Context: an optimization exercise on an open-source flow, tuned for small area. The choices shown serve that exercise and are no tape-out recipe. At most, simulation tests tie the RTL to the original design; equivalence was not proved. Not every run is shown, and edits may drop behaviour that the tests do not exercise. Function not checked in run 2: the RTL went through the layout flow alone.

### Power grid, run 1

Pins as bars on the die edge. Tap cells in grey.
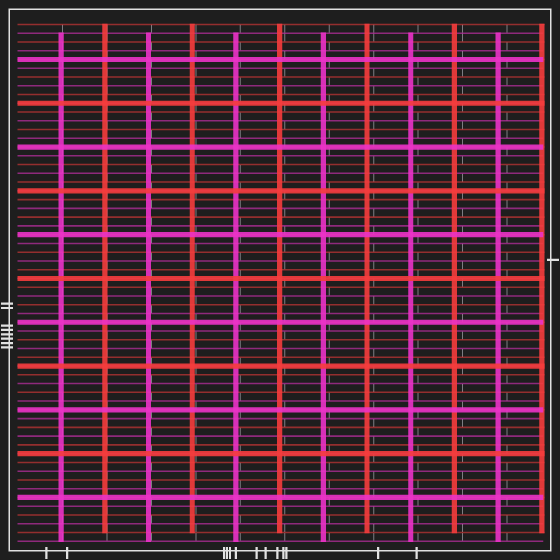
### Cells coloured by class, run 1

Fill, decap, tap and diode cells in grey.
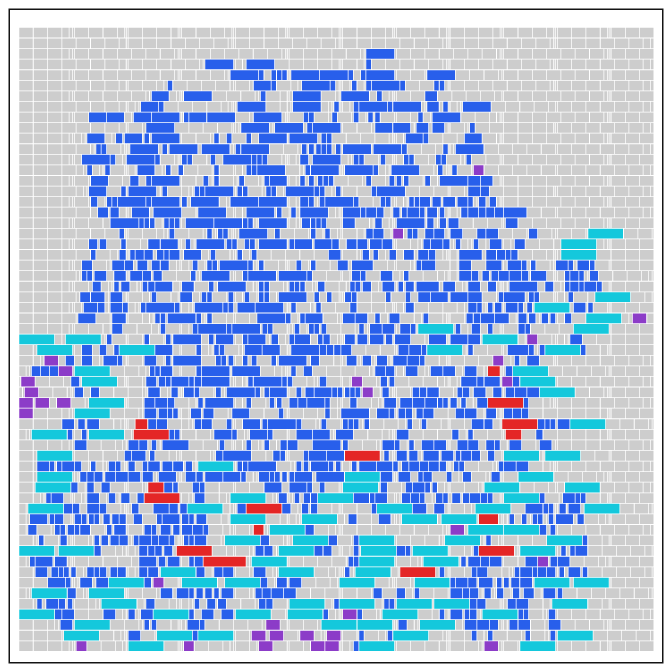
### Clock wires, drivers and flops, run 1

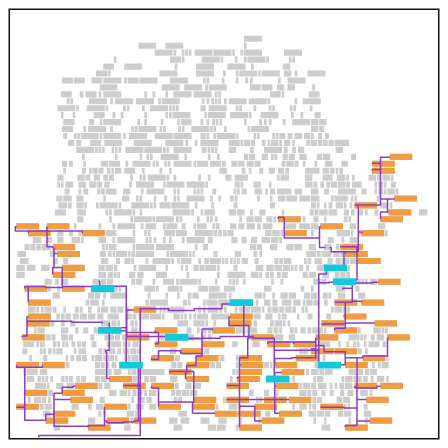
### Wiring by layer, run 1

Two of the layers only.
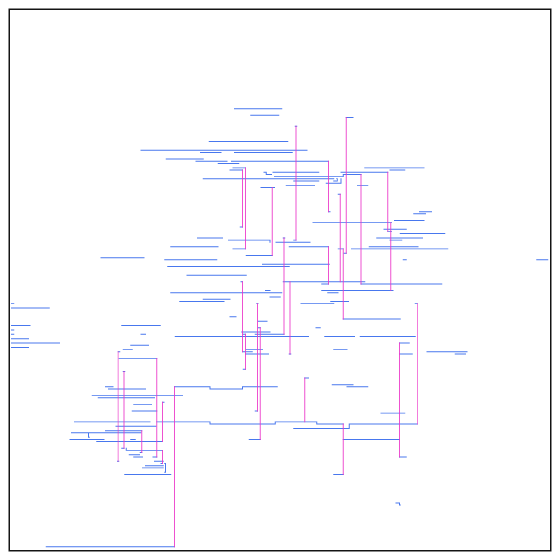
===== flow/run.sh =====
#!/bin/bash
# synth_recipe.tcl (not shown) runs the flow's synth.tcl, then flattens the netlist and writes it again
# the make line also repeats each setting of config.mk as NAME=value (left out here)
make -C /OpenROAD-flow-scripts/flow DESIGN_CONFIG=/design/flow/config.mk WORK_HOME=/design/flow/orfs CLKGATE_MAP_FILE= SYNTH_SCRIPT=/design/flow/synth_recipe.tcl finish

===== flow/constraint.sdc =====
create_clock -name core_clock -period 10.0 [get_ports {clk}]
set_input_delay 2.0000 -clock core_clock [delete_from_list [all_inputs] [get_ports {clk}]]
set_output_delay 2.0000 -clock core_clock [all_outputs]
set_load 0.01 [all_outputs]

===== flow/config.mk =====
export PLATFORM = sky130hd
export DESIGN_NAME = rgblcd_top
export DESIGN_NICKNAME = rgblcd_top
export VERILOG_FILES = /design/flow/design.v
export SDC_FILE = /design/flow/constraint.sdc
export NUM_CORES = 4
export LEC_CHECK = 0
export CAP_MARGIN = 20
export CORE_MARGIN = 2
export CORE_UTILIZATION = 40
export SLEW_MARGIN = 20

===== flow/design.v =====
`timescale 1ns/1ns
module lcd_ctrl
(
	input  wire			clk,			 
	input  wire			rst_n,     		 
	input  wire	[23:0]	lcd_data,		 
	output wire			lcd_clk,   		 
	output wire			lcd_hs,	    	 
	output wire			lcd_vs,	    	 
	output wire			lcd_de,			 
	output wire	[23:0]	lcd_rgb,		 
	output wire	[11:0]	lcd_xpos,		 
	output wire	[11:0]	lcd_ypos		 
);
	parameter H_SYNC = 10	; 		 
	parameter H_BACK = 46	; 		 
	parameter H_DISP = 800	; 		 
	parameter H_FRONT = 210 ; 		 
	parameter H_TOTAL = 1066; 		 
	parameter V_SYNC = 4	; 		 
	parameter V_BACK = 23	; 		 
	parameter V_DISP = 480	; 		 
	parameter V_FRONT = 13	; 		 
	parameter V_TOTAL = 520 ;  		 
localparam	H_AHEAD = 	12'd1;
reg [11:0] hcnt; 
reg [11:0] vcnt;
wire lcd_request;
always @ (posedge clk or negedge rst_n)
begin
	if (!rst_n)
		hcnt <= 12'd0;
	else
	begin
        if(hcnt < H_TOTAL - 1'b1)		 
            hcnt <= hcnt + 1'b1;
        else
            hcnt <= 12'd0;
	end
end 
assign	lcd_hs = (hcnt <= H_SYNC - 1'b1) ? 1'b0 : 1'b1;  
always@(posedge clk or negedge rst_n)
begin
	if (!rst_n)
		vcnt <= 12'b0;
	else if(hcnt == H_TOTAL - 1'b1)	 
		begin
		if(vcnt == V_TOTAL - 1'b1)		 
			vcnt <= 12'd0;
		else
			vcnt <= vcnt + 1'b1;
		end
end
assign	lcd_vs = (vcnt <= V_SYNC - 1'b1) ? 1'b0 : 1'b1;  
assign	lcd_de		=	(hcnt >= H_SYNC + H_BACK  && hcnt < H_SYNC + H_BACK + H_DISP) &&
						(vcnt >= V_SYNC + V_BACK  && vcnt < V_SYNC + V_BACK + V_DISP) 
						? 1'b1 : 1'b0;                    
assign	lcd_rgb 	= 	lcd_de ? lcd_data : 24'h000000;	
assign	lcd_request	=	(hcnt >= H_SYNC + H_BACK - H_AHEAD && hcnt < H_SYNC + H_BACK + H_DISP - H_AHEAD) &&
						(vcnt >= V_SYNC + V_BACK && vcnt < V_SYNC + V_BACK + V_DISP) 
						? 1'b1 : 1'b0;
assign	lcd_xpos	= 	lcd_request ? (hcnt - (H_SYNC + H_BACK - H_AHEAD)) : 12'd0;
assign	lcd_ypos	= 	lcd_request ? (vcnt - (V_SYNC + V_BACK)) : 12'd0;
assign lcd_clk = clk ;
endmodule
`timescale 1ns/1ns
module lcd_data
#(
	parameter H_DISP = 800,
	parameter V_DISP = 480,
	parameter PHASE  = 600_000	 
)
( 
	input  wire	 		clk,	
	input  wire			rst_n,	
	input  wire	[11:0]	lcd_xpos,	 
	input  wire	[11:0]	lcd_ypos,	 
	output reg  [23:0]	lcd_data	 
);
reg [28:0] clk50M_CNT;
always @(posedge clk or negedge rst_n) begin
	if(!rst_n) begin
		clk50M_CNT <= 0;
	end
	else begin
		if (clk50M_CNT==PHASE*8) begin
			clk50M_CNT<=0;
		end
		else 
		clk50M_CNT <= clk50M_CNT+1'b1;
	end
end
always@(posedge clk or negedge rst_n)
begin
	if(!rst_n)
		lcd_data <= 24'h0;
	else
		begin
		if	(clk50M_CNT>PHASE*7)
			lcd_data <= 24'hFF0000;
		else if(clk50M_CNT>PHASE*6)
			lcd_data <= 24'h00FF00;
		else if(clk50M_CNT>PHASE*5)
			lcd_data <= 24'h0000FF;
		else if(clk50M_CNT>PHASE*4)
		begin
		if	(lcd_ypos >= 0 && lcd_ypos < (V_DISP/8)*1  && lcd_xpos < (H_DISP/8)*4)
			lcd_data <= 24'hFF0000;
		else if(lcd_ypos >= (V_DISP/8)*1 && lcd_ypos < (V_DISP/8)*2  && lcd_xpos < (H_DISP/8)*4)
			lcd_data <= 24'h00FF00;
		else if(lcd_ypos >= (V_DISP/8)*2 && lcd_ypos < (V_DISP/8)*3  && lcd_xpos < (H_DISP/8)*4)
			lcd_data <= 24'h0000FF;
		else if(lcd_ypos >= (V_DISP/8)*3 && lcd_ypos < (V_DISP/8)*4  && lcd_xpos < (H_DISP/8)*4)
			lcd_data <= 24'hFFFFFF;
		else if(lcd_ypos >= (V_DISP/8)*4 && lcd_ypos < (V_DISP/8)*5  && lcd_xpos < (H_DISP/8)*4)
			lcd_data <= 24'h000000;
		else if(lcd_ypos >= (V_DISP/8)*5 && lcd_ypos < (V_DISP/8)*6 && lcd_xpos < (H_DISP/8)*4 )
			lcd_data <= 24'hFFFF00;
		else if(lcd_ypos >= (V_DISP/8)*6 && lcd_ypos < (V_DISP/8)*7  && lcd_xpos < (H_DISP/8)*4)
			lcd_data <= 24'hFF00FF;
		else
			lcd_data <= 24'h00FFFF;
		end
		else if(clk50M_CNT>PHASE*3)
		begin begin
		if	(lcd_xpos >= 0 && lcd_xpos < (H_DISP/8)*1)
			lcd_data <= 24'hFF0000;
		else if(lcd_xpos >= (H_DISP/8)*1 && lcd_xpos < (H_DISP/8)*2)
			lcd_data <= 24'h00FF00;
		else if(lcd_xpos >= (H_DISP/8)*2 && lcd_xpos < (H_DISP/8)*3)
			lcd_data <= 24'h0000FF;
		else if(lcd_xpos >= (H_DISP/8)*3 && lcd_xpos < (H_DISP/8)*4)
			lcd_data <= 24'hFFFFFF;
		else if(lcd_xpos >= (H_DISP/8)*4 && lcd_xpos < (H_DISP/8)*5)
			lcd_data <= 24'h000000;
		else if(lcd_xpos >= (H_DISP/8)*5 && lcd_xpos < (H_DISP/8)*6)
			lcd_data <= 24'hFFFF00;
		else if(lcd_xpos >= (H_DISP/8)*6 && lcd_xpos < (H_DISP/8)*7)
			lcd_data <= 24'hFF00FF;
		else
			lcd_data <= 24'h00FFFF;
		end end
		else if(clk50M_CNT>PHASE*2 )
			lcd_data <= {lcd_ypos[7:0], lcd_ypos[7:0], lcd_ypos[7:0]};
		else if(clk50M_CNT>PHASE*1)
			lcd_data <= lcd_xpos * lcd_ypos;
		else
			lcd_data <= 24'h00FFFF;
		end
end
endmodule
module rgblcd_top (
        input           clk,
        input           rst_n,
        output [4:0]  	LCD_R,
        output [5:0]  	LCD_G,
        output [4:0]  	LCD_B,
        output          lcd_de,
        output          lcd_hsync,
        output          lcd_vsync,
        output			lcd_bl
    );
    reg [31:0] bl_cnt;
    always @(posedge clk or negedge rst_n) begin
        if(!rst_n)
            bl_cnt<=0;
        else if(bl_cnt>250000)
            bl_cnt<=0;
        else begin
            bl_cnt<=bl_cnt+1;
        end
    end
   assign lcd_bl = bl_cnt>(250000/10)*4 ;
    wire clk_out = clk;
    parameter para = 8 ;
    wire [23:0] lcd_rgb  ;
    wire [23:0] lcd_data ;
    assign LCD_R[4:0] = lcd_rgb[4+ para*2:para*2];
    assign LCD_G[5:0] = lcd_rgb[5+ para*1:para*1];
    assign LCD_B[4:0] = lcd_rgb[4+ para*0:para*0];
    wire	[11:0]	lcd_xpos;
    wire	[11:0]	lcd_ypos;
    lcd_ctrl lcd_ctrl_inst (
                 .clk        (clk_out)    ,       
                 .rst_n      (rst_n)      ,       
                 .lcd_data   (lcd_data)   ,       
                 .lcd_clk    ()           ,       
                 .lcd_hs     (lcd_hsync)  ,	     
                 .lcd_vs     (lcd_vsync)  ,	     
                 .lcd_de     (lcd_de)     ,	     
                 .lcd_rgb    (lcd_rgb)    ,       
                 .lcd_xpos   (lcd_xpos)   ,       
                 .lcd_ypos   (lcd_ypos)		     
             );
    lcd_data lcd_data_inst(
                 .clk(clk),
                 .rst_n(rst_n),
                 .lcd_xpos(lcd_xpos),	 
                 .lcd_ypos(lcd_ypos),	 
                 .lcd_data(lcd_data)	     
             );
endmodule

==> results.sh, run 1 <==
export IMPL_crit_path_max_fanout=22
export IMPL_clk_pin_slew_ns=0.07
export IMPL_areaGrowthSynthToFinish_pct=8.01
export IMPL_synth_top_family_by_area="adder cells"
export IMPL_ioPinCount=22
export IMPL_rsz0062_at_grt="false"
export IMPL_final_common_cell="inv_1"
export IMPL_synth_xor_area_share_pct=7.50
export IMPL_synth_flop_cell="dfrtp_1"
export IMPL_viasPerCell=5.50
export IMPL_synth_cell_types=87
export IMPL_firstDrtPassIters=8
export IMPL_drc=0
export IMPL_initial_utilization_pct=40.9
export IMPL_setup_viol=0
export IMPL_status="complete, no violations"
export IMPL_synthMuxAreaShare_pct=0.397
export IMPL_end_kind="flip-flop"
export IMPL_cts_tree="yes"
export IMPL_gp_congestion=0.898
export IMPL_place_hpwl_um=21000
export IMPL_hp_class="reg2reg"
export IMPL_netlist_area_um2=10700
export IMPL_fill_cells=2549
export IMPL_yosysWarnings=3
export IMPL_wl_per_cell_um=16.8
export IMPL_io_buffers=21
export IMPL_worst_slew_pin_slew_ns=1.04
export IMPL_antenna_found_initial=0
export IMPL_reg2reg_slack_ns=1.68
export IMPL_final_cell_mix="inv_1, nor2_1, nand2_1"
export IMPL_period_needed_ns=8.32
export IMPL_clock_skew_ns=0.00872
export IMPL_cts_buffers=9
export IMPL_cts_root_buf="clkbuf_16"
export IMPL_start_kind="flip-flop"
export IMPL_ys_seq_elements=101
export IMPL_synth_compound_area_share_pct=13.7
export IMPL_cts_hold_fix_buffers=0
export IMPL_synth_simple_gate_area_share_pct=22.0
export IMPL_drv_slew=0
export IMPL_die_h_um=168
export IMPL_seq_area_frac_synth_pct=23.6
export IMPL_diodes=0
export IMPL_dpl_cell_area_um2=11300
export IMPL_first_global_vias=8852
export IMPL_cp_arrival_ns=8.58
export IMPL_clkSinkCount=101
export IMPL_wl_um=27000
export IMPL_grt_max_degree=76
export IMPL_synthArstFlopShare_pct=100
export IMPL_fin_crit_sh_pct=83.2
export IMPL_dieWidth_um=168
export IMPL_die_area_um2=28100
export IMPL_insertion_delay_ns=0.35
export IMPL_worstPathRequired_ns=10.26
export IMPL_final_nets=1418
export IMPL_synth_fa_ha_area_share_pct=24.7
export IMPL_grt_pass1_wl_um=46300
export IMPL_path_class="reg2reg"
export IMPL_max_freq_ghz=0.120
export IMPL_htree_levels=3
export IMPL_maxCapViolations=0
export IMPL_drive_gt1_share_pct=4.26
export IMPL_cts_path_max_buffers=2
export IMPL_tns_ns=0
export IMPL_cts_resized_gates=0
export IMPL_ant_nets=0
export IMPL_hold_viol_final=0
export IMPL_gr_total_overflow=0
export IMPL_synth_avg_cell_area_um2=8.54
export IMPL_synth_edf_count=0
export IMPL_max_slew_margin_pct=30.6
export IMPL_post_cts_setup_buffer_count=0
export IMPL_drt_iter0_markers=732
export IMPL_synth_cells=1255
Notes on 'Power grid' above:
legend:
  VSS:
    colour: magenta
  VDD:
    colour: red
met4 straps: 12
signal pins: 22
rows: 59
Core Region: 26200 um2

Notes on 'Cells coloured by class' above:
legend:
  other buffers and delay cells:
    colour: purple
    cells: 31
    share_of_their_area: 2.5%
  all other logic:
    colour: blue
    cells: 1120
    share_of_their_area: 72%
  clock drivers and dummy loads:
    colour: red
    cells: 16
    share_of_their_area: 2.8%
  flip-flops:
    colour: cyan
    cells: 101
    share_of_their_area: 23%
fin area: 11600 um2
FP Rows: 59
Layout Utilization: 44.2%
sequential cell area share: 21.8%

Notes on 'Clock wires, drivers and flops' above:
legend:
  flip-flops:
    colour: orange
    count: 101
  cells driving clock nets:
    colour: cyan
    count: 9
  clock wires:
    colour: purple
    length: 1340 um
routed clock nets: 10

Notes on 'Wiring by layer' above:
legend:
  met4:
    colour: magenta
    wire_length: 707 um
  met3:
    colour: blue
    wire_length: 1500 um
GRT Util Overall: 20.3%
DR vias: 8823

==> run 1: flip-flops by register name, indices dropped and copies added, names as in the netlist <==
register / cells
lcd_ctrl_inst.vcnt: 12
bl_cnt: 32
lcd_data_inst.clk50M_CNT: 29
lcd_ctrl_inst.hcnt: 12
lcd_data_inst.lcd_data: 16
==> run 1: metrics by stage <==
stage	setup slack, ns	hold slack [ns]	std cells
6_report	1.68	0.477	1603
5_1_grt	1.11	0.508	1603
4_1_cts	1.71	0.478	1602
3_5_place_dp	1.75	0.467	1586
3_3_place_gp	2.10	0.453	1586
2_1_floorplan	3.24	0.437	1288
==> run 1: cells in the mapped netlist, types with 12 or more instances <==
cell type  count  area (um2)
fa_1          97        1940
buf_2         13        65.1
o21ai_1       12        60.1
a31oi_1       12        75.1
dfrtp_1      101        2530
and3_1        16         100
ha_1          56         701
nor3_1        34         170
and2_1        26         163
clkbuf_1      46         173
o21ai_0       24         120
nand2_1      136         510
nor2_1       137         514
a211oi_1      12        90.1
nand4_1       21         131
xor2_1        32         280
a21oi_1       32         160
inv_1        151         567
xnor2_1       56         490
nand3_1       39         195
==> run 1: final timing paths <==
| check | start | end | cells past startpoint |
|---|---|---|---|
| setup / recovery | lcd_ctrl_inst.hcnt[0] | lcd_data_inst.lcd_data[19] | 23 |
| hold / removal | lcd_data_inst.clk50M_CNT[28] | lcd_data_inst.clk50M_CNT[28] | 1 |
| setup reg to reg | lcd_ctrl_inst.hcnt[0] | lcd_data_inst.lcd_data[19] | 23 |
| hold reg to reg | lcd_data_inst.clk50M_CNT[28] | lcd_data_inst.clk50M_CNT[28] | 1 |
| max in group asynchronous | rst_n | lcd_ctrl_inst.hcnt[11] | 2 |
| min in group asynchronous | rst_n | lcd_data_inst.clk50M_CNT[4] | 1 |
==> run 1: cell families (layout without fill, tap and decap cells) <==
group / after synthesis / after routing
adders and majority gates: 153 / 153
buffers and inverters: 220 / 200
muxes: 4 / 4
xor gates and xnor gates: 90 / 90
DFF: 101 / 101
other: 2 / 35
AOI/OAI and AO/OA: 201 / 201
and+or+nand+nor: 484 / 484
==> run 1: routing by layer <==
layer / share of wire, % / vias to the layer above / track usage, %
met4: 2.6 / 0 / 5.67
met1: 46 / 4305 / 28.7
met3: 5.5 / 64 / 3.12
met2: 46 / 263 / 32.4
li1: - / 4191 / -
met5: 0 / - / 0
==> run 1: final cells by class <==
class / instances / area (um2) / area share [%]
well taps: 335 / 419 / 3.62
flip-flops and latches: 101 / 2530 / 21.8
multi-input cells: 967 / 7450 / 64.4
inverters: 153 / 574 / 4.96
clock buffers: 10 / 239 / 2.06
clock inverters: 6 / 77.6 / 0.670
repair buffers: 31 / 283 / 2.44
==> run 1: worst max-delay path: stages (launching register included) <==
cell and delay (ns):
dfrtp_1 0.57, ha_1 0.41, a21oi_1 0.74, or4_1 0.26, nand4_2 0.47, nor2_1 0.87, nand2_1 0.17, fa_1 0.52
fa_1 0.52, inv_1 0.05, fa_1 0.46, fa_1 0.55, inv_1 0.06, fa_1 0.53, inv_1 0.04, ha_1 0.33
and2_1 0.18, and3_1 0.17, and3_1 0.18, o2111ai_1 0.26, a21boi_0 0.21, o21a_1 0.21, o311a_1 0.29, o221ai_1 0.19
## Run 2: files that changed since run 1, shown whole
==> flow/design.v <==
module lcd_ctrl (
    input  wire       clk,
    input  wire       rst_n,
    output reg  [3:0] xhi,
    output reg  [6:0] xlo,
    output reg  [9:0] y,
    output wire       de,
    output wire       hs,
    output wire       vs
);
    wire xlo_end  = xlo[6] & xlo[5] & xlo[1] & xlo[0];           
    wire line_end = xhi[3] & xhi[1] & xlo[6] & xlo[0];           
    always @(posedge clk or negedge rst_n) begin
        if (!rst_n) begin
            xhi <= 4'd10;                                         
            xlo <= 7'd10;
        end else if (line_end) begin
            xhi <= 4'd0;
            xlo <= 7'd0;
        end else if (xlo_end) begin
            xhi <= xhi + 4'd1;
            xlo <= 7'd0;
        end else begin
            xlo <= xlo + 7'd1;
        end
    end
    wire h_end = xhi[3] & xhi[1] & (xlo[6:0] == 7'd9);
    wire frame_end = y[9] & y[2] & y[1] & y[0];                   
    always @(posedge clk or negedge rst_n) begin
        if (!rst_n)
            y <= 10'd493;                                         
        else if (h_end)
            y <= frame_end ? 10'd0 : y + 10'd1;
    end
    wire h_sync = xhi[3] & xhi[1] & ~xlo[6] & ~xlo[5] &
                  ((~xlo[4] & xlo[3] & (xlo[2] | xlo[1])) | (xlo[4] & ~xlo[3] & ~xlo[2]));
    wire v_sync = (y >= 10'd493) & (y <= 10'd496);
    assign hs = ~h_sync;
    assign vs = ~v_sync;
    assign de = ~xhi[3] & (y < 10'd480);
endmodule
module lcd_data (
    input  wire        clk,
    input  wire        rst_n,
    input  wire [3:0]  xhi,
    input  wire [9:0]  y,
    input  wire        de,
    output wire [4:0]  r,
    output wire [5:0]  g,
    output wire [4:0]  b
);
    localparam [19:0] S_LAST  = 20'b10001111111110000001;
    localparam [19:0] S_JUMP  = 20'b00100000000100000010;
    localparam [19:0] S_JUMP0 = 20'b00000000000000000010;
    reg [2:0]  ph;
    reg [19:0] s;
    wire s_last = (s == S_LAST);
    wire s_fb   = ~(s[19] ^ s[16]);
    always @(posedge clk or negedge rst_n) begin
        if (!rst_n) begin
            ph <= 3'd7;                                          
            s  <= S_LAST;
        end else begin
            if (s_last)
                ph <= ph + 3'd1;
            s <= {s[18:0], s_fb} ^ (s_last ? ((ph == 3'd7) ? S_JUMP0 : S_JUMP) : 20'd0);
        end
    end
    reg [18:0] acc;
    always @(posedge clk) begin
        if (xhi[3])
            acc <= 19'd0;
        else
            acc <= acc + {10'd0, y[8:0]};
    end
    wire [2:0] yq = (y >= 10'd420) ? 3'd7 :
                    (y >= 10'd360) ? 3'd6 :
                    (y >= 10'd300) ? 3'd5 :
                    (y >= 10'd240) ? 3'd4 :
                    (y >= 10'd180) ? 3'd3 :
                    (y >= 10'd120) ? 3'd2 :
                    (y >= 10'd60)  ? 3'd1 : 3'd0;
    wire ph0 = (ph == 3'd0);
    wire ph1 = (ph == 3'd1);
    wire ph2 = (ph == 3'd2);
    wire ph3 = (ph == 3'd3);
    wire ph4 = (ph == 3'd4);
    wire ph5 = (ph == 3'd5);
    wire ph6 = (ph == 3'd6);
    wire ph7 = (ph == 3'd7);
    wire [2:0] idx  = ph3 ? xhi[2:0] : (xhi[2] ? 3'd7 : yq);
    wire       bars = ph3 | ph4;
    wire ir = (idx == 3'd0) | (idx == 3'd3) | (idx == 3'd5) | (idx == 3'd6);
    wire ig = (idx == 3'd1) | (idx == 3'd3) | (idx == 3'd5) | (idx == 3'd7);
    wire ib = (idx == 3'd2) | (idx == 3'd3) | (idx == 3'd6) | (idx == 3'd7);
    wire cr = ph7 | (bars & ir);
    wire cg = ph0 | ph6 | (bars & ig);
    wire cb = ph0 | ph5 | (bars & ib);
    wire mul  = de & ph1;
    wire gray = de & ph2;
    assign r = ({5{mul}} & {2'b00, acc[18:16]}) | ({5{gray}} & y[4:0]) | {5{de & cr}};
    assign g = ({6{mul}} & acc[13:8])          | ({6{gray}} & y[5:0]) | {6{de & cg}};
    assign b = ({5{mul}} & acc[4:0])           | ({5{gray}} & y[4:0]) | {5{de & cb}};
endmodule
module rgblcd_top (
        input           clk,
        input           rst_n,
        output [4:0]    LCD_R,
        output [5:0]    LCD_G,
        output [4:0]    LCD_B,
        output          lcd_de,
        output          lcd_hsync,
        output          lcd_vsync,
        output          lcd_bl
    );
    localparam [17:0] R_START  = 18'b101001010110111110;
    localparam [17:0] R_END_LO = 18'b011100001011111111;
    localparam [17:0] R_END_HI = 18'b010100101011011111;
    localparam [17:0] R_JUMP   = 18'b000000010010000000;
    reg        bl;
    reg [17:0] rs;
    wire r_end = (rs == (bl ? R_END_HI : R_END_LO));
    wire r_fb  = ~(rs[17] ^ rs[6]);
    always @(posedge clk or negedge rst_n) begin
        if (!rst_n) begin
            bl <= 1'b0;
            rs <= R_START;
        end else begin
            bl <= bl ^ r_end;
            rs <= {rs[16:0], r_fb} ^ ((r_end & ~bl) ? R_JUMP : 18'd0);
        end
    end
    assign lcd_bl = bl;
    wire [3:0] xhi;
    wire [6:0] xlo;
    wire [9:0] y;
    lcd_ctrl lcd_ctrl_inst (
        .clk   (clk),
        .rst_n (rst_n),
        .xhi   (xhi),
        .xlo   (xlo),
        .y     (y),
        .de    (lcd_de),
        .hs    (lcd_hsync),
        .vs    (lcd_vsync)
    );
    lcd_data lcd_data_inst (
        .clk   (clk),
        .rst_n (rst_n),
        .xhi   (xhi),
        .y     (y),
        .de    (lcd_de),
        .r     (LCD_R),
        .g     (LCD_G),
        .b     (LCD_B)
    );
endmodule
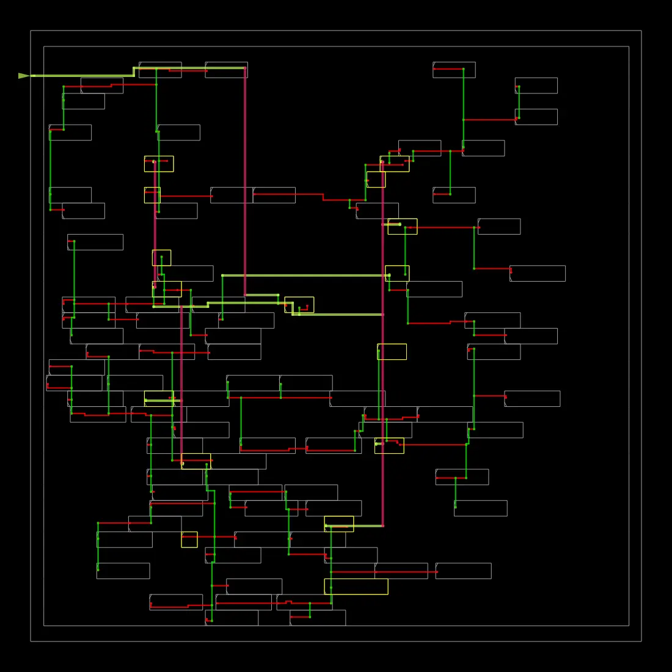
*Clock wiring as the flow saved it, run 2*
Seq cells: 82
worst skew pair latency: 0.37 ns

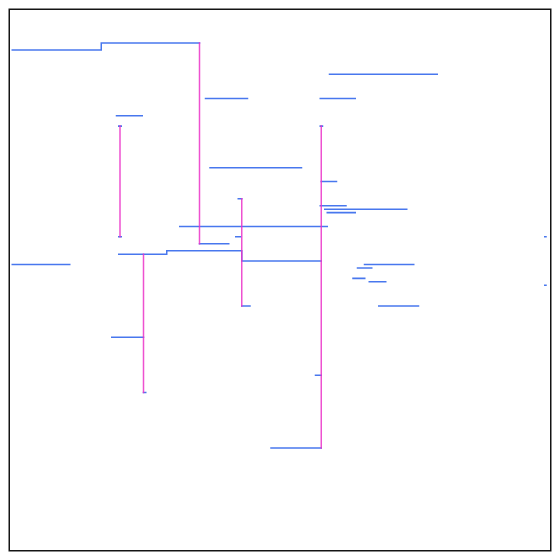
*Wiring by layer, run 2*
Two of the layers only.
legend:
  met4:
    colour: magenta
    wire_length: 173 um
  met3:
    colour: blue
    wire_length: 263 um
wirelength, routed: 8310 um
routed len/inst: 14.8 um
DR vias: 2998

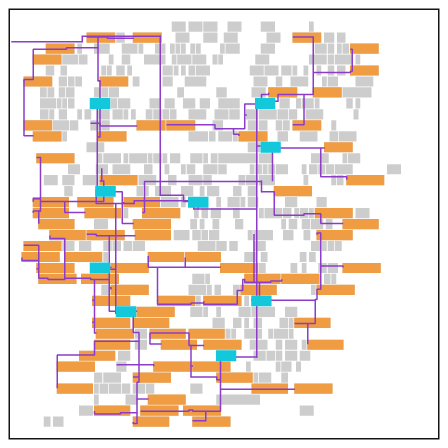
*Clock wires, drivers and flops, run 2*
legend:
  clock wires:
    colour: purple
    length: 1070 um
  flip-flops:
    colour: orange
    count: 82
  cells driving clock nets:
    colour: cyan
    count: 9
flops lie: spread over the die
Layout Skew: 0.0147 ns

==> run 2 against run 1 <==
Global-route usage decreased by 4.6 points. Non-clock buffer count down 9. Critical path depth down 14. Area after synthesis decreased by 61%. Clock skew up 0.0060 ns. Sequential cell count shrank 19. Via count decreased by 66%. Critical endpoint is now LCD_R[4]. Cell count shrank 65%. Sequential share of layout area is 21 points higher. Count of clock-buffer cells in the layout is the same. Register-to-register slack improved by 5.5 ns. Critical path type is now reg2out. Largest cell class is now registers. Die area down 60%.
==> results.sh, run 2 <==
export IMPL_seq_area_frac_synth_pct=48.0
export IMPL_final_cell_mix="nand2_1, dfstp_2, nor2_1"
export IMPL_cts_resized_gates=0
export IMPL_yosysWarnings=3
export IMPL_max_slew_margin_pct=50.4
export IMPL_clk_pin_slew_ns=0.08
export IMPL_regMostFlops="lcd_data_inst.s"
export IMPL_grt_total_usage_pct=15.7
export IMPL_gp_congestion=0.850
export IMPL_initial_utilization_pct=40.8
export IMPL_cts_path_max_buffers=2
export IMPL_synth_flop_cell="dfstp_2"
export IMPL_netlist_area_um2=4170
export IMPL_areaGrowthSynthToFinish_pct=11.5
export IMPL_synth_avg_cell_area_um2=10.3
export IMPL_grt_max_degree=64
export IMPL_die_h_um=106
export IMPL_status="complete, no violations"
export IMPL_die_area_um2=11300
export IMPL_drt_iter0_markers=155
export IMPL_cts_tree="yes"
export IMPL_firstDrtPassIters=4
export IMPL_place_hpwl_um=5770
export IMPL_post_cts_setup_buffer_count=0
export IMPL_start_kind="flip-flop"
export IMPL_path_class="reg2out"
export IMPL_first_global_vias=2793
export IMPL_cts_root_buf="clkbuf_8"
export IMPL_largest_reg_flops=20
export IMPL_ys_seq_elements=82
export IMPL_synth_cells=405
export IMPL_clkSinkCount=82
export IMPL_end_kind="primary output"
export IMPL_reg2reg_slack_ns=7.13
export IMPL_period_needed_ns=5.18
export IMPL_synth_cell_types=70
export IMPL_setup_slack_ns=4.82
export IMPL_rows=37
export IMPL_worstPathRequired_ns=8.00
export IMPL_reg2reg_depth=9
export IMPL_dieWidth_um=106
export IMPL_gr_total_overflow=0
export IMPL_crit_path_max_fanout=7
export IMPL_drv_slew=0
export IMPL_synth_top_area_share_pct=22.7
export IMPL_hp_class="reg2reg"
export IMPL_final_nets=445
export IMPL_max_freq_ghz=0.193
export IMPL_ioPinCount=22
export IMPL_grt_pass1_wl_um=13900
export IMPL_maxCapViolations=0
export IMPL_antenna_found_initial=0
export IMPL_drive_gt1_share_pct=16.9
export IMPL_synthTopCellsByArea="dfstp_2, dfrtp_1, dfxtp_1"
export IMPL_ant_nets=0
export IMPL_setup_viol=0
export IMPL_rsz0062_at_grt="false"
export IMPL_worst_slew_pin_slew_ns=0.743
export IMPL_htree_levels=3
export IMPL_cp_arrival_ns=3.18
export IMPL_tns_ns=0
export IMPL_synthArstFlopShare_pct=76.8
export IMPL_synth_edf_count=0
export IMPL_core_area_um2=10200
export IMPL_cts_buffers=9
export IMPL_reg_top3="lcd_data_inst.s (20), lcd_data_inst.acc (19), rs (18)"
export IMPL_synth_commonest_cells="dfstp_2, nand2_1, nor2_1"
export IMPL_io_buffers=21
export IMPL_viasPerCell=5.34
export IMPL_post_place_ws_ns=5.23
export IMPL_final_core_util_pct=45.4
export IMPL_fin_crit_sh_pct=51.8
export IMPL_drc=0
export IMPL_timing_hold_ws_ns=0.370
export IMPL_synth_top_area_cell="dfstp_2"
export IMPL_hold_viol_final=0
export IMPL_holdPathStages=0
export IMPL_diodes=0
export IMPL_cts_hold_fix_buffers=0
## run 2: kinds of logic after synthesis
kind of cell	Yosys count	share of synthesized area, %
adder cells (fa/ha/maj)	23	7.08
multiplexers	7	1.95
XOR/XNOR	21	4.41
AND/OR/NAND/NOR	149	19.0
flip-flops	82	48.0
buffers and inverters	37	4.50
AO/OA/AOI/OAI	86	15.1
## run 2: cell type report
class	instances	area, um2
fill	950	5580
sequential	82	2000
multi-input combinational	286	1980
timing repair buffer	22	213
tap	136	170
clock buffer	10	138
clock inverter	6	73.8
inverter	19	71.3
## run 2: path summary, 6_finish.rpt
path	from	endpoint
setup / recovery	lcd_data_inst.ph[2]	LCD_R[4]
hold / removal	lcd_data_inst.s[13]	lcd_data_inst.s[14]
setup reg to reg	lcd_ctrl_inst.y[0]	lcd_data_inst.acc[18]
hold reg to reg	lcd_data_inst.s[13]	lcd_data_inst.s[14]
max in group asynchronous	rst_n	lcd_data_inst.s[17]
min in group asynchronous	rst_n	rs[6]
## run 2: layer usage
metal  share of wire, %  global-route usage, %  routed length (um)  vias up
met5                  0                      0                   0        -
met4                2.1                   7.24                 172        0
met1                 51                   22.7                4220     1465
met3                3.2                   2.82                 263       14
met2                 44                   22.8                3660       50
li1                   -                      -                   -     1469
## run 2: critical path, cell delays in order (launching register included)
cell	delay, ns
dfstp_2	0.59
inv_1	0.10
ha_1	0.26
nor3_1	0.21
a21boi_0	0.39
a221o_1	0.25
o211ai_2	0.11
mux2i_2	0.31
nand2_1	0.12
clkdlybuf4s50_1	0.49
## run 2: per-stage QoR
stage | area, um2 | instances
after CTS | 4650 | 561
after global placement | 4440 | 545
after global routing | 4650 | 561
final | 4650 | 561
after floorplan | 4170 | 405
after detailed placement | 4440 | 545
==> run 2 -> run 3 <==
--- a/flow/design.v
+++ b/flow/design.v
@@ -10,27 +10,48 @@
 );
     wire xlo_end  = xlo[6] & xlo[5] & xlo[1] & xlo[0];           
     wire line_end = xhi[3] & xhi[1] & xlo[6] & xlo[0];           
+    wire [7:0] xlo_c;
+    wire [6:0] xlo_inc;
+    wire [4:0] xhi_c;
+    wire [3:0] xhi_inc;
+    assign xlo_c[0] = 1'b1;
+    assign xhi_c[0] = xlo_end;
+    genvar i;
+    generate
+        for (i = 0; i < 7; i = i + 1) begin : g_xlo
+            assign xlo_inc[i]  = xlo[i] ^ xlo_c[i];
+            assign xlo_c[i+1]  = xlo[i] & xlo_c[i];
+        end
+        for (i = 0; i < 4; i = i + 1) begin : g_xhi
+            assign xhi_inc[i]  = xhi[i] ^ xhi_c[i];
+            assign xhi_c[i+1]  = xhi[i] & xhi_c[i];
+        end
+    endgenerate
     always @(posedge clk or negedge rst_n) begin
         if (!rst_n) begin
             xhi <= 4'd10;                                         
             xlo <= 7'd10;
-        end else if (line_end) begin
-            xhi <= 4'd0;
-            xlo <= 7'd0;
-        end else if (xlo_end) begin
-            xhi <= xhi + 4'd1;
-            xlo <= 7'd0;
         end else begin
-            xlo <= xlo + 7'd1;
+            xhi <= xhi_inc & {4{~line_end}};
+            xlo <= xlo_inc & {7{~(line_end | xlo_end)}};
         end
     end
-    wire h_end = xhi[3] & xhi[1] & (xlo[6:0] == 7'd9);
+    wire h_end     = xhi[3] & xhi[1] & (xlo[6:0] == 7'd9);
     wire frame_end = y[9] & y[2] & y[1] & y[0];                   
+    wire [10:0] y_c;
+    wire [9:0]  y_inc;
+    assign y_c[0] = h_end;
+    generate
+        for (i = 0; i < 10; i = i + 1) begin : g_y
+            assign y_inc[i] = y[i] ^ y_c[i];
+            assign y_c[i+1] = y[i] & y_c[i];
+        end
+    endgenerate
     always @(posedge clk or negedge rst_n) begin
         if (!rst_n)
             y <= 10'd493;                                         
-        else if (h_end)
-            y <= frame_end ? 10'd0 : y + 10'd1;
+        else
+            y <= y_inc & {10{~(h_end & frame_end)}};
     end
     wire h_sync = xhi[3] & xhi[1] & ~xlo[6] & ~xlo[5] &
                   ((~xlo[4] & xlo[3] & (xlo[2] | xlo[1])) | (xlo[4] & ~xlo[3] & ~xlo[2]));
@@ -56,23 +77,41 @@
     reg [19:0] s;
     wire s_last = (s == S_LAST);
     wire s_fb   = ~(s[19] ^ s[16]);
+    wire [3:0] ph_c;
+    wire [2:0] ph_inc;
+    assign ph_c[0] = s_last;
+    genvar i;
+    generate
+        for (i = 0; i < 3; i = i + 1) begin : g_ph
+            assign ph_inc[i] = ph[i] ^ ph_c[i];
+            assign ph_c[i+1] = ph[i] & ph_c[i];
+        end
+    endgenerate
     always @(posedge clk or negedge rst_n) begin
         if (!rst_n) begin
             ph <= 3'd7;                                          
             s  <= S_LAST;
         end else begin
-            if (s_last)
-                ph <= ph + 3'd1;
+            ph <= ph_inc;
             s <= {s[18:0], s_fb} ^ (s_last ? ((ph == 3'd7) ? S_JUMP0 : S_JUMP) : 20'd0);
         end
     end
-    reg [18:0] acc;
-    always @(posedge clk) begin
-        if (xhi[3])
-            acc <= 19'd0;
-        else
-            acc <= acc + {10'd0, y[8:0]};
-    end
+    reg  [18:0] acc;
+    wire [19:0] acc_c;
+    wire [18:0] acc_sum;
+    assign acc_c[0] = 1'b0;
+    generate
+        for (i = 0; i < 9; i = i + 1) begin : g_acc_fa
+            assign acc_sum[i]  = acc[i] ^ y[i] ^ acc_c[i];
+            assign acc_c[i+1]  = (acc[i] & y[i]) | (acc_c[i] & (acc[i] ^ y[i]));
+        end
+        for (i = 9; i < 19; i = i + 1) begin : g_acc_ha
+            assign acc_sum[i]  = acc[i] ^ acc_c[i];
+            assign acc_c[i+1]  = acc[i] & acc_c[i];
+        end
+    endgenerate
+    always @(posedge clk)
+        acc <= acc_sum & {19{~xhi[3]}};
     wire [2:0] yq = (y >= 10'd420) ? 3'd7 :
                     (y >= 10'd360) ? 3'd6 :
                     (y >= 10'd300) ? 3'd5 :
--- a/flow/config.mk
+++ b/flow/config.mk
@@ -5,6 +5,7 @@
 export SDC_FILE = /design/flow/constraint.sdc
 export NUM_CORES = 4
 export LEC_CHECK = 0
+export ABC_AREA = 1
 export CAP_MARGIN = 20
 export CORE_MARGIN = 2
 export CORE_UTILIZATION = 40
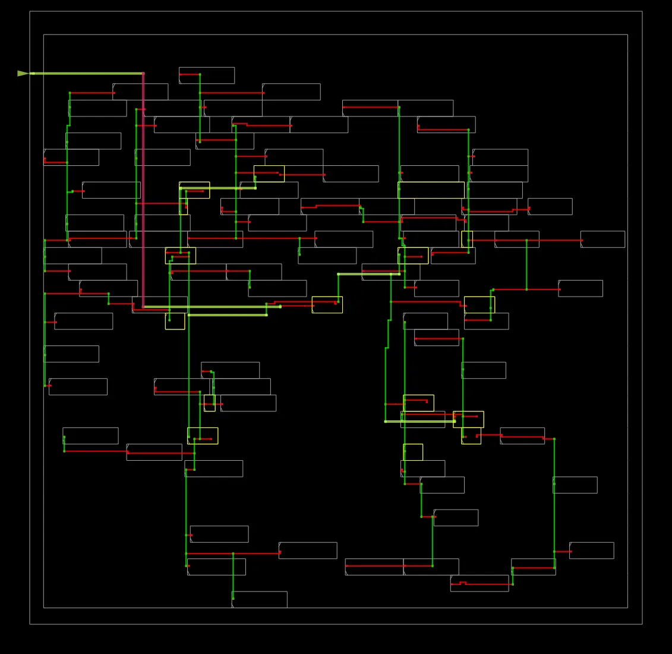
*Clock wiring as the flow saved it, run 3*
worst skew pair latency: 0.34 ns
final-layout clock buffer total: 10

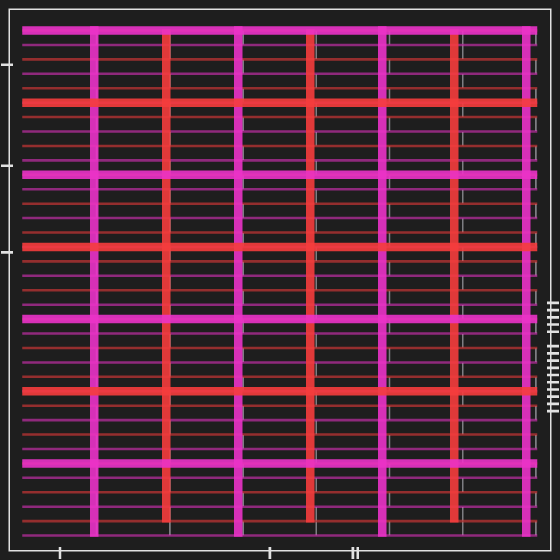
*Power grid, run 3*
Pins as bars on the die edge. Tap cells in grey.
legend:
  VDD:
    colour: red
  VSS:
    colour: magenta
met1 rails: 36
signal pins: 22

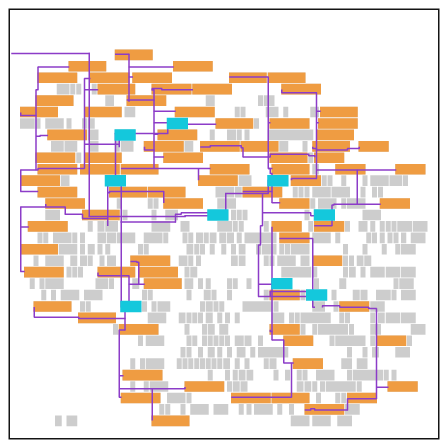
*Clock wires, drivers and flops, run 3*
legend:
  flip-flops:
    colour: orange
    count: 82
  cells driving clock nets:
    colour: cyan
    count: 9
  clock wires:
    colour: purple
    length: 977 um
routed clock nets: 10
flops lie: spread over the die

==> run 3 against run 2 <==
Routed wire length is 22% lower. Critical endpoint is now lcd_data_inst.acc[18]. Final area down 6.0%. Count of clock-buffer cells in the layout unchanged. Area after synthesis down 8.3%. Sequential share of layout area up 2.7 points. Clock skew fell by 0.0062 ns. Non-clock buffer count did not move. Worst setup slack better by 0.042 ns. Via count down 15%. Utilization increased by 1.9 points.
==> results.sh, run 3 <==
export IMPL_regToRegStartpoint="lcd_ctrl_inst.y[0]"
export IMPL_maxCapViolations=0
export IMPL_hp_class="reg2reg"
export IMPL_synth_flop_cell="dfstp_2"
export IMPL_regMostFlops="lcd_data_inst.s"
export IMPL_synthTopCellsByArea="dfstp_2, dfrtp_1, ha_1"
export IMPL_grt_max_degree=64
export IMPL_rows=35
export IMPL_worstPathRequired_ns=10.22
export IMPL_clock_skew_ns=0.00857
export IMPL_synth_top_family_by_area="simple AND/OR/NAND/NOR gates"
export IMPL_synth_most_common_cell="nand2_1"
export IMPL_gp_congestion=0.842
export IMPL_io_buffers=21
export IMPL_firstDrtPassIters=4
export IMPL_cts_buffers=9
export IMPL_hold_path_end="rs[4]"
export IMPL_cts_hold_fix_buffers=0
export IMPL_grt_pass1_wl_um=11500
export IMPL_path_class="reg2reg"
export IMPL_reg2reg_slack_ns=4.86
export IMPL_ys_seq_elements=82
export IMPL_drive_gt1_share_pct=14.8
export IMPL_crit_path_max_fanout=5
export IMPL_max_freq_ghz=0.195
export IMPL_viasPerCell=4.49
export IMPL_synthMuxAreaShare_pct=0
export IMPL_seq_area_um2=2000
export IMPL_dieWidth_um=102
export IMPL_core_area_um2=9240
export IMPL_period_needed_ns=5.14
export IMPL_tns_ns=0
export IMPL_die_h_um=102
export IMPL_cts_path_max_buffers=2
export IMPL_worst_slew_pin_slew_ns=0.840
export IMPL_max_slew_margin_pct=43.5
export IMPL_htree_levels=3
export IMPL_synth_xor_area_share_pct=2.06
export IMPL_ioPinCount=22
export IMPL_seq_area_frac_synth_pct=52.3
export IMPL_end_kind="flip-flop"
export IMPL_min_delay_start="rs[3]"
export IMPL_drc=0
export IMPL_wl_per_cell_um=11.3
export IMPL_ant_nets=0
export IMPL_synthArstFlopShare_pct=76.8
export IMPL_reg_top3="lcd_data_inst.s (20), lcd_data_inst.acc (19), rs (18)"
export IMPL_synth_simple_gate_area_share_pct=20.4
export IMPL_final_cell_mix="nand2_1, inv_1, nor2_1"
export IMPL_synth_cells=406
export IMPL_synth_compound_area_share_pct=2.68
export IMPL_cts_tree="yes"
export IMPL_cts_root_buf="clkbuf_8"
export IMPL_start_kind="flip-flop"
export IMPL_fill_cells=876
export IMPL_netlist_area_um2=3820
export IMPL_cp_arrival_ns=5.36
export IMPL_grt_total_usage_pct=14.2
export IMPL_gr_total_overflow=0
export IMPL_drt_iter0_markers=132
export IMPL_num_vias=2554
export IMPL_r2r_end="lcd_data_inst.acc[18]"
export IMPL_synth_avg_cell_area_um2=9.42
export IMPL_yosysWarnings=3
export IMPL_final_common_cell="nand2_1"
export IMPL_setup_viol=0
export IMPL_fin_crit_sh_pct=51.4
export IMPL_initial_utilization_pct=41.4
export IMPL_areaGrowthSynthToFinish_pct=14.3
export IMPL_synth_commonest_cells="nand2_1, inv_1, nor2_1"
export IMPL_wl_um=6460
export IMPL_status="complete, no violations"
export IMPL_diodes=0
export IMPL_synth_fa_ha_area_share_pct=14.3
export IMPL_clk_pin_slew_ns=0.08
export IMPL_final_nets=476
export IMPL_rsz0062_at_grt="false"
export IMPL_synth_cell_types=31
export IMPL_drv_slew=0
export IMPL_cts_resized_gates=0
export IMPL_reg2reg_depth=24
export IMPL_post_cts_setup_buffer_count=0
export IMPL_multiInputGateArea_um2=1510
export IMPL_die_area_um2=10400
export IMPL_largest_reg_flops=20
export IMPL_place_hpwl_um=4700
export IMPL_antenna_found_initial=0
export IMPL_hold_viol_final=0
export IMPL_first_global_vias=2470
export IMPL_synth_top_area_share_pct=24.7
export IMPL_synth_top_area_cell="dfstp_2"
export IMPL_clkSinkCount=82
export IMPL_synth_edf_count=0
export IMPL_holdPathStages=0
export IMPL_timing_hold_ws_ns=0.363
run 3: cell count changes after synthesis, sizes merged, moves of 7 or more:
cell / before / now
a21oi: 19 / 2
and3: 7 / 0
buf: 12 / 2
fa: 1 / 8
ha: 22 / 31
inv: 19 / 76
nand2: 37 / 84
nand3: 7 / 19
nor2: 33 / 48
nor2b: 14 / 0
nor3: 12 / 5
run 3: kinds of logic (layout without fill, tap and decap cells):
family | Yosys count | in the layout
compound gates | 19 | 19
flops | 82 | 82
fa+ha+maj | 39 | 39
simple gates | 176 | 176
xor+xnor | 9 | 9
buf+inv | 81 | 115
run 3: layout make-up:
class / count / area share (%)
Tap cell: 129 / 3.69
Clock inverter: 6 / 1.52
Clock buffer: 10 / 2.92
Sequential cell: 82 / 45.8
Timing Repair Buffer: 22 / 4.87
Inverter: 77 / 6.61
Multi-Input combinational cell: 243 / 34.6
run 3: how the worst max path moves through the flow:
stage                       startpoint                     to  slack [ns]  depth (start not counted)
global route        lcd_ctrl_inst.y[0]  lcd_data_inst.acc[18]        4.53                         24
global placement    lcd_ctrl_inst.y[0]  lcd_data_inst.acc[18]        4.97                         24
finish              lcd_ctrl_inst.y[0]  lcd_data_inst.acc[18]        4.86                         24
floorplan           lcd_ctrl_inst.y[0]  lcd_data_inst.acc[18]        5.11                         24
CTS                 lcd_ctrl_inst.y[0]  lcd_data_inst.acc[18]        4.83                         24
detailed placement  lcd_ctrl_inst.y[0]  lcd_data_inst.acc[18]        4.87                         24
run 3: critical path, stage by stage, from the launching register on:
cell and delay (ns):
dfstp_2 0.58, ha_1 0.15, inv_1 0.04, fa_1 0.38, fa_1 0.39, fa_1 0.36
inv_1 0.07, fa_1 0.17, fa_1 0.16, inv_1 0.06, fa_1 0.45, fa_1 0.42
inv_1 0.09, fa_1 0.18, ha_1 0.15, ha_1 0.15, ha_1 0.15, ha_1 0.15
ha_1 0.14, ha_1 0.15, ha_1 0.15, ha_1 0.15, ha_1 0.15, xnor2_1 0.11
nor2_1 0.05
run 3: metrics by stage:
stage | instances | utilization (%) | worst slack, ns | cell area (um2)
3_5_place_dp | 553 | 45.2 | 4.87 | 4180
2_1_floorplan | 406 | - | 5.11 | 3820
4_1_cts | 569 | 47.3 | 4.83 | 4370
5_1_grt | 569 | 47.3 | 4.53 | 4370
6_report | 569 | 47.3 | 4.86 | 4370
3_3_place_gp | 553 | 45.2 | 4.97 | 4180
run 3: metal layers:
layer  vias up  routed length (um)  global-route usage (%)
li1       1324                   -                       -
met1      1186                3380                    19.9
met2        40                2800                    20.9
met3         4                 218                    3.80
met4         0                  62                    5.61
met5         -                   0                       0
## Run 4: files that changed since run 3, shown whole
removed: flow/run.sh
==> flow/design.v <==
module lcd_ctrl (
    input  wire       clk,
    input  wire       rst_n,
    output reg  [3:0] xhi,
    output reg  [6:0] xlo,
    output reg  [9:0] y,
    output wire       de,
    output wire       hs,
    output wire       vs
);
    wire xlo_end  = xlo[6] & xlo[5] & xlo[1] & xlo[0];           
    wire line_end = xhi[3] & xhi[1] & xlo[6] & xlo[0];           
    wire [7:0] xlo_c;
    wire [6:0] xlo_inc;
    wire [4:0] xhi_c;
    wire [3:0] xhi_inc;
    assign xlo_c[0] = 1'b1;
    assign xhi_c[0] = xlo_end;
    genvar i;
    generate
        for (i = 0; i < 7; i = i + 1) begin : g_xlo
            assign xlo_inc[i]  = xlo[i] ^ xlo_c[i];
            assign xlo_c[i+1]  = xlo[i] & xlo_c[i];
        end
        for (i = 0; i < 4; i = i + 1) begin : g_xhi
            assign xhi_inc[i]  = xhi[i] ^ xhi_c[i];
            assign xhi_c[i+1]  = xhi[i] & xhi_c[i];
        end
    endgenerate
    always @(posedge clk or negedge rst_n) begin
        if (!rst_n) begin
            xhi <= 4'd10;                                         
            xlo <= 7'd10;
        end else begin
            xhi <= {xhi_inc[3] & ~line_end, xhi_inc[2],
                    xhi_inc[1] & ~line_end, xhi_inc[0]};
            xlo <= {xlo_inc[6] & ~(xlo_end | line_end),
                    xlo_inc[5] & ~xlo_end,
                    xlo_inc[4:3],
                    xlo_inc[2] & ~xlo_end,
                    xlo_inc[1] & ~line_end,
                    xlo_inc[0]};
        end
    end
    wire h_end     = xhi[3] & xhi[1] & ~xlo[6] & ~xlo[5] & ~xlo[4] &
                     xlo[3] & ~xlo[2] & ~xlo[1] & xlo[0];          
    wire frame_end = y[9] & y[2] & y[1] & y[0];                   
    wire y_wrap    = h_end & frame_end;
    wire [10:0] y_c;
    wire [9:0]  y_inc;
    assign y_c[0] = h_end;
    generate
        for (i = 0; i < 10; i = i + 1) begin : g_y
            assign y_inc[i] = y[i] ^ y_c[i];
            assign y_c[i+1] = y[i] & y_c[i];
        end
    endgenerate
    always @(posedge clk or negedge rst_n) begin
        if (!rst_n)
            y <= 10'd493;                                         
        else
            y <= {y_inc[9] & ~y_wrap, y_inc[8:4], y_inc[3] & ~y_wrap, y_inc[2:0]};
    end
    wire h_sync = xhi[3] & xhi[1] & ~xlo[6] & ~xlo[5] &
                  ((~xlo[4] & xlo[3] & (xlo[2] | xlo[1])) | (xlo[4] & ~xlo[3] & ~xlo[2]));
    wire v_sync = ~y[9] & y[8] & y[7] & y[6] & y[5] &
                  ((~y[4] & y[3] & y[2] & (y[1] | y[0])) |
                   (y[4] & ~y[3] & ~y[2] & ~y[1] & ~y[0]));
    assign hs = ~h_sync;
    assign vs = ~v_sync;
    assign de = ~xhi[3] & ~y[9] & ~(y[8] & y[7] & y[6] & y[5]);
endmodule
module lcd_data (
    input  wire        clk,
    input  wire        rst_n,
    input  wire [3:0]  xhi,
    input  wire [9:0]  y,
    input  wire        de,
    output wire [4:0]  r,
    output wire [5:0]  g,
    output wire [4:0]  b
);
    localparam [19:0] S_LAST  = 20'b10001111111110000001;
    localparam [19:0] S_JUMP  = 20'b00100000000100000010;
    localparam [19:0] S_JUMP0 = 20'b00000000000000000010;
    reg [2:0]  ph;
    reg [19:0] s;
    wire s_last = (s == S_LAST);
    wire s_fb   = ~(s[19] ^ s[16]);
    wire [3:0] ph_c;
    wire [2:0] ph_inc;
    assign ph_c[0] = s_last;
    genvar i;
    generate
        for (i = 0; i < 3; i = i + 1) begin : g_ph
            assign ph_inc[i] = ph[i] ^ ph_c[i];
            assign ph_c[i+1] = ph[i] & ph_c[i];
        end
    endgenerate
    always @(posedge clk or negedge rst_n) begin
        if (!rst_n) begin
            ph <= 3'd7;                                          
            s  <= S_LAST;
        end else begin
            ph <= ph_inc;
            s  <= {s[18:0], s_fb} ^ (s_last ? ((ph == 3'd7) ? S_JUMP0 : S_JUMP) : 20'd0);
        end
    end
    reg  [18:0] acc;
    wire [19:0] acc_c;
    wire [18:0] acc_sum;
    assign acc_c[0] = 1'b0;
    generate
        for (i = 0; i < 9; i = i + 1) begin : g_acc_fa
            assign acc_sum[i]  = acc[i] ^ y[i] ^ acc_c[i];
            assign acc_c[i+1]  = (acc[i] & y[i]) | (acc_c[i] & (acc[i] ^ y[i]));
        end
        for (i = 9; i < 19; i = i + 1) begin : g_acc_ha
            assign acc_sum[i]  = acc[i] ^ acc_c[i];
            assign acc_c[i+1]  = acc[i] & acc_c[i];
        end
    endgenerate
    always @(posedge clk)
        acc <= acc_sum & {19{~xhi[3]}};
    wire [6:0] yy = y[8:2];
    wire hr = (yy < 7'd15) | ((yy >= 7'd45) & (yy < 7'd60)) | ((yy >= 7'd75) & (yy < 7'd105));
    wire hg = ((yy >= 7'd15) & (yy < 7'd30)) | ((yy >= 7'd45) & (yy < 7'd60)) |
              ((yy >= 7'd75) & (yy < 7'd90)) | (yy >= 7'd105);
    wire hb = ((yy >= 7'd30) & (yy < 7'd60)) | (yy >= 7'd90);
    wire ph0 = (ph == 3'd0);
    wire ph1 = (ph == 3'd1);
    wire ph2 = (ph == 3'd2);
    wire ph3 = (ph == 3'd3);
    wire ph4 = (ph == 3'd4);
    wire ph5 = (ph == 3'd5);
    wire ph6 = (ph == 3'd6);
    wire ph7 = (ph == 3'd7);
    wire cr = ph7 | (ph3 & ~(xhi[2] ^ xhi[1] ^ xhi[0])) | (ph4 & ~xhi[2] & hr);
    wire cg = ph0 | ph6 | (ph3 & xhi[0]) | (ph4 & (xhi[2] | hg));
    wire cb = ph0 | ph5 | (ph3 & xhi[1]) | (ph4 & (xhi[2] | hb));
    wire mul  = de & ph1;
    wire gray = de & ph2;
    assign r = ({5{mul}} & {2'b00, acc[18:16]}) | ({5{gray}} & y[4:0]) | {5{de & cr}};
    assign g = ({6{mul}} & acc[13:8])          | ({6{gray}} & y[5:0]) | {6{de & cg}};
    assign b = ({5{mul}} & acc[4:0])           | ({5{gray}} & y[4:0]) | {5{de & cb}};
endmodule
module rgblcd_top (
        input           clk,
        input           rst_n,
        output [4:0]    LCD_R,
        output [5:0]    LCD_G,
        output [4:0]    LCD_B,
        output          lcd_de,
        output          lcd_hsync,
        output          lcd_vsync,
        output          lcd_bl
    );
    localparam [17:0] R_START  = 18'b101001010110111110;
    localparam [17:0] R_END_LO = 18'b011100001011111111;
    localparam [17:0] R_END_HI = 18'b010100101011011111;
    localparam [17:0] R_JUMP   = 18'b000000010010000000;
    reg        bl;
    reg [17:0] rs;
    wire r_end = (rs == (bl ? R_END_HI : R_END_LO));
    wire r_fb  = ~(rs[17] ^ rs[6]);
    always @(posedge clk or negedge rst_n) begin
        if (!rst_n) begin
            bl <= 1'b0;
            rs <= R_START;
        end else begin
            bl <= bl ^ r_end;
            rs <= {rs[16:0], r_fb} ^ ((r_end & ~bl) ? R_JUMP : 18'd0);
        end
    end
    assign lcd_bl = bl;
    wire [3:0] xhi;
    wire [6:0] xlo;
    wire [9:0] y;
    lcd_ctrl lcd_ctrl_inst (
        .clk   (clk),
        .rst_n (rst_n),
        .xhi   (xhi),
        .xlo   (xlo),
        .y     (y),
        .de    (lcd_de),
        .hs    (lcd_hsync),
        .vs    (lcd_vsync)
    );
    lcd_data lcd_data_inst (
        .clk   (clk),
        .rst_n (rst_n),
        .xhi   (xhi),
        .y     (y),
        .de    (lcd_de),
        .r     (LCD_R),
        .g     (LCD_G),
        .b     (LCD_B)
    );
endmodule
==> flow/flow/run.sh <==
#!/bin/bash
# Standard ORFS layout, with three changes to how cells are chosen:
#  - synthesis maps logic with an area-oriented ABC script (abc_area.script
#    here) and without the full/half-adder extraction;
#  - input and output ports are buffered with buf_1;
#  - clock tree synthesis uses small clock buffers and no dummy loads.
set -euo pipefail
W=$PWD
rm -rf "$W/scripts_mod"
cp -r "$FLOW_HOME/scripts" "$W/scripts_mod"
cp "$W/flow/abc_area.script" "$W/scripts_mod/abc_area.script"
export SCRIPTS_DIR="$W/scripts_mod"
export ADDER_MAP_FILE=
export BUFFER_PORTS_ARGS="-buffer_cell sky130_fd_sc_hd__buf_1"
export CTS_ARGS="-sink_clustering_enable -repair_clock_nets -dont_use_dummy_load -root_buf sky130_fd_sc_hd__clkbuf_8 -buf_list {sky130_fd_sc_hd__clkbuf_8} -sink_clustering_size 25 -sink_clustering_max_diameter 200"
bash standard.sh > "$W/standard.log" 2>&1
==> flow/flow/abc_area.script <==
strash
&get -n
&deepsyn -T 30
&put
amap -m
topo
==> flow/standard.sh <==
#!/bin/bash
# synth_recipe.tcl (not shown) runs the flow's synth.tcl, then flattens the netlist and writes it again
# the make line also repeats each setting of config.mk as NAME=value (left out here)
make -C /OpenROAD-flow-scripts/flow DESIGN_CONFIG=/design/flow/config.mk WORK_HOME=/design/flow/orfs CLKGATE_MAP_FILE= SYNTH_SCRIPT=/design/flow/synth_recipe.tcl "${@:-finish}"
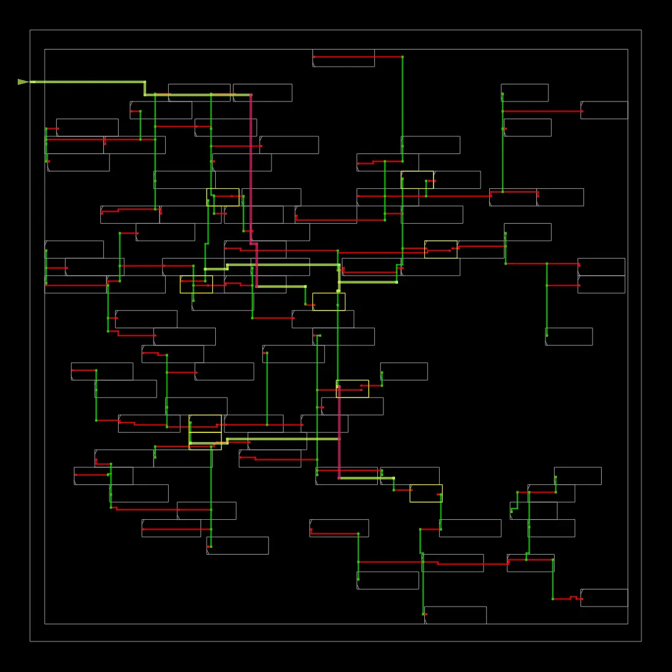
*Clock wiring as the flow saved it, run 4*
Layout Skew: 0.0338 ns
cts bufs inserted: 9

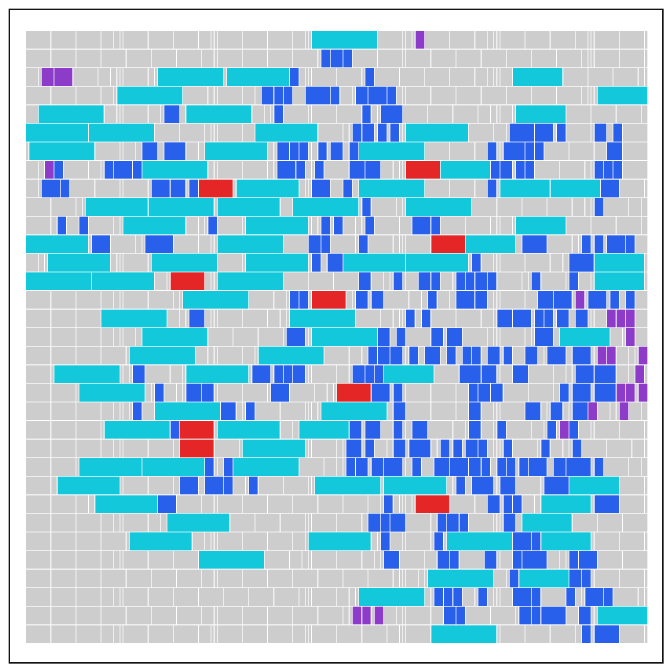
*Cells coloured by class, run 4*
Fill, decap, tap and diode cells in grey.
legend:
  flip-flops:
    colour: cyan
    cells: 82
    share_of_their_area: 56%
  all other logic:
    colour: blue
    cells: 262
    share_of_their_area: 38%
  other buffers and delay cells:
    colour: purple
    cells: 22
    share_of_their_area: 2.5%
  cells driving clock nets:
    colour: red
    cells: 9
    share_of_their_area: 3.5%
fin area: 3690 um2
sequential cell area share: 54.2%

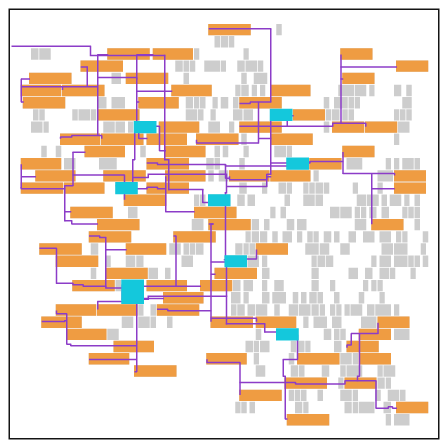
*Clock wires, drivers and flops, run 4*
legend:
  flip-flops:
    colour: orange
    count: 82
  cells driving clock nets:
    colour: cyan
    count: 9
  clock wires:
    colour: purple
    length: 957 um
routed clock nets: 10

==> run 4 against run 3 <==
Critical endpoint is now LCD_R[4]. Global-route usage up 1.8 points. Count of clock-buffer cells in the layout down 1. Still clean on timing, DRC and antenna. Critical path type is now reg2out.
==> results.sh, run 4 <==
export IMPL_dieWidth_um=95.5
export IMPL_clk_pin_slew_ns=0.07
export IMPL_synth_cells=344
export IMPL_drt_iter0_markers=135
export IMPL_crit_path_max_incr_delay_ns=0.55
export IMPL_fin_crit_sh_pct=50.3
export IMPL_ant_nets=0
export IMPL_tns_ns=0
export IMPL_yosysWarnings=3
export IMPL_viasPerCell=5.20
export IMPL_setup_viol=0
export IMPL_hp_class="reg2reg"
export IMPL_min_delay_start="lcd_data_inst.s[9]"
export IMPL_largest_reg_flops=20
export IMPL_rows=33
export IMPL_synth_fa_ha_area_share_pct=0
export IMPL_dpl_cell_area_um2=3570
export IMPL_gr_total_overflow=0
export IMPL_synth_avg_cell_area_um2=9.73
export IMPL_grt_total_usage_pct=16.0
export IMPL_period_needed_ns=5.03
export IMPL_regToRegStartpoint="lcd_ctrl_inst.y[0]"
export IMPL_synth_top_area_cell="dfstp_2"
export IMPL_end_kind="primary output"
export IMPL_crit_path_max_fanout=9
export IMPL_final_nets=379
export IMPL_synth_cell_types=31
export IMPL_io_buffers=21
export IMPL_final_common_cell="nor2_1"
export IMPL_crit_chain="clkinv_1 > o21ai_0 > a21oi_1 > nor2_1 > nor2_1 > nor2_1 > o22ai_1 > a21oi_1 > nor3_1 > o21ai_0 > o21ai_0 > buf_1"
export IMPL_r2r_end="lcd_data_inst.acc[18]"
export IMPL_hold_viol_final=0
export IMPL_cts_tree="yes"
export IMPL_post_cts_setup_buffer_count=0
export IMPL_cts_resized_gates=0
export IMPL_reg2reg_depth=26
export IMPL_max_freq_ghz=0.199
export IMPL_regMostFlops="lcd_data_inst.s"
export IMPL_worst_slew_pin_slew_ns=0.773
export IMPL_synth_top_family_by_area="compound AO/OA/AOI/OAI gates"
export IMPL_place_hpwl_um=4810
export IMPL_diodes=0
export IMPL_antenna_found_initial=0
export IMPL_ioPinCount=22
export IMPL_rsz0062_at_grt="false"
export IMPL_crit_path_top_delay_cell="dfstp_2"
export IMPL_first_global_vias=2391
export IMPL_wl_per_cell_um=13.8
export IMPL_core_area_um2=8180
export IMPL_path_class="reg2out"
export IMPL_synth_top_area_share_pct=28.3
export IMPL_drv_slew=0
export IMPL_gp_congestion=0.850
export IMPL_synth_simple_gate_area_share_pct=16.2
export IMPL_reg2reg_slack_ns=5.53
export IMPL_synth_commonest_cells="nor2_1, clkinv_1, dfstp_2"
export IMPL_synth_edf_count=0
export IMPL_drive_gt1_share_pct=12.5
export IMPL_areaGrowthSynthToFinish_pct=10.2
export IMPL_reg_top3="lcd_data_inst.s (20), lcd_data_inst.acc (19), rs (18)"
export IMPL_cp_arrival_ns=3.03
export IMPL_firstDrtPassIters=4
export IMPL_htree_levels=3
export IMPL_holdPathStages=0
export IMPL_synth_compound_area_share_pct=18.1
export IMPL_seq_area_frac_synth_pct=59.8
export IMPL_clkSinkCount=82
export IMPL_cts_path_max_buffers=2
export IMPL_hold_path_end="lcd_data_inst.s[10]"
export IMPL_insertion_delay_ns=0.34
export IMPL_worstPathRequired_ns=8.00
export IMPL_synth_flop_cell="dfstp_2"
export IMPL_wl_um=6640
export IMPL_die_area_um2=9120
export IMPL_ys_seq_elements=82
export IMPL_cts_root_buf="clkbuf_8"
export IMPL_startpoint="lcd_ctrl_inst.y[3]"
export IMPL_synthTopCellsByArea="dfstp_2, dfrtp_1, dfxtp_1"
export IMPL_final_cell_mix="nor2_1, clkinv_1, dfstp_2"
export IMPL_netlist_area_um2=3350
export IMPL_drc=0
export IMPL_max_slew_margin_pct=48.5
export IMPL_synth_xor_area_share_pct=0
export IMPL_cts_hold_fix_buffers=0
export IMPL_initial_utilization_pct=41.0
export IMPL_num_vias=2494
export IMPL_status="complete, no violations"
export IMPL_die_h_um=95.5
export IMPL_synthMuxAreaShare_pct=0
export IMPL_start_kind="flip-flop"
export IMPL_synthArstFlopShare_pct=76.8
export IMPL_maxCapViolations=0
export IMPL_grt_max_degree=64
export IMPL_grt_pass1_wl_um=11200
export IMPL_synth_most_common_cell="nor2_1"
[run 4: cell types whose count changed after synthesis, moves of 10 or more]
cell / before / now
a21oi_1: 2 / 17
ha_1: 31 / 0
inv_1: 73 / 0
o211a_1: 0 / 10
nand3_1: 17 / 4
clkinv_1: 1 / 53
nand2_1: 80 / 27
[run 4: final cells by class]
| class | instances | area (um2) |
|---|---|---|
| Fill cell | 798 | 4480 |
| Tap cell | 105 | 131 |
| Inverter | 53 | 199 |
| Multi-Input combinational cell | 209 | 1150 |
| Sequential cell | 82 | 2000 |
| Clock buffer | 9 | 124 |
| Timing Repair Buffer | 22 | 87.6 |
[run 4: cell families after synthesis]
| logic type | Yosys count |
|---|---|
| and+or+nand+nor | 120 |
| buffers and inverters | 53 |
| AOI/OAI and AO/OA | 89 |
| DFF | 82 |
[run 4: worst max-delay path by stage]
stage                to  slack (ns)  depth (start not counted)
2_1_floorplan  LCD_G[4]        5.84                          9
3_5_place_dp   LCD_R[4]        5.41                         12
6_report       LCD_R[4]        4.97                         12
5_1_grt        LCD_G[5]        4.67                         10
4_1_cts        LCD_R[4]        5.05                         12
3_3_place_gp   LCD_R[4]        5.50                         12
[run 4: metrics by stage]
step                setup slack [ns]  util (%)  hold WS (ns)  instances
global route                    4.67      45.1         0.366        480
detailed placement              5.41      43.6         0.357        471
finish                          4.97      45.1         0.356        480
global placement                5.50      43.6         0.353        471
CTS                             5.05      45.1         0.358        480
floorplan                       5.84         -         0.346        344
[run 4: per-layer routing]
metal	share of wire, %	GRT usage [%]	vias to the layer above	routed length, um
met4	0.68	4.76	0	45
met3	4.4	3.87	5	291
met2	46	25.8	44	3020
li1	-	-	1270	-
met5	0	0	-	0
met1	49	21.5	1175	3280
[run 4: critical path, delay by kind of cell (launching register included)]
family,cells,cell delay (ns)
compound gates,6,1.40
flops,1,0.55
buf+inv,2,0.38
simple gates,4,0.38
==> run 4 -> run 5 <==
--- a/flow/flow/run.sh
+++ b/flow/flow/run.sh
@@ -12,5 +12,5 @@
 export SCRIPTS_DIR="$W/scripts_mod"
 export ADDER_MAP_FILE=
 export BUFFER_PORTS_ARGS="-buffer_cell sky130_fd_sc_hd__buf_1"
-export CTS_ARGS="-sink_clustering_enable -repair_clock_nets -dont_use_dummy_load -root_buf sky130_fd_sc_hd__clkbuf_8 -buf_list {sky130_fd_sc_hd__clkbuf_8} -sink_clustering_size 25 -sink_clustering_max_diameter 200"
+export CTS_ARGS="-repair_clock_nets -dont_use_dummy_load -root_buf sky130_fd_sc_hd__clkbuf_16 -buf_list {sky130_fd_sc_hd__clkbuf_16}"
 bash standard.sh > "$W/standard.log" 2>&1
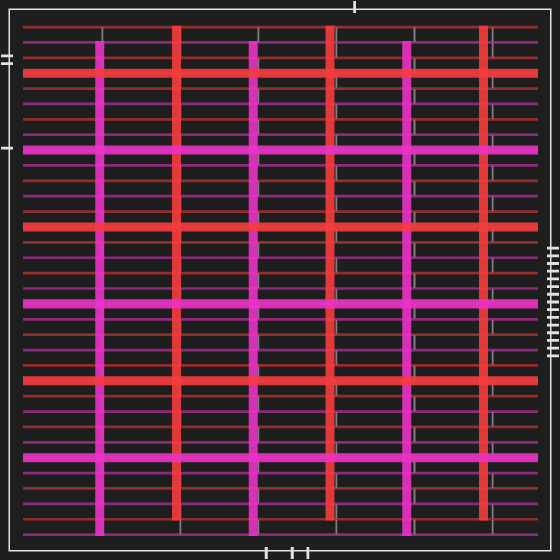
*Power grid, run 5*
Pins as bars on the die edge. Tap cells in grey.
legend:
  VSS:
    colour: magenta
  VDD:
    colour: red
signal pins: 22
met1 rails: 34
Die Height: 95.5 um
die width: 95.5 um
Core Region: 8180 um2

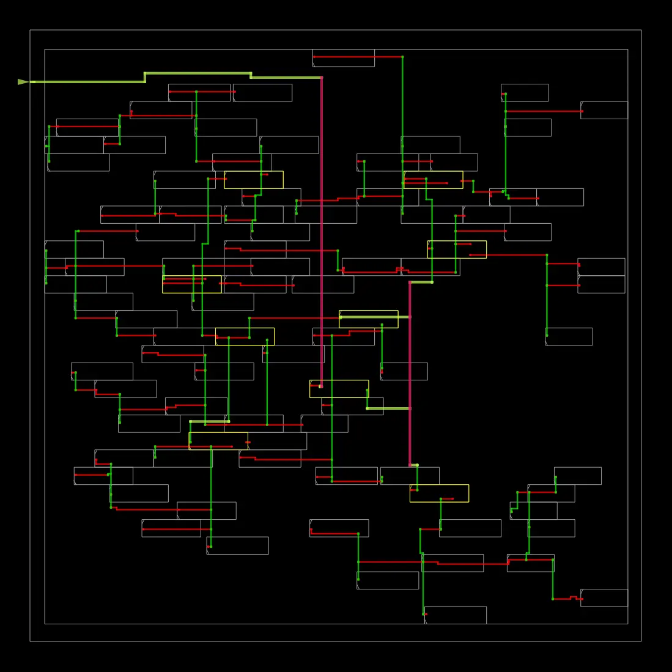
*Clock wiring as the flow saved it, run 5*
final-layout clock buffer total: 9
CTS sink count: 82

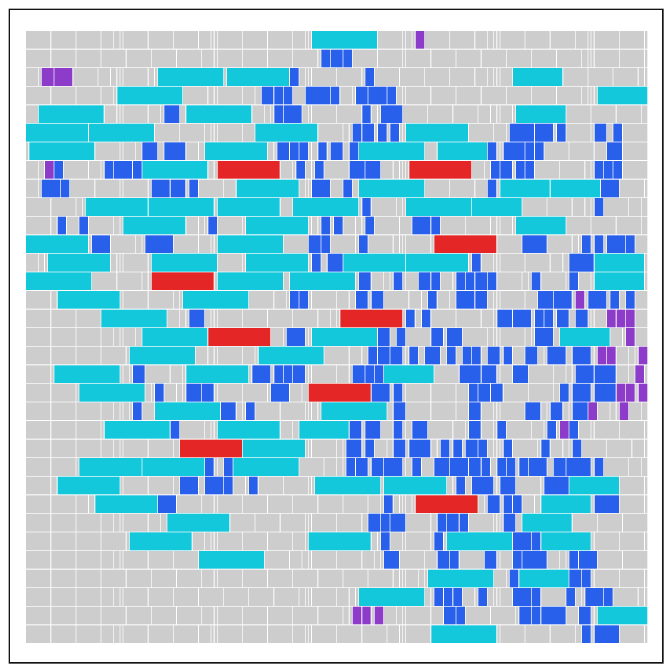
*Cells coloured by class, run 5*
Fill, decap, tap and diode cells in grey.
legend:
  flip-flops:
    colour: cyan
    cells: 82
    share_of_their_area: 55%
  other buffers and delay cells:
    colour: purple
    cells: 22
    share_of_their_area: 2.4%
  cells driving clock nets:
    colour: red
    cells: 9
    share_of_their_area: 6.2%
  all other logic:
    colour: blue
    cells: 262
    share_of_their_area: 37%

==> run 5 against run 4 <==
Non-clock buffer count unchanged. Utilization is 1.2 points higher. Worst setup slack improved by 0.0050 ns. Register-to-register slack got worse by 0.02 ns. Hold slack improved by 0.0026 ns. Synthesized cell count unchanged. Critical path depth did not move. Sequential share of layout area shrank 1.4 points. Sequential cell count unchanged. Final area up 2.7%. Critical path type unchanged. Critical endpoint unchanged. Largest cell class unchanged.
==> results.sh, run 5 <==
export IMPL_cp_arrival_ns=3.03
export IMPL_hp_class="reg2reg"
export IMPL_crit_path_top_delay_cell="dfstp_2"
export IMPL_synth_cell_types=31
export IMPL_drv_slew=0
export IMPL_setup_viol=0
export IMPL_synth_edf_count=0
export IMPL_netlist_area_um2=3350
export IMPL_ioPinCount=22
export IMPL_die_area_um2=9120
export IMPL_first_global_vias=2409
export IMPL_largest_reg_flops=20
export IMPL_gp_congestion=0.850
export IMPL_hold_viol_final=0
export IMPL_crit_chain="clkinv_1 > o21ai_0 > a21oi_1 > nor2_1 > nor2_1 > nor2_1 > o22ai_1 > a21oi_1 > nor3_1 > o21ai_0 > o21ai_0 > buf_1"
export IMPL_num_vias=2516
export IMPL_cts_tree="yes"
export IMPL_drc=0
export IMPL_rsz0062_at_grt="false"
export IMPL_synthArstFlopShare_pct=76.8
export IMPL_gr_total_overflow=0
export IMPL_fin_area_um2=3790
export IMPL_grt_pass1_wl_um=11400
export IMPL_insertion_delay_ns=0.33
export IMPL_synth_commonest_cells="nor2_1, clkinv_1, dfstp_2"
export IMPL_seq_area_frac_synth_pct=59.8
export IMPL_ys_seq_elements=82
export IMPL_drive_gt1_share_pct=12.5
export IMPL_end_kind="primary output"
export IMPL_viasPerCell=5.24
export IMPL_clk_pin_slew_ns=0.05
export IMPL_final_core_util_pct=46.4
export IMPL_synth_most_common_cell="nor2_1"
export IMPL_crit_path_max_incr_delay_ns=0.55
export IMPL_max_freq_ghz=0.199
export IMPL_grt_max_degree=64
export IMPL_initial_utilization_pct=41.0
export IMPL_areaGrowthSynthToFinish_pct=13.3
export IMPL_htree_levels=3
export IMPL_cts_path_max_buffers=2
export IMPL_cts_resized_gates=0
export IMPL_worst_slew_pin_slew_ns=0.775
export IMPL_synth_avg_cell_area_um2=9.73
export IMPL_synth_cells=344
export IMPL_wl_um=6790
export IMPL_io_buffers=21
export IMPL_grt_total_usage_pct=16.4
export IMPL_synthTopCellsByArea="dfstp_2, dfrtp_1, dfxtp_1"
export IMPL_rows=33
export IMPL_antenna_found_initial=0
export IMPL_ant_nets=0
export IMPL_start_kind="flip-flop"
export IMPL_yosysWarnings=3
export IMPL_regMostFlops="lcd_data_inst.s"
export IMPL_post_cts_setup_buffer_count=0
export IMPL_reg_top3="lcd_data_inst.s (20), lcd_data_inst.acc (19), rs (18)"
export IMPL_final_common_cell="nor2_1"
export IMPL_timing_hold_ws_ns=0.358
export IMPL_maxCapViolations=0
export IMPL_firstDrtPassIters=4
export IMPL_place_hpwl_um=4810
export IMPL_drt_iter0_markers=135
export IMPL_final_nets=379
export IMPL_cts_root_buf="clkbuf_16"
export IMPL_dpl_cell_area_um2=3570
export IMPL_max_slew_margin_pct=48.4
export IMPL_diodes=0
export IMPL_status="complete, no violations"
export IMPL_path_class="reg2out"
export IMPL_wl_per_cell_um=14.1
export IMPL_tns_ns=0
export IMPL_synth_top_area_share_pct=28.3
export IMPL_crit_path_max_fanout=9
export IMPL_fill_cells=789
export IMPL_final_cell_mix="nor2_1, clkinv_1, dfstp_2"
export IMPL_period_needed_ns=5.03
export IMPL_worstPathRequired_ns=8.00
export IMPL_synth_top_area_cell="dfstp_2"
export IMPL_fin_crit_sh_pct=50.3
export IMPL_cts_buffers=9
export IMPL_synth_flop_cell="dfstp_2"
export IMPL_clock_skew_ns=0.0226
export IMPL_cts_hold_fix_buffers=0
==> run 5: cells by family after synthesis <==
group / synth area share, %
compound gates: 18.1
buf+inv: 5.94
flops: 59.8
simple gates: 16.2
==> run 5: final cells by class <==
type                       instances  area, um2  share of cell area (%)
inverter                          53        199                    5.25
timing repair buffer              22       87.6                    2.31
multi-input combinational        209       1150                    30.3
sequential                        82       2000                    52.8
clock buffer                       9        225                    5.94
tap                              105        131                    3.46
==> run 5: critical path: cells and delay by family, from the launching register on <==
family                 cells  cell delay, ns
buffers and inverters      2            0.38
flip-flops                 1            0.55
AND/OR/NAND/NOR            4            0.38
AO/OA/AOI/OAI              6            1.40
==> run 5: stage by stage <==
step	worst slack [ns]	std cells
after CTS	5.07	480
after detailed placement	5.41	471
after floorplan	5.84	344
after global placement	5.50	471
final	4.97	480
after global routing	4.68	480
==> run 5: path summary, 6_finish.rpt <==
| check | slack [ns] | cells after the start | to | from |
|---|---|---|---|---|
| min | 0.36 | 0 | lcd_data_inst.s[10] | lcd_data_inst.s[9] |
| max in group asynchronous | 7.64 | 2 | lcd_ctrl_inst.y[4] | rst_n |
| max reg2reg | 5.51 | 26 | lcd_data_inst.acc[18] | lcd_ctrl_inst.y[0] |
| max | 4.97 | 12 | LCD_R[4] | lcd_ctrl_inst.y[3] |
| min in group asynchronous | 1.81 | 2 | bl | rst_n |
| min reg2reg | 0.36 | 0 | lcd_data_inst.s[10] | lcd_data_inst.s[9] |
==> run 5: layer usage <==
metal  global-route usage (%)  wire length (um)
met1                     21.7              3370
met2                     26.2              3090
met3                     3.40               253
met4                     7.26                76
met5                        0                 0
==> run 5 -> run 6 <==
--- a/flow/flow/run.sh
+++ b/flow/flow/run.sh
@@ -12,5 +12,5 @@
 export SCRIPTS_DIR="$W/scripts_mod"
 export ADDER_MAP_FILE=
 export BUFFER_PORTS_ARGS="-buffer_cell sky130_fd_sc_hd__buf_1"
-export CTS_ARGS="-repair_clock_nets -dont_use_dummy_load -root_buf sky130_fd_sc_hd__clkbuf_16 -buf_list {sky130_fd_sc_hd__clkbuf_16}"
+export CTS_ARGS="-sink_clustering_enable -repair_clock_nets -dont_use_dummy_load -root_buf sky130_fd_sc_hd__clkbuf_8 -buf_list {sky130_fd_sc_hd__clkbuf_8} -sink_clustering_size 50 -sink_clustering_max_diameter 300"
 bash standard.sh > "$W/standard.log" 2>&1
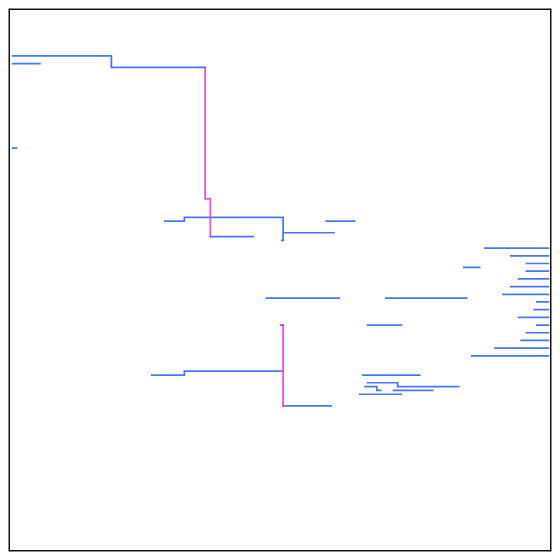
*Wiring by layer, run 6*
Two of the layers only.
wirelength, routed: 6640 um
GRT Util Overall: 16.0%

==> run 6 against run 5 <==
Sequential cell count is the same. Register-to-register slack gained 0.02 ns. Routed wire length is 2.1% lower. Critical path type unchanged.
==> results.sh, run 6 <==
export IMPL_status="complete, no violations"
export IMPL_instances_no_fill=480
export IMPL_synth_flop_cell="dfstp_2"
export IMPL_synth_commonest_cells="nor2_1, clkinv_1, dfstp_2"
export IMPL_synth_cell_types=31
export IMPL_cts_buffers=9
export IMPL_regMostFlops="lcd_data_inst.s"
export IMPL_ioPinCount=22
export IMPL_initial_utilization_pct=41.0
export IMPL_grt_pass1_wl_um=11200
export IMPL_timing_hold_ws_ns=0.356
export IMPL_wl_per_cell_um=13.8
export IMPL_dp_cells=471
export IMPL_clkSinkCount=82
export IMPL_crit_path_top_delay_cell="dfstp_2"
export IMPL_cp_arrival_ns=3.03
export IMPL_yosysWarnings=3
export IMPL_rsz0062_at_grt="false"
export IMPL_seq_area_frac_synth_pct=59.8
export IMPL_gr_total_overflow=0
export IMPL_cts_tree="yes"
export IMPL_cts_resized_gates=0
export IMPL_end_kind="primary output"
export IMPL_max_slew_margin_pct=48.5
export IMPL_hp_class="reg2reg"
export IMPL_dieWidth_um=95.5
export IMPL_maxCapViolations=0
export IMPL_areaGrowthSynthToFinish_pct=10.2
export IMPL_crit_chain="clkinv_1 > o21ai_0 > a21oi_1 > nor2_1 > nor2_1 > nor2_1 > o22ai_1 > a21oi_1 > nor3_1 > o21ai_0 > o21ai_0 > buf_1"
export IMPL_start_kind="flip-flop"
export IMPL_die_area_um2=9120
export IMPL_highest_layer="met4"
export IMPL_worstPathRequired_ns=8.00
export IMPL_max_freq_ghz=0.199
export IMPL_synthArstFlopShare_pct=76.8
export IMPL_ys_seq_elements=82
export IMPL_wl_met2_um=3020
export IMPL_num_vias=2494
export IMPL_period_needed_ns=5.03
export IMPL_cts_hold_fix_buffers=0
export IMPL_tns_ns=0
export IMPL_netlist_area_um2=3350
export IMPL_synth_edf_count=0
export IMPL_largest_reg_flops=20
export IMPL_hold_viol_final=0
export IMPL_crit_path_max_fanout=9
export IMPL_fin_crit_sh_pct=50.3
export IMPL_synth_top_area_share_pct=28.3
export IMPL_met3RoutedLength_um=291
export IMPL_grt_max_degree=64
export IMPL_firstDrtPassIters=4
export IMPL_synthTopCellsByArea="dfstp_2, dfrtp_1, dfxtp_1"
export IMPL_cts_root_buf="clkbuf_8"
export IMPL_cts_path_max_buffers=2
export IMPL_drive_gt1_share_pct=12.5
export IMPL_antenna_found_initial=0
export IMPL_drt_iter0_markers=135
export IMPL_htree_levels=3
export IMPL_gp_congestion=0.850
export IMPL_final_nets=379
export IMPL_clock_skew_ns=0.0338
export IMPL_io_buffers=21
export IMPL_worst_slew_pin_slew_ns=0.773
export IMPL_first_global_vias=2391
export IMPL_drv_slew=0
export IMPL_ant_nets=0
export IMPL_final_cell_mix="nor2_1, clkinv_1, dfstp_2"
export IMPL_place_hpwl_um=4810
export IMPL_path_delay_family="compound AO/OA/AOI/OAI gates"
export IMPL_die_h_um=95.5
export IMPL_insertion_delay_ns=0.34
export IMPL_drc=0
export IMPL_crit_path_max_incr_delay_ns=0.55
export IMPL_synth_avg_cell_area_um2=9.73
export IMPL_core_area_um2=8180
export IMPL_viasPerCell=5.20
export IMPL_final_common_cell="nor2_1"
export IMPL_setup_viol=0
export IMPL_worst_path_buf_inv=2
export IMPL_fill_cells=798
export IMPL_diodes=0
export IMPL_synth_top_area_cell="dfstp_2"
export IMPL_clk_pin_slew_ns=0.07
export IMPL_reg_top3="lcd_data_inst.s (20), lcd_data_inst.acc (19), rs (18)"
export IMPL_path_class="reg2out"
export IMPL_wl_met1_um=3280
export IMPL_synth_most_common_cell="nor2_1"
export IMPL_post_cts_setup_buffer_count=0
export IMPL_rows=33
export IMPL_synth_cells=344
## run 6: kinds of logic (layout without fill, tap and decap cells)
group           after synthesis  in the layout  share of synthesized area (%)
compound gates               89             89                           18.1
flops                        82             82                           59.8
simple gates                120            120                           16.2
buf+inv                      53             84                           5.94
## run 6: final cells by class
| class | instances | area, um2 | area share, % |
|---|---|---|---|
| sequential | 82 | 2000 | 54.2 |
| multi-input combinational | 209 | 1150 | 31.1 |
| inverter | 53 | 199 | 5.39 |
| tap | 105 | 131 | 3.56 |
| clock buffer | 9 | 124 | 3.36 |
| timing repair buffer | 22 | 87.6 | 2.37 |
## run 6: worst register-to-register path: stages (launching register included)
cell	delay (ns)
dfstp_2	0.59
nand2_1	0.11
nand2_1	0.08
o21ai_0	0.15
nand2_1	0.12
o21ai_0	0.10
or2_0	0.25
o21ai_0	0.17
nand2_1	0.12
o21ai_0	0.14
nand2_1	0.13
o21ai_0	0.14
nand2_1	0.11
o21ai_0	0.12
nand2_1	0.10
o21ai_0	0.12
nand2_1	0.11
o21ai_0	0.14
nand2_1	0.16
nor2_1	0.20
nand2_1	0.11
nor2_1	0.20
and3_1	0.24
nand2_1	0.10
nor2_1	0.19
nand2_1	0.11
a221oi_1	0.28
## run 6: path summary, 6_finish.rpt
kind / endpoint / slack (ns) / start / cells after the start
min in group asynchronous: bl / 1.79 / rst_n / 2
max in group asynchronous: lcd_ctrl_inst.y[4] / 7.65 / rst_n / 2
max: LCD_R[4] / 4.97 / lcd_ctrl_inst.y[3] / 12
min: lcd_data_inst.s[10] / 0.36 / lcd_data_inst.s[9] / 0
max reg2reg: lcd_data_inst.acc[18] / 5.53 / lcd_ctrl_inst.y[0] / 26
min reg2reg: lcd_data_inst.s[10] / 0.36 / lcd_data_inst.s[9] / 0
## run 6: routing by layer
| layer | global-route usage, % | vias to the layer above |
|---|---|---|
| li1 | - | 1270 |
| met1 | 21.5 | 1175 |
| met2 | 25.8 | 44 |
| met3 | 3.87 | 5 |
| met4 | 4.76 | 0 |
| met5 | 0 | - |
## run 6: metrics by stage
step	instance area, um2	worst slack [ns]	util, %
2_1_floorplan	3350	5.84	-
3_3_place_gp	3570	5.50	43.6
3_5_place_dp	3570	5.41	43.6
4_1_cts	3690	5.05	45.1
5_1_grt	3690	4.67	45.1
6_report	3690	4.97	45.1
==> run 6 -> run 7 <==
--- a/flow/flow/run.sh
+++ b/flow/flow/run.sh
@@ -12,5 +12,5 @@
 export SCRIPTS_DIR="$W/scripts_mod"
 export ADDER_MAP_FILE=
 export BUFFER_PORTS_ARGS="-buffer_cell sky130_fd_sc_hd__buf_1"
-export CTS_ARGS="-sink_clustering_enable -repair_clock_nets -dont_use_dummy_load -root_buf sky130_fd_sc_hd__clkbuf_8 -buf_list {sky130_fd_sc_hd__clkbuf_8} -sink_clustering_size 50 -sink_clustering_max_diameter 300"
+export CTS_ARGS="-sink_clustering_enable -repair_clock_nets -dont_use_dummy_load -root_buf sky130_fd_sc_hd__clkbuf_8 -buf_list {sky130_fd_sc_hd__clkbuf_16} -sink_clustering_size 50 -sink_clustering_max_diameter 300"
 bash standard.sh > "$W/standard.log" 2>&1
==> run 7 against run 6 <==
Fmax unchanged. Synthesized cell count unchanged. Hold slack unchanged. Area after synthesis unchanged. Sequential share of layout area did not move. Global-route usage unchanged. Critical path type unchanged.
==> results.sh, run 7 <==
export IMPL_status="complete, no violations"
export IMPL_final_nets=379
export IMPL_diodes=0
export IMPL_instances_no_fill=480
export IMPL_cts_path_max_buffers=2
export IMPL_synth_flop_cell="dfstp_2"
export IMPL_seq_area_frac_synth_pct=59.8
export IMPL_post_cts_setup_buffer_count=0
export IMPL_reg2reg_slack_ns=5.53
export IMPL_regToRegStartpoint="lcd_ctrl_inst.y[0]"
export IMPL_clkSinkCount=82
export IMPL_start_kind="flip-flop"
export IMPL_areaGrowthSynthToFinish_pct=10.2
export IMPL_synth_most_common_cell="nor2_1"
export IMPL_min_delay_start="lcd_data_inst.s[9]"
export IMPL_netlist_area_um2=3350
export IMPL_worst_slew_pin_slew_ns=0.773
export IMPL_top_usage_layer="met2"
export IMPL_worstPathRequired_ns=8.00
export IMPL_firstDrtPassIters=4
export IMPL_synth_cell_types=31
export IMPL_ys_seq_elements=82
export IMPL_clock_skew_ns=0.0338
export IMPL_synth_top_area_share_pct=28.3
export IMPL_first_global_vias=2391
export IMPL_fin_crit_sh_pct=50.3
export IMPL_startpoint="lcd_ctrl_inst.y[3]"
export IMPL_drv_slew=0
export IMPL_largest_reg_flops=20
export IMPL_dp_cells=471
export IMPL_reg_top3="lcd_data_inst.s (20), lcd_data_inst.acc (19), rs (18)"
export IMPL_wl_per_cell_um=13.8
export IMPL_cts_hold_fix_buffers=0
export IMPL_cp_arrival_ns=3.03
export IMPL_cts_tree="yes"
export IMPL_hp_class="reg2reg"
export IMPL_maxCapViolations=0
export IMPL_synth_avg_cell_area_um2=9.73
export IMPL_core_area_um2=8180
export IMPL_grt_total_usage_pct=16.0
export IMPL_crit_path_max_fanout=9
export IMPL_max_slew_margin_pct=48.5
export IMPL_hold_viol_final=0
export IMPL_antenna_found_initial=0
export IMPL_ant_nets=0
export IMPL_met3_usage_pct=3.87
export IMPL_setup_viol=0
export IMPL_synth_top_area_cell="dfstp_2"
export IMPL_cts_buffers=9
export IMPL_cts_resized_gates=0
export IMPL_die_area_um2=9120
export IMPL_met1_usage_pct=21.5
export IMPL_place_hpwl_um=4810
export IMPL_end_kind="primary output"
export IMPL_multiInputGateArea_um2=1150
export IMPL_clk_pin_slew_ns=0.07
export IMPL_grt_max_degree=64
export IMPL_final_common_cell="nor2_1"
export IMPL_synth_cells=344
export IMPL_num_vias=2494
export IMPL_rsz0062_at_grt="false"
export IMPL_gp_congestion=0.850
export IMPL_drt_iter0_markers=135
export IMPL_gr_total_overflow=0
export IMPL_synth_commonest_cells="nor2_1, clkinv_1, dfstp_2"
export IMPL_synthArstFlopShare_pct=76.8
export IMPL_htree_levels=3
export IMPL_tns_ns=0
export IMPL_use_met2_pct=25.8
export IMPL_viasPerCell=5.20
export IMPL_ioPinCount=22
export IMPL_die_h_um=95.5
export IMPL_initial_utilization_pct=41.0
export IMPL_synth_edf_count=0
export IMPL_yosysWarnings=3
export IMPL_drive_gt1_share_pct=12.5
export IMPL_grt_pass1_wl_um=11200
export IMPL_period_needed_ns=5.03
export IMPL_wl_um=6640
export IMPL_max_freq_ghz=0.199
export IMPL_regMostFlops="lcd_data_inst.s"
export IMPL_final_cell_mix="nor2_1, clkinv_1, dfstp_2"
export IMPL_drc=0
export IMPL_insertion_delay_ns=0.34
export IMPL_rows=33
export IMPL_dieWidth_um=95.5
export IMPL_seq_area_um2=2000
export IMPL_fill_cells=798
export IMPL_synthTopCellsByArea="dfstp_2, dfrtp_1, dfxtp_1"
export IMPL_io_buffers=21
export IMPL_path_class="reg2out"
export IMPL_cts_root_buf="clkbuf_8"
[run 7: path summary, 6_finish.rpt]
check | to | depth (start not counted)
setup reg to reg | lcd_data_inst.acc[18] | 26
hold reg to reg | lcd_data_inst.s[10] | 0
min in group asynchronous | bl | 2
hold / removal | lcd_data_inst.s[10] | 0
setup / recovery | LCD_R[4] | 12
max in group asynchronous | lcd_ctrl_inst.y[4] | 2
[run 7: per-stage QoR]
step                      area [um2]  hold slack [ns]  worst slack (ns)  util (%)
after global placement          3570            0.353              5.50      43.6
after CTS                       3690            0.358              5.05      45.1
final                           3690            0.356              4.97      45.1
after global routing            3690            0.366              4.67      45.1
after floorplan                 3350            0.346              5.84         -
after detailed placement        3570            0.357              5.41      43.6
[run 7: layout make-up]
type / count / area share [%]
Multi-Input combinational cell: 209 / 31.1
Sequential cell: 82 / 54.2
Tap cell: 105 / 3.56
Inverter: 53 / 5.39
Timing Repair Buffer: 22 / 2.37
Clock buffer: 9 / 3.36
[run 7: routing by layer]
layer / vias up / part of all wire (%)
met5: - / 0
met4: 0 / 0.68
met3: 5 / 4.4
met2: 44 / 46
met1: 1175 / 49
li1: 1270 / -
[run 7: kinds of logic (layout without fill, tap and decap cells)]
group / after synthesis / in the layout / synth area share, %
flip-flops: 82 / 82 / 59.8
AO/OA/AOI/OAI: 89 / 89 / 18.1
AND/OR/NAND/NOR: 120 / 120 / 16.2
buffers and inverters: 53 / 84 / 5.94
[run 7: critical path, cell delays in order, from the launching register on]
cell and delay [ns]:
dfstp_2 0.55, clkinv_1 0.19, o21ai_0 0.24, a21oi_1 0.09, nor2_1 0.09, nor2_1 0.06
nor2_1 0.17, o22ai_1 0.11, a21oi_1 0.20, nor3_1 0.06, o21ai_0 0.48, o21ai_0 0.28
buf_1 0.19
==> run 7 -> run 8 <==
--- a/flow/flow/run.sh
+++ b/flow/flow/run.sh
@@ -12,5 +12,5 @@
 export SCRIPTS_DIR="$W/scripts_mod"
 export ADDER_MAP_FILE=
 export BUFFER_PORTS_ARGS="-buffer_cell sky130_fd_sc_hd__buf_1"
-export CTS_ARGS="-sink_clustering_enable -repair_clock_nets -dont_use_dummy_load -root_buf sky130_fd_sc_hd__clkbuf_8 -buf_list {sky130_fd_sc_hd__clkbuf_16} -sink_clustering_size 50 -sink_clustering_max_diameter 300"
+export CTS_ARGS="-sink_clustering_enable -repair_clock_nets -dont_use_dummy_load -buf_list {sky130_fd_sc_hd__clkbuf_2 sky130_fd_sc_hd__clkbuf_4 sky130_fd_sc_hd__clkbuf_8}"
 bash standard.sh > "$W/standard.log" 2>&1
==> run 8 against run 7 <==
Cell count did not move. Area after synthesis stayed put. Die area did not move. Sequential share of layout area did not move. Register-to-register slack is essentially flat. Worst setup slack did not move. Count of clock-buffer cells in the layout is the same. Utilization is the same. Clock skew is the same. Hold slack stayed put. Fmax is the same.
==> results.sh, run 8 <==
export IMPL_grt_max_degree=64
export IMPL_regMostFlops="lcd_data_inst.s"
export IMPL_synthArstFlopShare_pct=76.8
export IMPL_initial_utilization_pct=41.0
export IMPL_reg2reg_depth=26
export IMPL_crit_path_max_fanout=9
export IMPL_fin_crit_sh_pct=50.3
export IMPL_cts_path_max_buffers=2
export IMPL_worst_path_buf_inv=2
export IMPL_synth_cell_types=31
export IMPL_crit_chain="clkinv_1 > o21ai_0 > a21oi_1 > nor2_1 > nor2_1 > nor2_1 > o22ai_1 > a21oi_1 > nor3_1 > o21ai_0 > o21ai_0 > buf_1"
export IMPL_die_area_um2=9120
export IMPL_viasPerCell=5.20
export IMPL_post_cts_setup_buffer_count=0
export IMPL_end_kind="primary output"
export IMPL_status="complete, no violations"
export IMPL_diodes=0
export IMPL_cp_arrival_ns=3.03
export IMPL_path_class="reg2out"
export IMPL_grt_total_usage_pct=16.0
export IMPL_synth_edf_count=0
export IMPL_cts_resized_gates=0
export IMPL_num_vias=2494
export IMPL_synth_commonest_cells="nor2_1, clkinv_1, dfstp_2"
export IMPL_path_delay_family="compound AO/OA/AOI/OAI gates"
export IMPL_yosysWarnings=3
export IMPL_hold_viol_final=0
export IMPL_max_freq_ghz=0.199
export IMPL_synthTopCellsByArea="dfstp_2, dfrtp_1, dfxtp_1"
export IMPL_max_slew_margin_pct=48.5
export IMPL_wl_per_cell_um=13.8
export IMPL_rows=33
export IMPL_worstPathRequired_ns=8.00
export IMPL_drive_gt1_share_pct=12.5
export IMPL_clkSinkCount=82
export IMPL_place_hpwl_um=4810
export IMPL_antenna_found_initial=0
export IMPL_maxCapViolations=0
export IMPL_rsz0062_at_grt="false"
export IMPL_firstDrtPassIters=4
export IMPL_min_delay_start="lcd_data_inst.s[9]"
export IMPL_final_common_cell="nor2_1"
export IMPL_core_area_um2=8180
export IMPL_ioPinCount=22
export IMPL_insertion_delay_ns=0.34
export IMPL_io_buffers=21
export IMPL_largest_reg_flops=20
export IMPL_drv_slew=0
export IMPL_areaGrowthSynthToFinish_pct=10.2
export IMPL_reg_top3="lcd_data_inst.s (20), lcd_data_inst.acc (19), rs (18)"
export IMPL_gp_congestion=0.850
export IMPL_fill_cells=798
export IMPL_synth_avg_cell_area_um2=9.73
export IMPL_clock_skew_ns=0.0338
export IMPL_ys_seq_elements=82
export IMPL_cts_root_buf="clkbuf_8"
export IMPL_synth_flop_cell="dfstp_2"
export IMPL_r2r_end="lcd_data_inst.acc[18]"
export IMPL_hold_path_end="lcd_data_inst.s[10]"
export IMPL_cts_hold_fix_buffers=0
export IMPL_cts_buffers=9
export IMPL_hp_class="reg2reg"
export IMPL_synth_top_area_share_pct=28.3
export IMPL_holdPathStages=0
export IMPL_drt_iter0_markers=135
export IMPL_cts_tree="yes"
export IMPL_netlist_area_um2=3350
export IMPL_reg2reg_slack_ns=5.53
export IMPL_crit_path_top_delay_cell="dfstp_2"
export IMPL_final_nets=379
export IMPL_regToRegStartpoint="lcd_ctrl_inst.y[0]"
export IMPL_synth_most_common_cell="nor2_1"
export IMPL_synth_cells=344
export IMPL_crit_path_max_incr_delay_ns=0.55
export IMPL_synth_top_area_cell="dfstp_2"
export IMPL_setup_viol=0
export IMPL_dieWidth_um=95.5
export IMPL_die_h_um=95.5
export IMPL_ant_nets=0
export IMPL_seq_area_frac_synth_pct=59.8
export IMPL_first_global_vias=2391
export IMPL_start_kind="flip-flop"
export IMPL_worst_slew_pin_slew_ns=0.773
export IMPL_wl_um=6640
export IMPL_clk_pin_slew_ns=0.07
export IMPL_gr_total_overflow=0
export IMPL_drc=0
export IMPL_tns_ns=0
export IMPL_htree_levels=3
export IMPL_final_cell_mix="nor2_1, clkinv_1, dfstp_2"
export IMPL_period_needed_ns=5.03
==> run 8: cell type report <==
class / count / area (um2) / share of cell area [%]
flip-flops and latches: 82 / 2000 / 54.2
repair buffers: 22 / 87.6 / 2.37
well taps: 105 / 131 / 3.56
clock buffers: 9 / 124 / 3.36
inverters: 53 / 199 / 5.39
multi-input cells: 209 / 1150 / 31.1
==> run 8: per-layer routing <==
metal / vias up / GRT usage [%] / part of all wire [%]
met5: - / 0 / 0
met4: 0 / 4.76 / 0.68
met3: 5 / 3.87 / 4.4
met2: 44 / 25.8 / 46
met1: 1175 / 21.5 / 49
li1: 1270 / - / -
==> run 8: how the worst max path moves through the flow <==
stage,start,endpoint,slack [ns],depth (start not counted)
floorplan,lcd_ctrl_inst.y[8],LCD_G[4],5.84,9
global route,lcd_ctrl_inst.y[4],LCD_G[5],4.67,10
global placement,lcd_ctrl_inst.y[3],LCD_R[4],5.50,12
detailed placement,lcd_ctrl_inst.y[2],LCD_R[4],5.41,12
finish,lcd_ctrl_inst.y[3],LCD_R[4],4.97,12
CTS,lcd_ctrl_inst.y[2],LCD_R[4],5.05,12
==> run 8: cells by family (layout without fill, tap and decap cells) <==
family	Yosys count	count (layout)	synth area share, %
simple gates	120	120	16.2
compound gates	89	89	18.1
buf+inv	53	84	5.94
flops	82	82	59.8
==> run 8: through the flow <==
stage | cell area, um2 | setup slack, ns | instances | hold WS, ns
4_1_cts | 3690 | 5.05 | 480 | 0.358
2_1_floorplan | 3350 | 5.84 | 344 | 0.346
6_report | 3690 | 4.97 | 480 | 0.356
3_5_place_dp | 3570 | 5.41 | 471 | 0.357
3_3_place_gp | 3570 | 5.50 | 471 | 0.353
5_1_grt | 3690 | 4.67 | 480 | 0.366
==> run 8: worst reg2reg max path, delay by kind of cell (launching register included) <==
family / cells / cell delay (ns)
flip-flops: 1 / 0.59
AO/OA/AOI/OAI: 9 / 1.36
AND/OR/NAND/NOR: 17 / 2.44
==> run 9: too many edits to list; what changed since run 8 <==
flow/design.v: 199 -> 253 lines; modules unchanged: 0
  lcd_ctrl: edited, 72 -> 82 lines
  lcd_data: edited, 74 -> 91 lines
  lcd_out: new, 16 lines
  rgblcd_top: edited, 53 -> 64 lines
==> module lcd_out as of run 9 <==
module lcd_out (
    input  wire        mul,
    input  wire        gray,
    input  wire        cr,
    input  wire        cg,
    input  wire        cb,
    input  wire [18:0] acc,
    input  wire [5:0]  y,
    output wire [4:0]  r,
    output wire [5:0]  g,
    output wire [4:0]  b
);
    assign r = ({5{mul}} & {2'b00, acc[18:16]}) | ({5{gray}} & y[4:0]) | {5{cr}};
    assign g = ({6{mul}} & acc[13:8])          | ({6{gray}} & y[5:0]) | {6{cg}};
    assign b = ({5{mul}} & acc[4:0])           | ({5{gray}} & y[4:0]) | {5{cb}};
endmodule
==> module lcd_data as of run 9 <==
module lcd_data #(
    parameter [2:0]  PH_P  = 3'd0,
    parameter [19:0] S_P   = 20'd0,
    parameter [18:1] ACC_P = 18'd0
) (
    input  wire        clk,
    input  wire        rst_n,
    input  wire [3:0]  xhi,
    input  wire        x0,
    input  wire [9:0]  y,
    input  wire        de,
    output wire [4:0]  r,
    output wire [5:0]  g,
    output wire [4:0]  b
);
    localparam [19:0] S_LAST  = 20'b10001111111110000001;
    localparam [19:0] S_JUMP  = 20'b00100000000100000010;
    localparam [19:0] S_JUMP0 = 20'b00000000000000000010;
    reg  [2:0]  ph_q;
    reg  [19:0] s_q;
    wire [2:0]  ph = ph_q ^ PH_P;
    wire [19:0] s  = s_q ^ S_P;
    wire s_last = (s == S_LAST);
    wire s_fb   = ~(s[19] ^ s[16]);
    wire [3:0] ph_c;
    wire [2:0] ph_inc;
    assign ph_c[0] = s_last;
    genvar i;
    generate
        for (i = 0; i < 3; i = i + 1) begin : g_ph
            assign ph_inc[i] = ph[i] ^ ph_c[i];
            assign ph_c[i+1] = ph[i] & ph_c[i];
        end
    endgenerate
    always @(posedge clk or negedge rst_n) begin
        if (!rst_n) begin
            ph_q <= 3'd7 ^ PH_P;                                 
            s_q  <= S_LAST ^ S_P;
        end else begin
            ph_q <= ph_inc ^ PH_P;
            s_q  <= S_P ^ {s[18:0], s_fb} ^ (s_last ? ((ph == 3'd7) ? S_JUMP0 : S_JUMP) : 20'd0);
        end
    end
    wire        p0 = x0 & y[0];
    reg  [18:1] acc_q;
    wire [18:1] acc_r = acc_q ^ ACC_P;
    wire [18:0] acc = {acc_r, p0};
    wire [19:1] acc_c;
    wire [18:1] acc_sum;
    assign acc_c[1] = p0;
    generate
        for (i = 1; i < 9; i = i + 1) begin : g_acc_fa
            assign acc_sum[i]  = acc[i] ^ y[i] ^ acc_c[i];
            assign acc_c[i+1]  = (acc[i] & y[i]) | (acc_c[i] & (acc[i] ^ y[i]));
        end
        for (i = 9; i < 19; i = i + 1) begin : g_acc_ha
            assign acc_sum[i]  = acc[i] ^ acc_c[i];
            assign acc_c[i+1]  = acc[i] & acc_c[i];
        end
    endgenerate
    always @(posedge clk)
        acc_q <= ACC_P ^ (acc_sum & {18{~xhi[3]}});
    wire [6:0] yy = y[8:2];
    wire hr = (yy < 7'd15) | ((yy >= 7'd45) & (yy < 7'd60)) | ((yy >= 7'd75) & (yy < 7'd105));
    wire hg = ((yy >= 7'd15) & (yy < 7'd30)) | ((yy >= 7'd45) & (yy < 7'd60)) |
              ((yy >= 7'd75) & (yy < 7'd90)) | (yy >= 7'd105);
    wire hb = ((yy >= 7'd30) & (yy < 7'd60)) | (yy >= 7'd90);
    wire ph0 = (ph == 3'd0);
    wire ph1 = (ph == 3'd1);
    wire ph2 = (ph == 3'd2);
    wire ph3 = (ph == 3'd3);
    wire ph4 = (ph == 3'd4);
    wire ph5 = (ph == 3'd5);
    wire ph6 = (ph == 3'd6);
    wire ph7 = (ph == 3'd7);
    wire cr = ph7 | (ph3 & ~(xhi[2] ^ xhi[1] ^ xhi[0])) | (ph4 & ~xhi[2] & hr);
    wire cg = ph0 | ph6 | (ph3 & xhi[0]) | (ph4 & (xhi[2] | hg));
    wire cb = ph0 | ph5 | (ph3 & xhi[1]) | (ph4 & (xhi[2] | hb));
    lcd_out lcd_out_inst (
        .mul  (de & ph1),
        .gray (de & ph2),
        .cr   (de & cr),
        .cg   (de & cg),
        .cb   (de & cb),
        .acc  (acc),
        .y    (y[5:0]),
        .r    (r),
        .g    (g),
        .b    (b)
    );
endmodule
--- a/flow/flow/run.sh
+++ b/flow/flow/run.sh
@@ -13,4 +13,4 @@
 export ADDER_MAP_FILE=
 export BUFFER_PORTS_ARGS="-buffer_cell sky130_fd_sc_hd__buf_1"
-export CTS_ARGS="-sink_clustering_enable -repair_clock_nets -dont_use_dummy_load -buf_list {sky130_fd_sc_hd__clkbuf_2 sky130_fd_sc_hd__clkbuf_4 sky130_fd_sc_hd__clkbuf_8}"
+export CTS_ARGS="-sink_clustering_enable -repair_clock_nets -dont_use_dummy_load -root_buf sky130_fd_sc_hd__clkbuf_8 -buf_list {sky130_fd_sc_hd__clkbuf_8} -sink_clustering_size 40 -sink_clustering_max_diameter 300 -sink_clustering_levels 1"
 bash standard.sh > "$W/standard.log" 2>&1
==> flow/flow/abc_area.script (replaced) <==
strash
&get -n
&deepsyn -J 100 -T 300
&put
dch -f
amap -m
topo
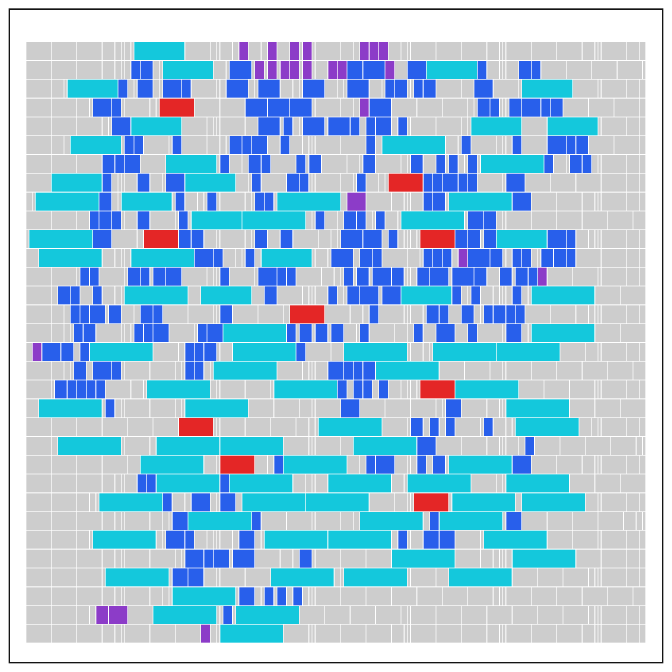
*Cells coloured by class, run 9*
Fill, decap, tap and diode cells in grey.
legend:
  other buffers and delay cells:
    colour: purple
    cells: 23
    share_of_their_area: 2.7%
  cells driving clock nets:
    colour: red
    cells: 9
    share_of_their_area: 3.6%
  flip-flops:
    colour: cyan
    cells: 81
    share_of_their_area: 56%
  all other logic:
    colour: blue
    cells: 264
    share_of_their_area: 38%
sequential cell area share: 53.6%
fin area: 3610 um2

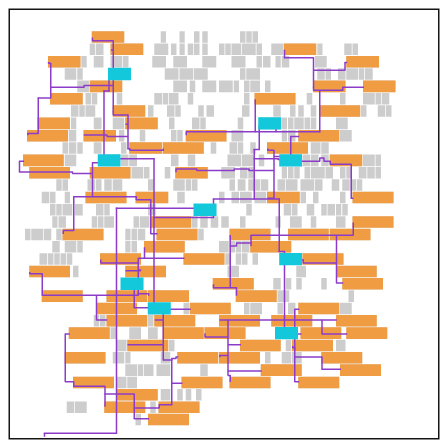
*Clock wires, drivers and flops, run 9*
legend:
  cells driving clock nets:
    colour: cyan
    count: 9
  clock wires:
    colour: purple
    length: 904 um
  flip-flops:
    colour: orange
    count: 81
flops lie: spread over the die
Layout Skew: 0.0156 ns
worst skew pair latency: 0.35 ns

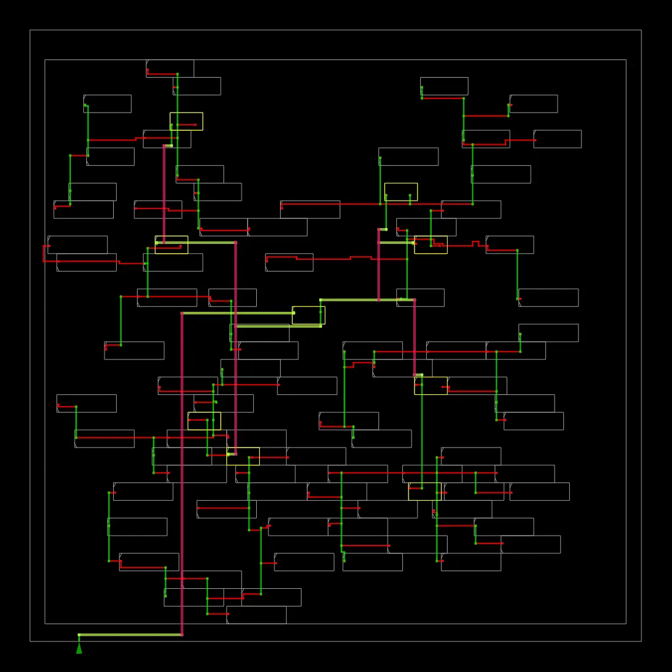
*Clock wiring as the flow saved it, run 9*
Seq cells: 81
CTS sink count: 81

==> run 9 against run 8 <==
Register-to-register slack improved by 0.10 ns. First-iteration DRC count fell by 35%. Non-clock buffer count rose by 1. Critical endpoint is now LCD_B[1]. Worst setup slack got worse by 0.029 ns. Clock skew fell by 0.018 ns.
==> results.sh, run 9 <==
export IMPL_cts_hold_fix_buffers=0
export IMPL_viasPerCell=5.10
export IMPL_cts_resized_gates=0
export IMPL_holdPathStages=0
export IMPL_htree_levels=3
export IMPL_worst_path_buf_inv=2
export IMPL_status="complete, no violations"
export IMPL_cts_root_buf="clkbuf_8"
export IMPL_rows=32
export IMPL_post_place_ws_ns=5.29
export IMPL_final_nets=381
export IMPL_fill_cells=758
export IMPL_synth_most_common_cell="dfrtp_1"
export IMPL_cts_path_max_buffers=2
export IMPL_drive_gt1_share_pct=3.18
export IMPL_wl_um=6180
export IMPL_crit_path_max_incr_delay_ns=0.72
export IMPL_regMostFlops="lcd_data_inst.s_q"
export IMPL_firstDrtPassIters=4
export IMPL_maxCapViolations=0
export IMPL_grt_max_degree=64
export IMPL_synth_edf_count=0
export IMPL_drc=0
export IMPL_multiInputGateArea_um2=1130
export IMPL_reg_top3="lcd_data_inst.s_q (20), lcd_data_inst.acc_q (18), rs_q (18)"
export IMPL_wl_per_cell_um=12.9
export IMPL_cts_tree="yes"
export IMPL_cp_arrival_ns=3.06
export IMPL_use_met2_pct=23.3
export IMPL_initial_utilization_pct=41.8
export IMPL_met1_usage_pct=22.0
export IMPL_gr_total_overflow=0
export IMPL_hold_viol_final=0
export IMPL_clk_pin_slew_ns=0.08
export IMPL_path_delay_family="compound AO/OA/AOI/OAI gates"
export IMPL_die_h_um=94.4
export IMPL_ioPinCount=22
export IMPL_setup_slack_ns=4.94
export IMPL_seq_area_um2=1940
export IMPL_netlist_area_um2=3270
export IMPL_cp_depth=6
export IMPL_synth_cells=345
export IMPL_end_kind="primary output"
export IMPL_grt_pass1_wl_um=10800
export IMPL_ant_nets=0
export IMPL_reg2reg_depth=28
export IMPL_diodes=0
export IMPL_tns_ns=0
export IMPL_seq_area_frac_synth_pct=59.3
export IMPL_post_cts_setup_buffer_count=0
export IMPL_cts_buffers=9
export IMPL_start_kind="flip-flop"
export IMPL_max_freq_ghz=0.198
export IMPL_rsz0062_at_grt="false"
export IMPL_ys_seq_elements=81
export IMPL_dieWidth_um=94.4
export IMPL_fin_crit_sh_pct=50.6
export IMPL_die_area_um2=8900
export IMPL_path_class="reg2out"
export IMPL_final_cell_mix="dfrtp_1, clkinv_1, nor2_1"
export IMPL_io_buffers=21
export IMPL_num_vias=2443
export IMPL_gp_congestion=0.836
export IMPL_place_hpwl_um=4490
export IMPL_core_area_um2=7810
export IMPL_synthTopCellsByArea="dfrtp_1, dfxtp_1, clkinv_1"
export IMPL_period_needed_ns=5.06
export IMPL_largest_reg_flops=20
export IMPL_synthArstFlopShare_pct=77.8
export IMPL_synth_commonest_cells="dfrtp_1, clkinv_1, nor2_1"
export IMPL_drv_slew=0
export IMPL_top_usage_layer="met2"
export IMPL_synth_flop_cell="dfrtp_1"
export IMPL_final_common_cell="dfrtp_1"
export IMPL_synth_avg_cell_area_um2=9.47
export IMPL_drt_iter0_markers=88
export IMPL_first_global_vias=2335
export IMPL_met3_usage_pct=3.19
export IMPL_synth_cell_types=31
export IMPL_synth_top_area_share_pct=48.3
export IMPL_crit_chain="clkinv_1 > nor3_1 > nand2_1 > o32ai_1 > a211o_1 > buf_1"
export IMPL_yosysWarnings=3
export IMPL_crit_path_top_delay_cell="o32ai_1"
export IMPL_grt_total_usage_pct=15.7
export IMPL_setup_viol=0
export IMPL_worstPathRequired_ns=8.00
export IMPL_antenna_found_initial=0
export IMPL_max_slew_margin_pct=48.0
export IMPL_hp_class="reg2reg"
export IMPL_synth_top_area_cell="dfrtp_1"
export IMPL_areaGrowthSynthToFinish_pct=10.6
export IMPL_worst_slew_pin_slew_ns=0.780
export IMPL_crit_path_max_fanout=17
## run 9: cell types whose count changed in the layout (fill, tap and decap cells not counted), sizes merged, moves of 5 or more
cell,previous run,this run
a211o,0,13
a211oi,5,16
a21oi,17,22
a22oi,8,0
dfrtp,27,63
dfstp,36,0
nor2,54,48
o211a,10,0
o211ai,7,1
o21a,8,3
o21ai,18,25
## run 9: worst paths after layout
check | end | start | slack [ns]
worst max-delay path | LCD_B[1] | lcd_ctrl_inst.xhi_q[3] | 4.94
worst min-delay path | lcd_data_inst.s_q[3] | lcd_data_inst.s_q[2] | 0.37
min in group asynchronous | bl | rst_n | 1.81
max in group asynchronous | lcd_ctrl_inst.y_q[4] | rst_n | 7.65
worst min register to register | lcd_data_inst.s_q[3] | lcd_data_inst.s_q[2] | 0.37
worst max register to register | lcd_data_inst.acc_q[18] | lcd_ctrl_inst.xlo_q[0] | 5.63
## run 9: cell families after synthesis
logic type             after synthesis  synth area share (%)
AOI/OAI and AO/OA                   92                  18.0
buffers and inverters               52                  5.98
DFF                                 81                  59.3
and+or+nand+nor                    120                  16.7
## run 9: area by class of cell
type | count | share of cell area [%]
repair buffers | 23 | 2.63
clock buffers | 9 | 3.43
inverters | 52 | 5.40
flip-flops and latches | 81 | 53.6
multi-input cells | 212 | 31.4
well taps | 102 | 3.53
## run 9: per-layer routing
layer  vias up  part of all wire, %
li1       1251                    -
met1      1157                   52
met4         0                  1.9
met3        12                  2.3
met5         -                    0
met2        23                   44
## run 9: metrics by stage
stage                     instances  cell area [um2]  hold slack, ns  util, %
final                           479             3610           0.371     46.3
after global routing            479             3610           0.385     46.3
after CTS                       479             3610           0.374     46.3
after detailed placement        470             3490           0.355     44.7
after global placement          470             3490           0.352     44.7
after floorplan                 345             3270           0.346        -

## port drivers added, routing unchanged
In the flow no input, the clock included, has a driving cell. The finished layouts below were timed again as built, in two steps.
Step 1 assumes that a clkbuf_16 drives the clock port and a buf_2 every other input.
Step 2 adds t to the input delays and takes it off the output delays; t is the mean of the earliest and latest rising clock arrival at the registers after step 1. Input paths then give back, and output paths get back, about the clock's delay inside the block.
Slacks: ideal ports / drivers / drivers and shift; pairs: ideal ports / drivers.
run | t, ns | setup WS [ns] | worst hold slack (ns)
run 1 | 0.391 | 1.678 / 1.678 / 1.678 | 0.477 / 0.477 / 0.477
run 2 | 0.390 | 4.820 / 4.788 / 5.178 | 0.370 / 0.370 / 0.370
run 3 | 0.365 | 4.862 / 4.862 / 4.862 | 0.363 / 0.363 / 0.363
run 4 | 0.357 | 4.969 / 4.939 / 5.296 | 0.356 / 0.356 / 0.356
run 5 | 0.357 | 4.974 / 4.936 / 5.293 | 0.358 / 0.358 / 0.358
run 6 | 0.357 | 4.969 / 4.939 / 5.296 | 0.356 / 0.356 / 0.356
run 7 | 0.357 | 4.969 / 4.939 / 5.296 | 0.356 / 0.356 / 0.356
run 8 | 0.357 | 4.969 / 4.939 / 5.296 | 0.356 / 0.356 / 0.356
run 9 | 0.365 | 4.940 / 4.911 / 5.276 | 0.371 / 0.371 / 0.371
After both steps setup and hold are still met in every run listed.
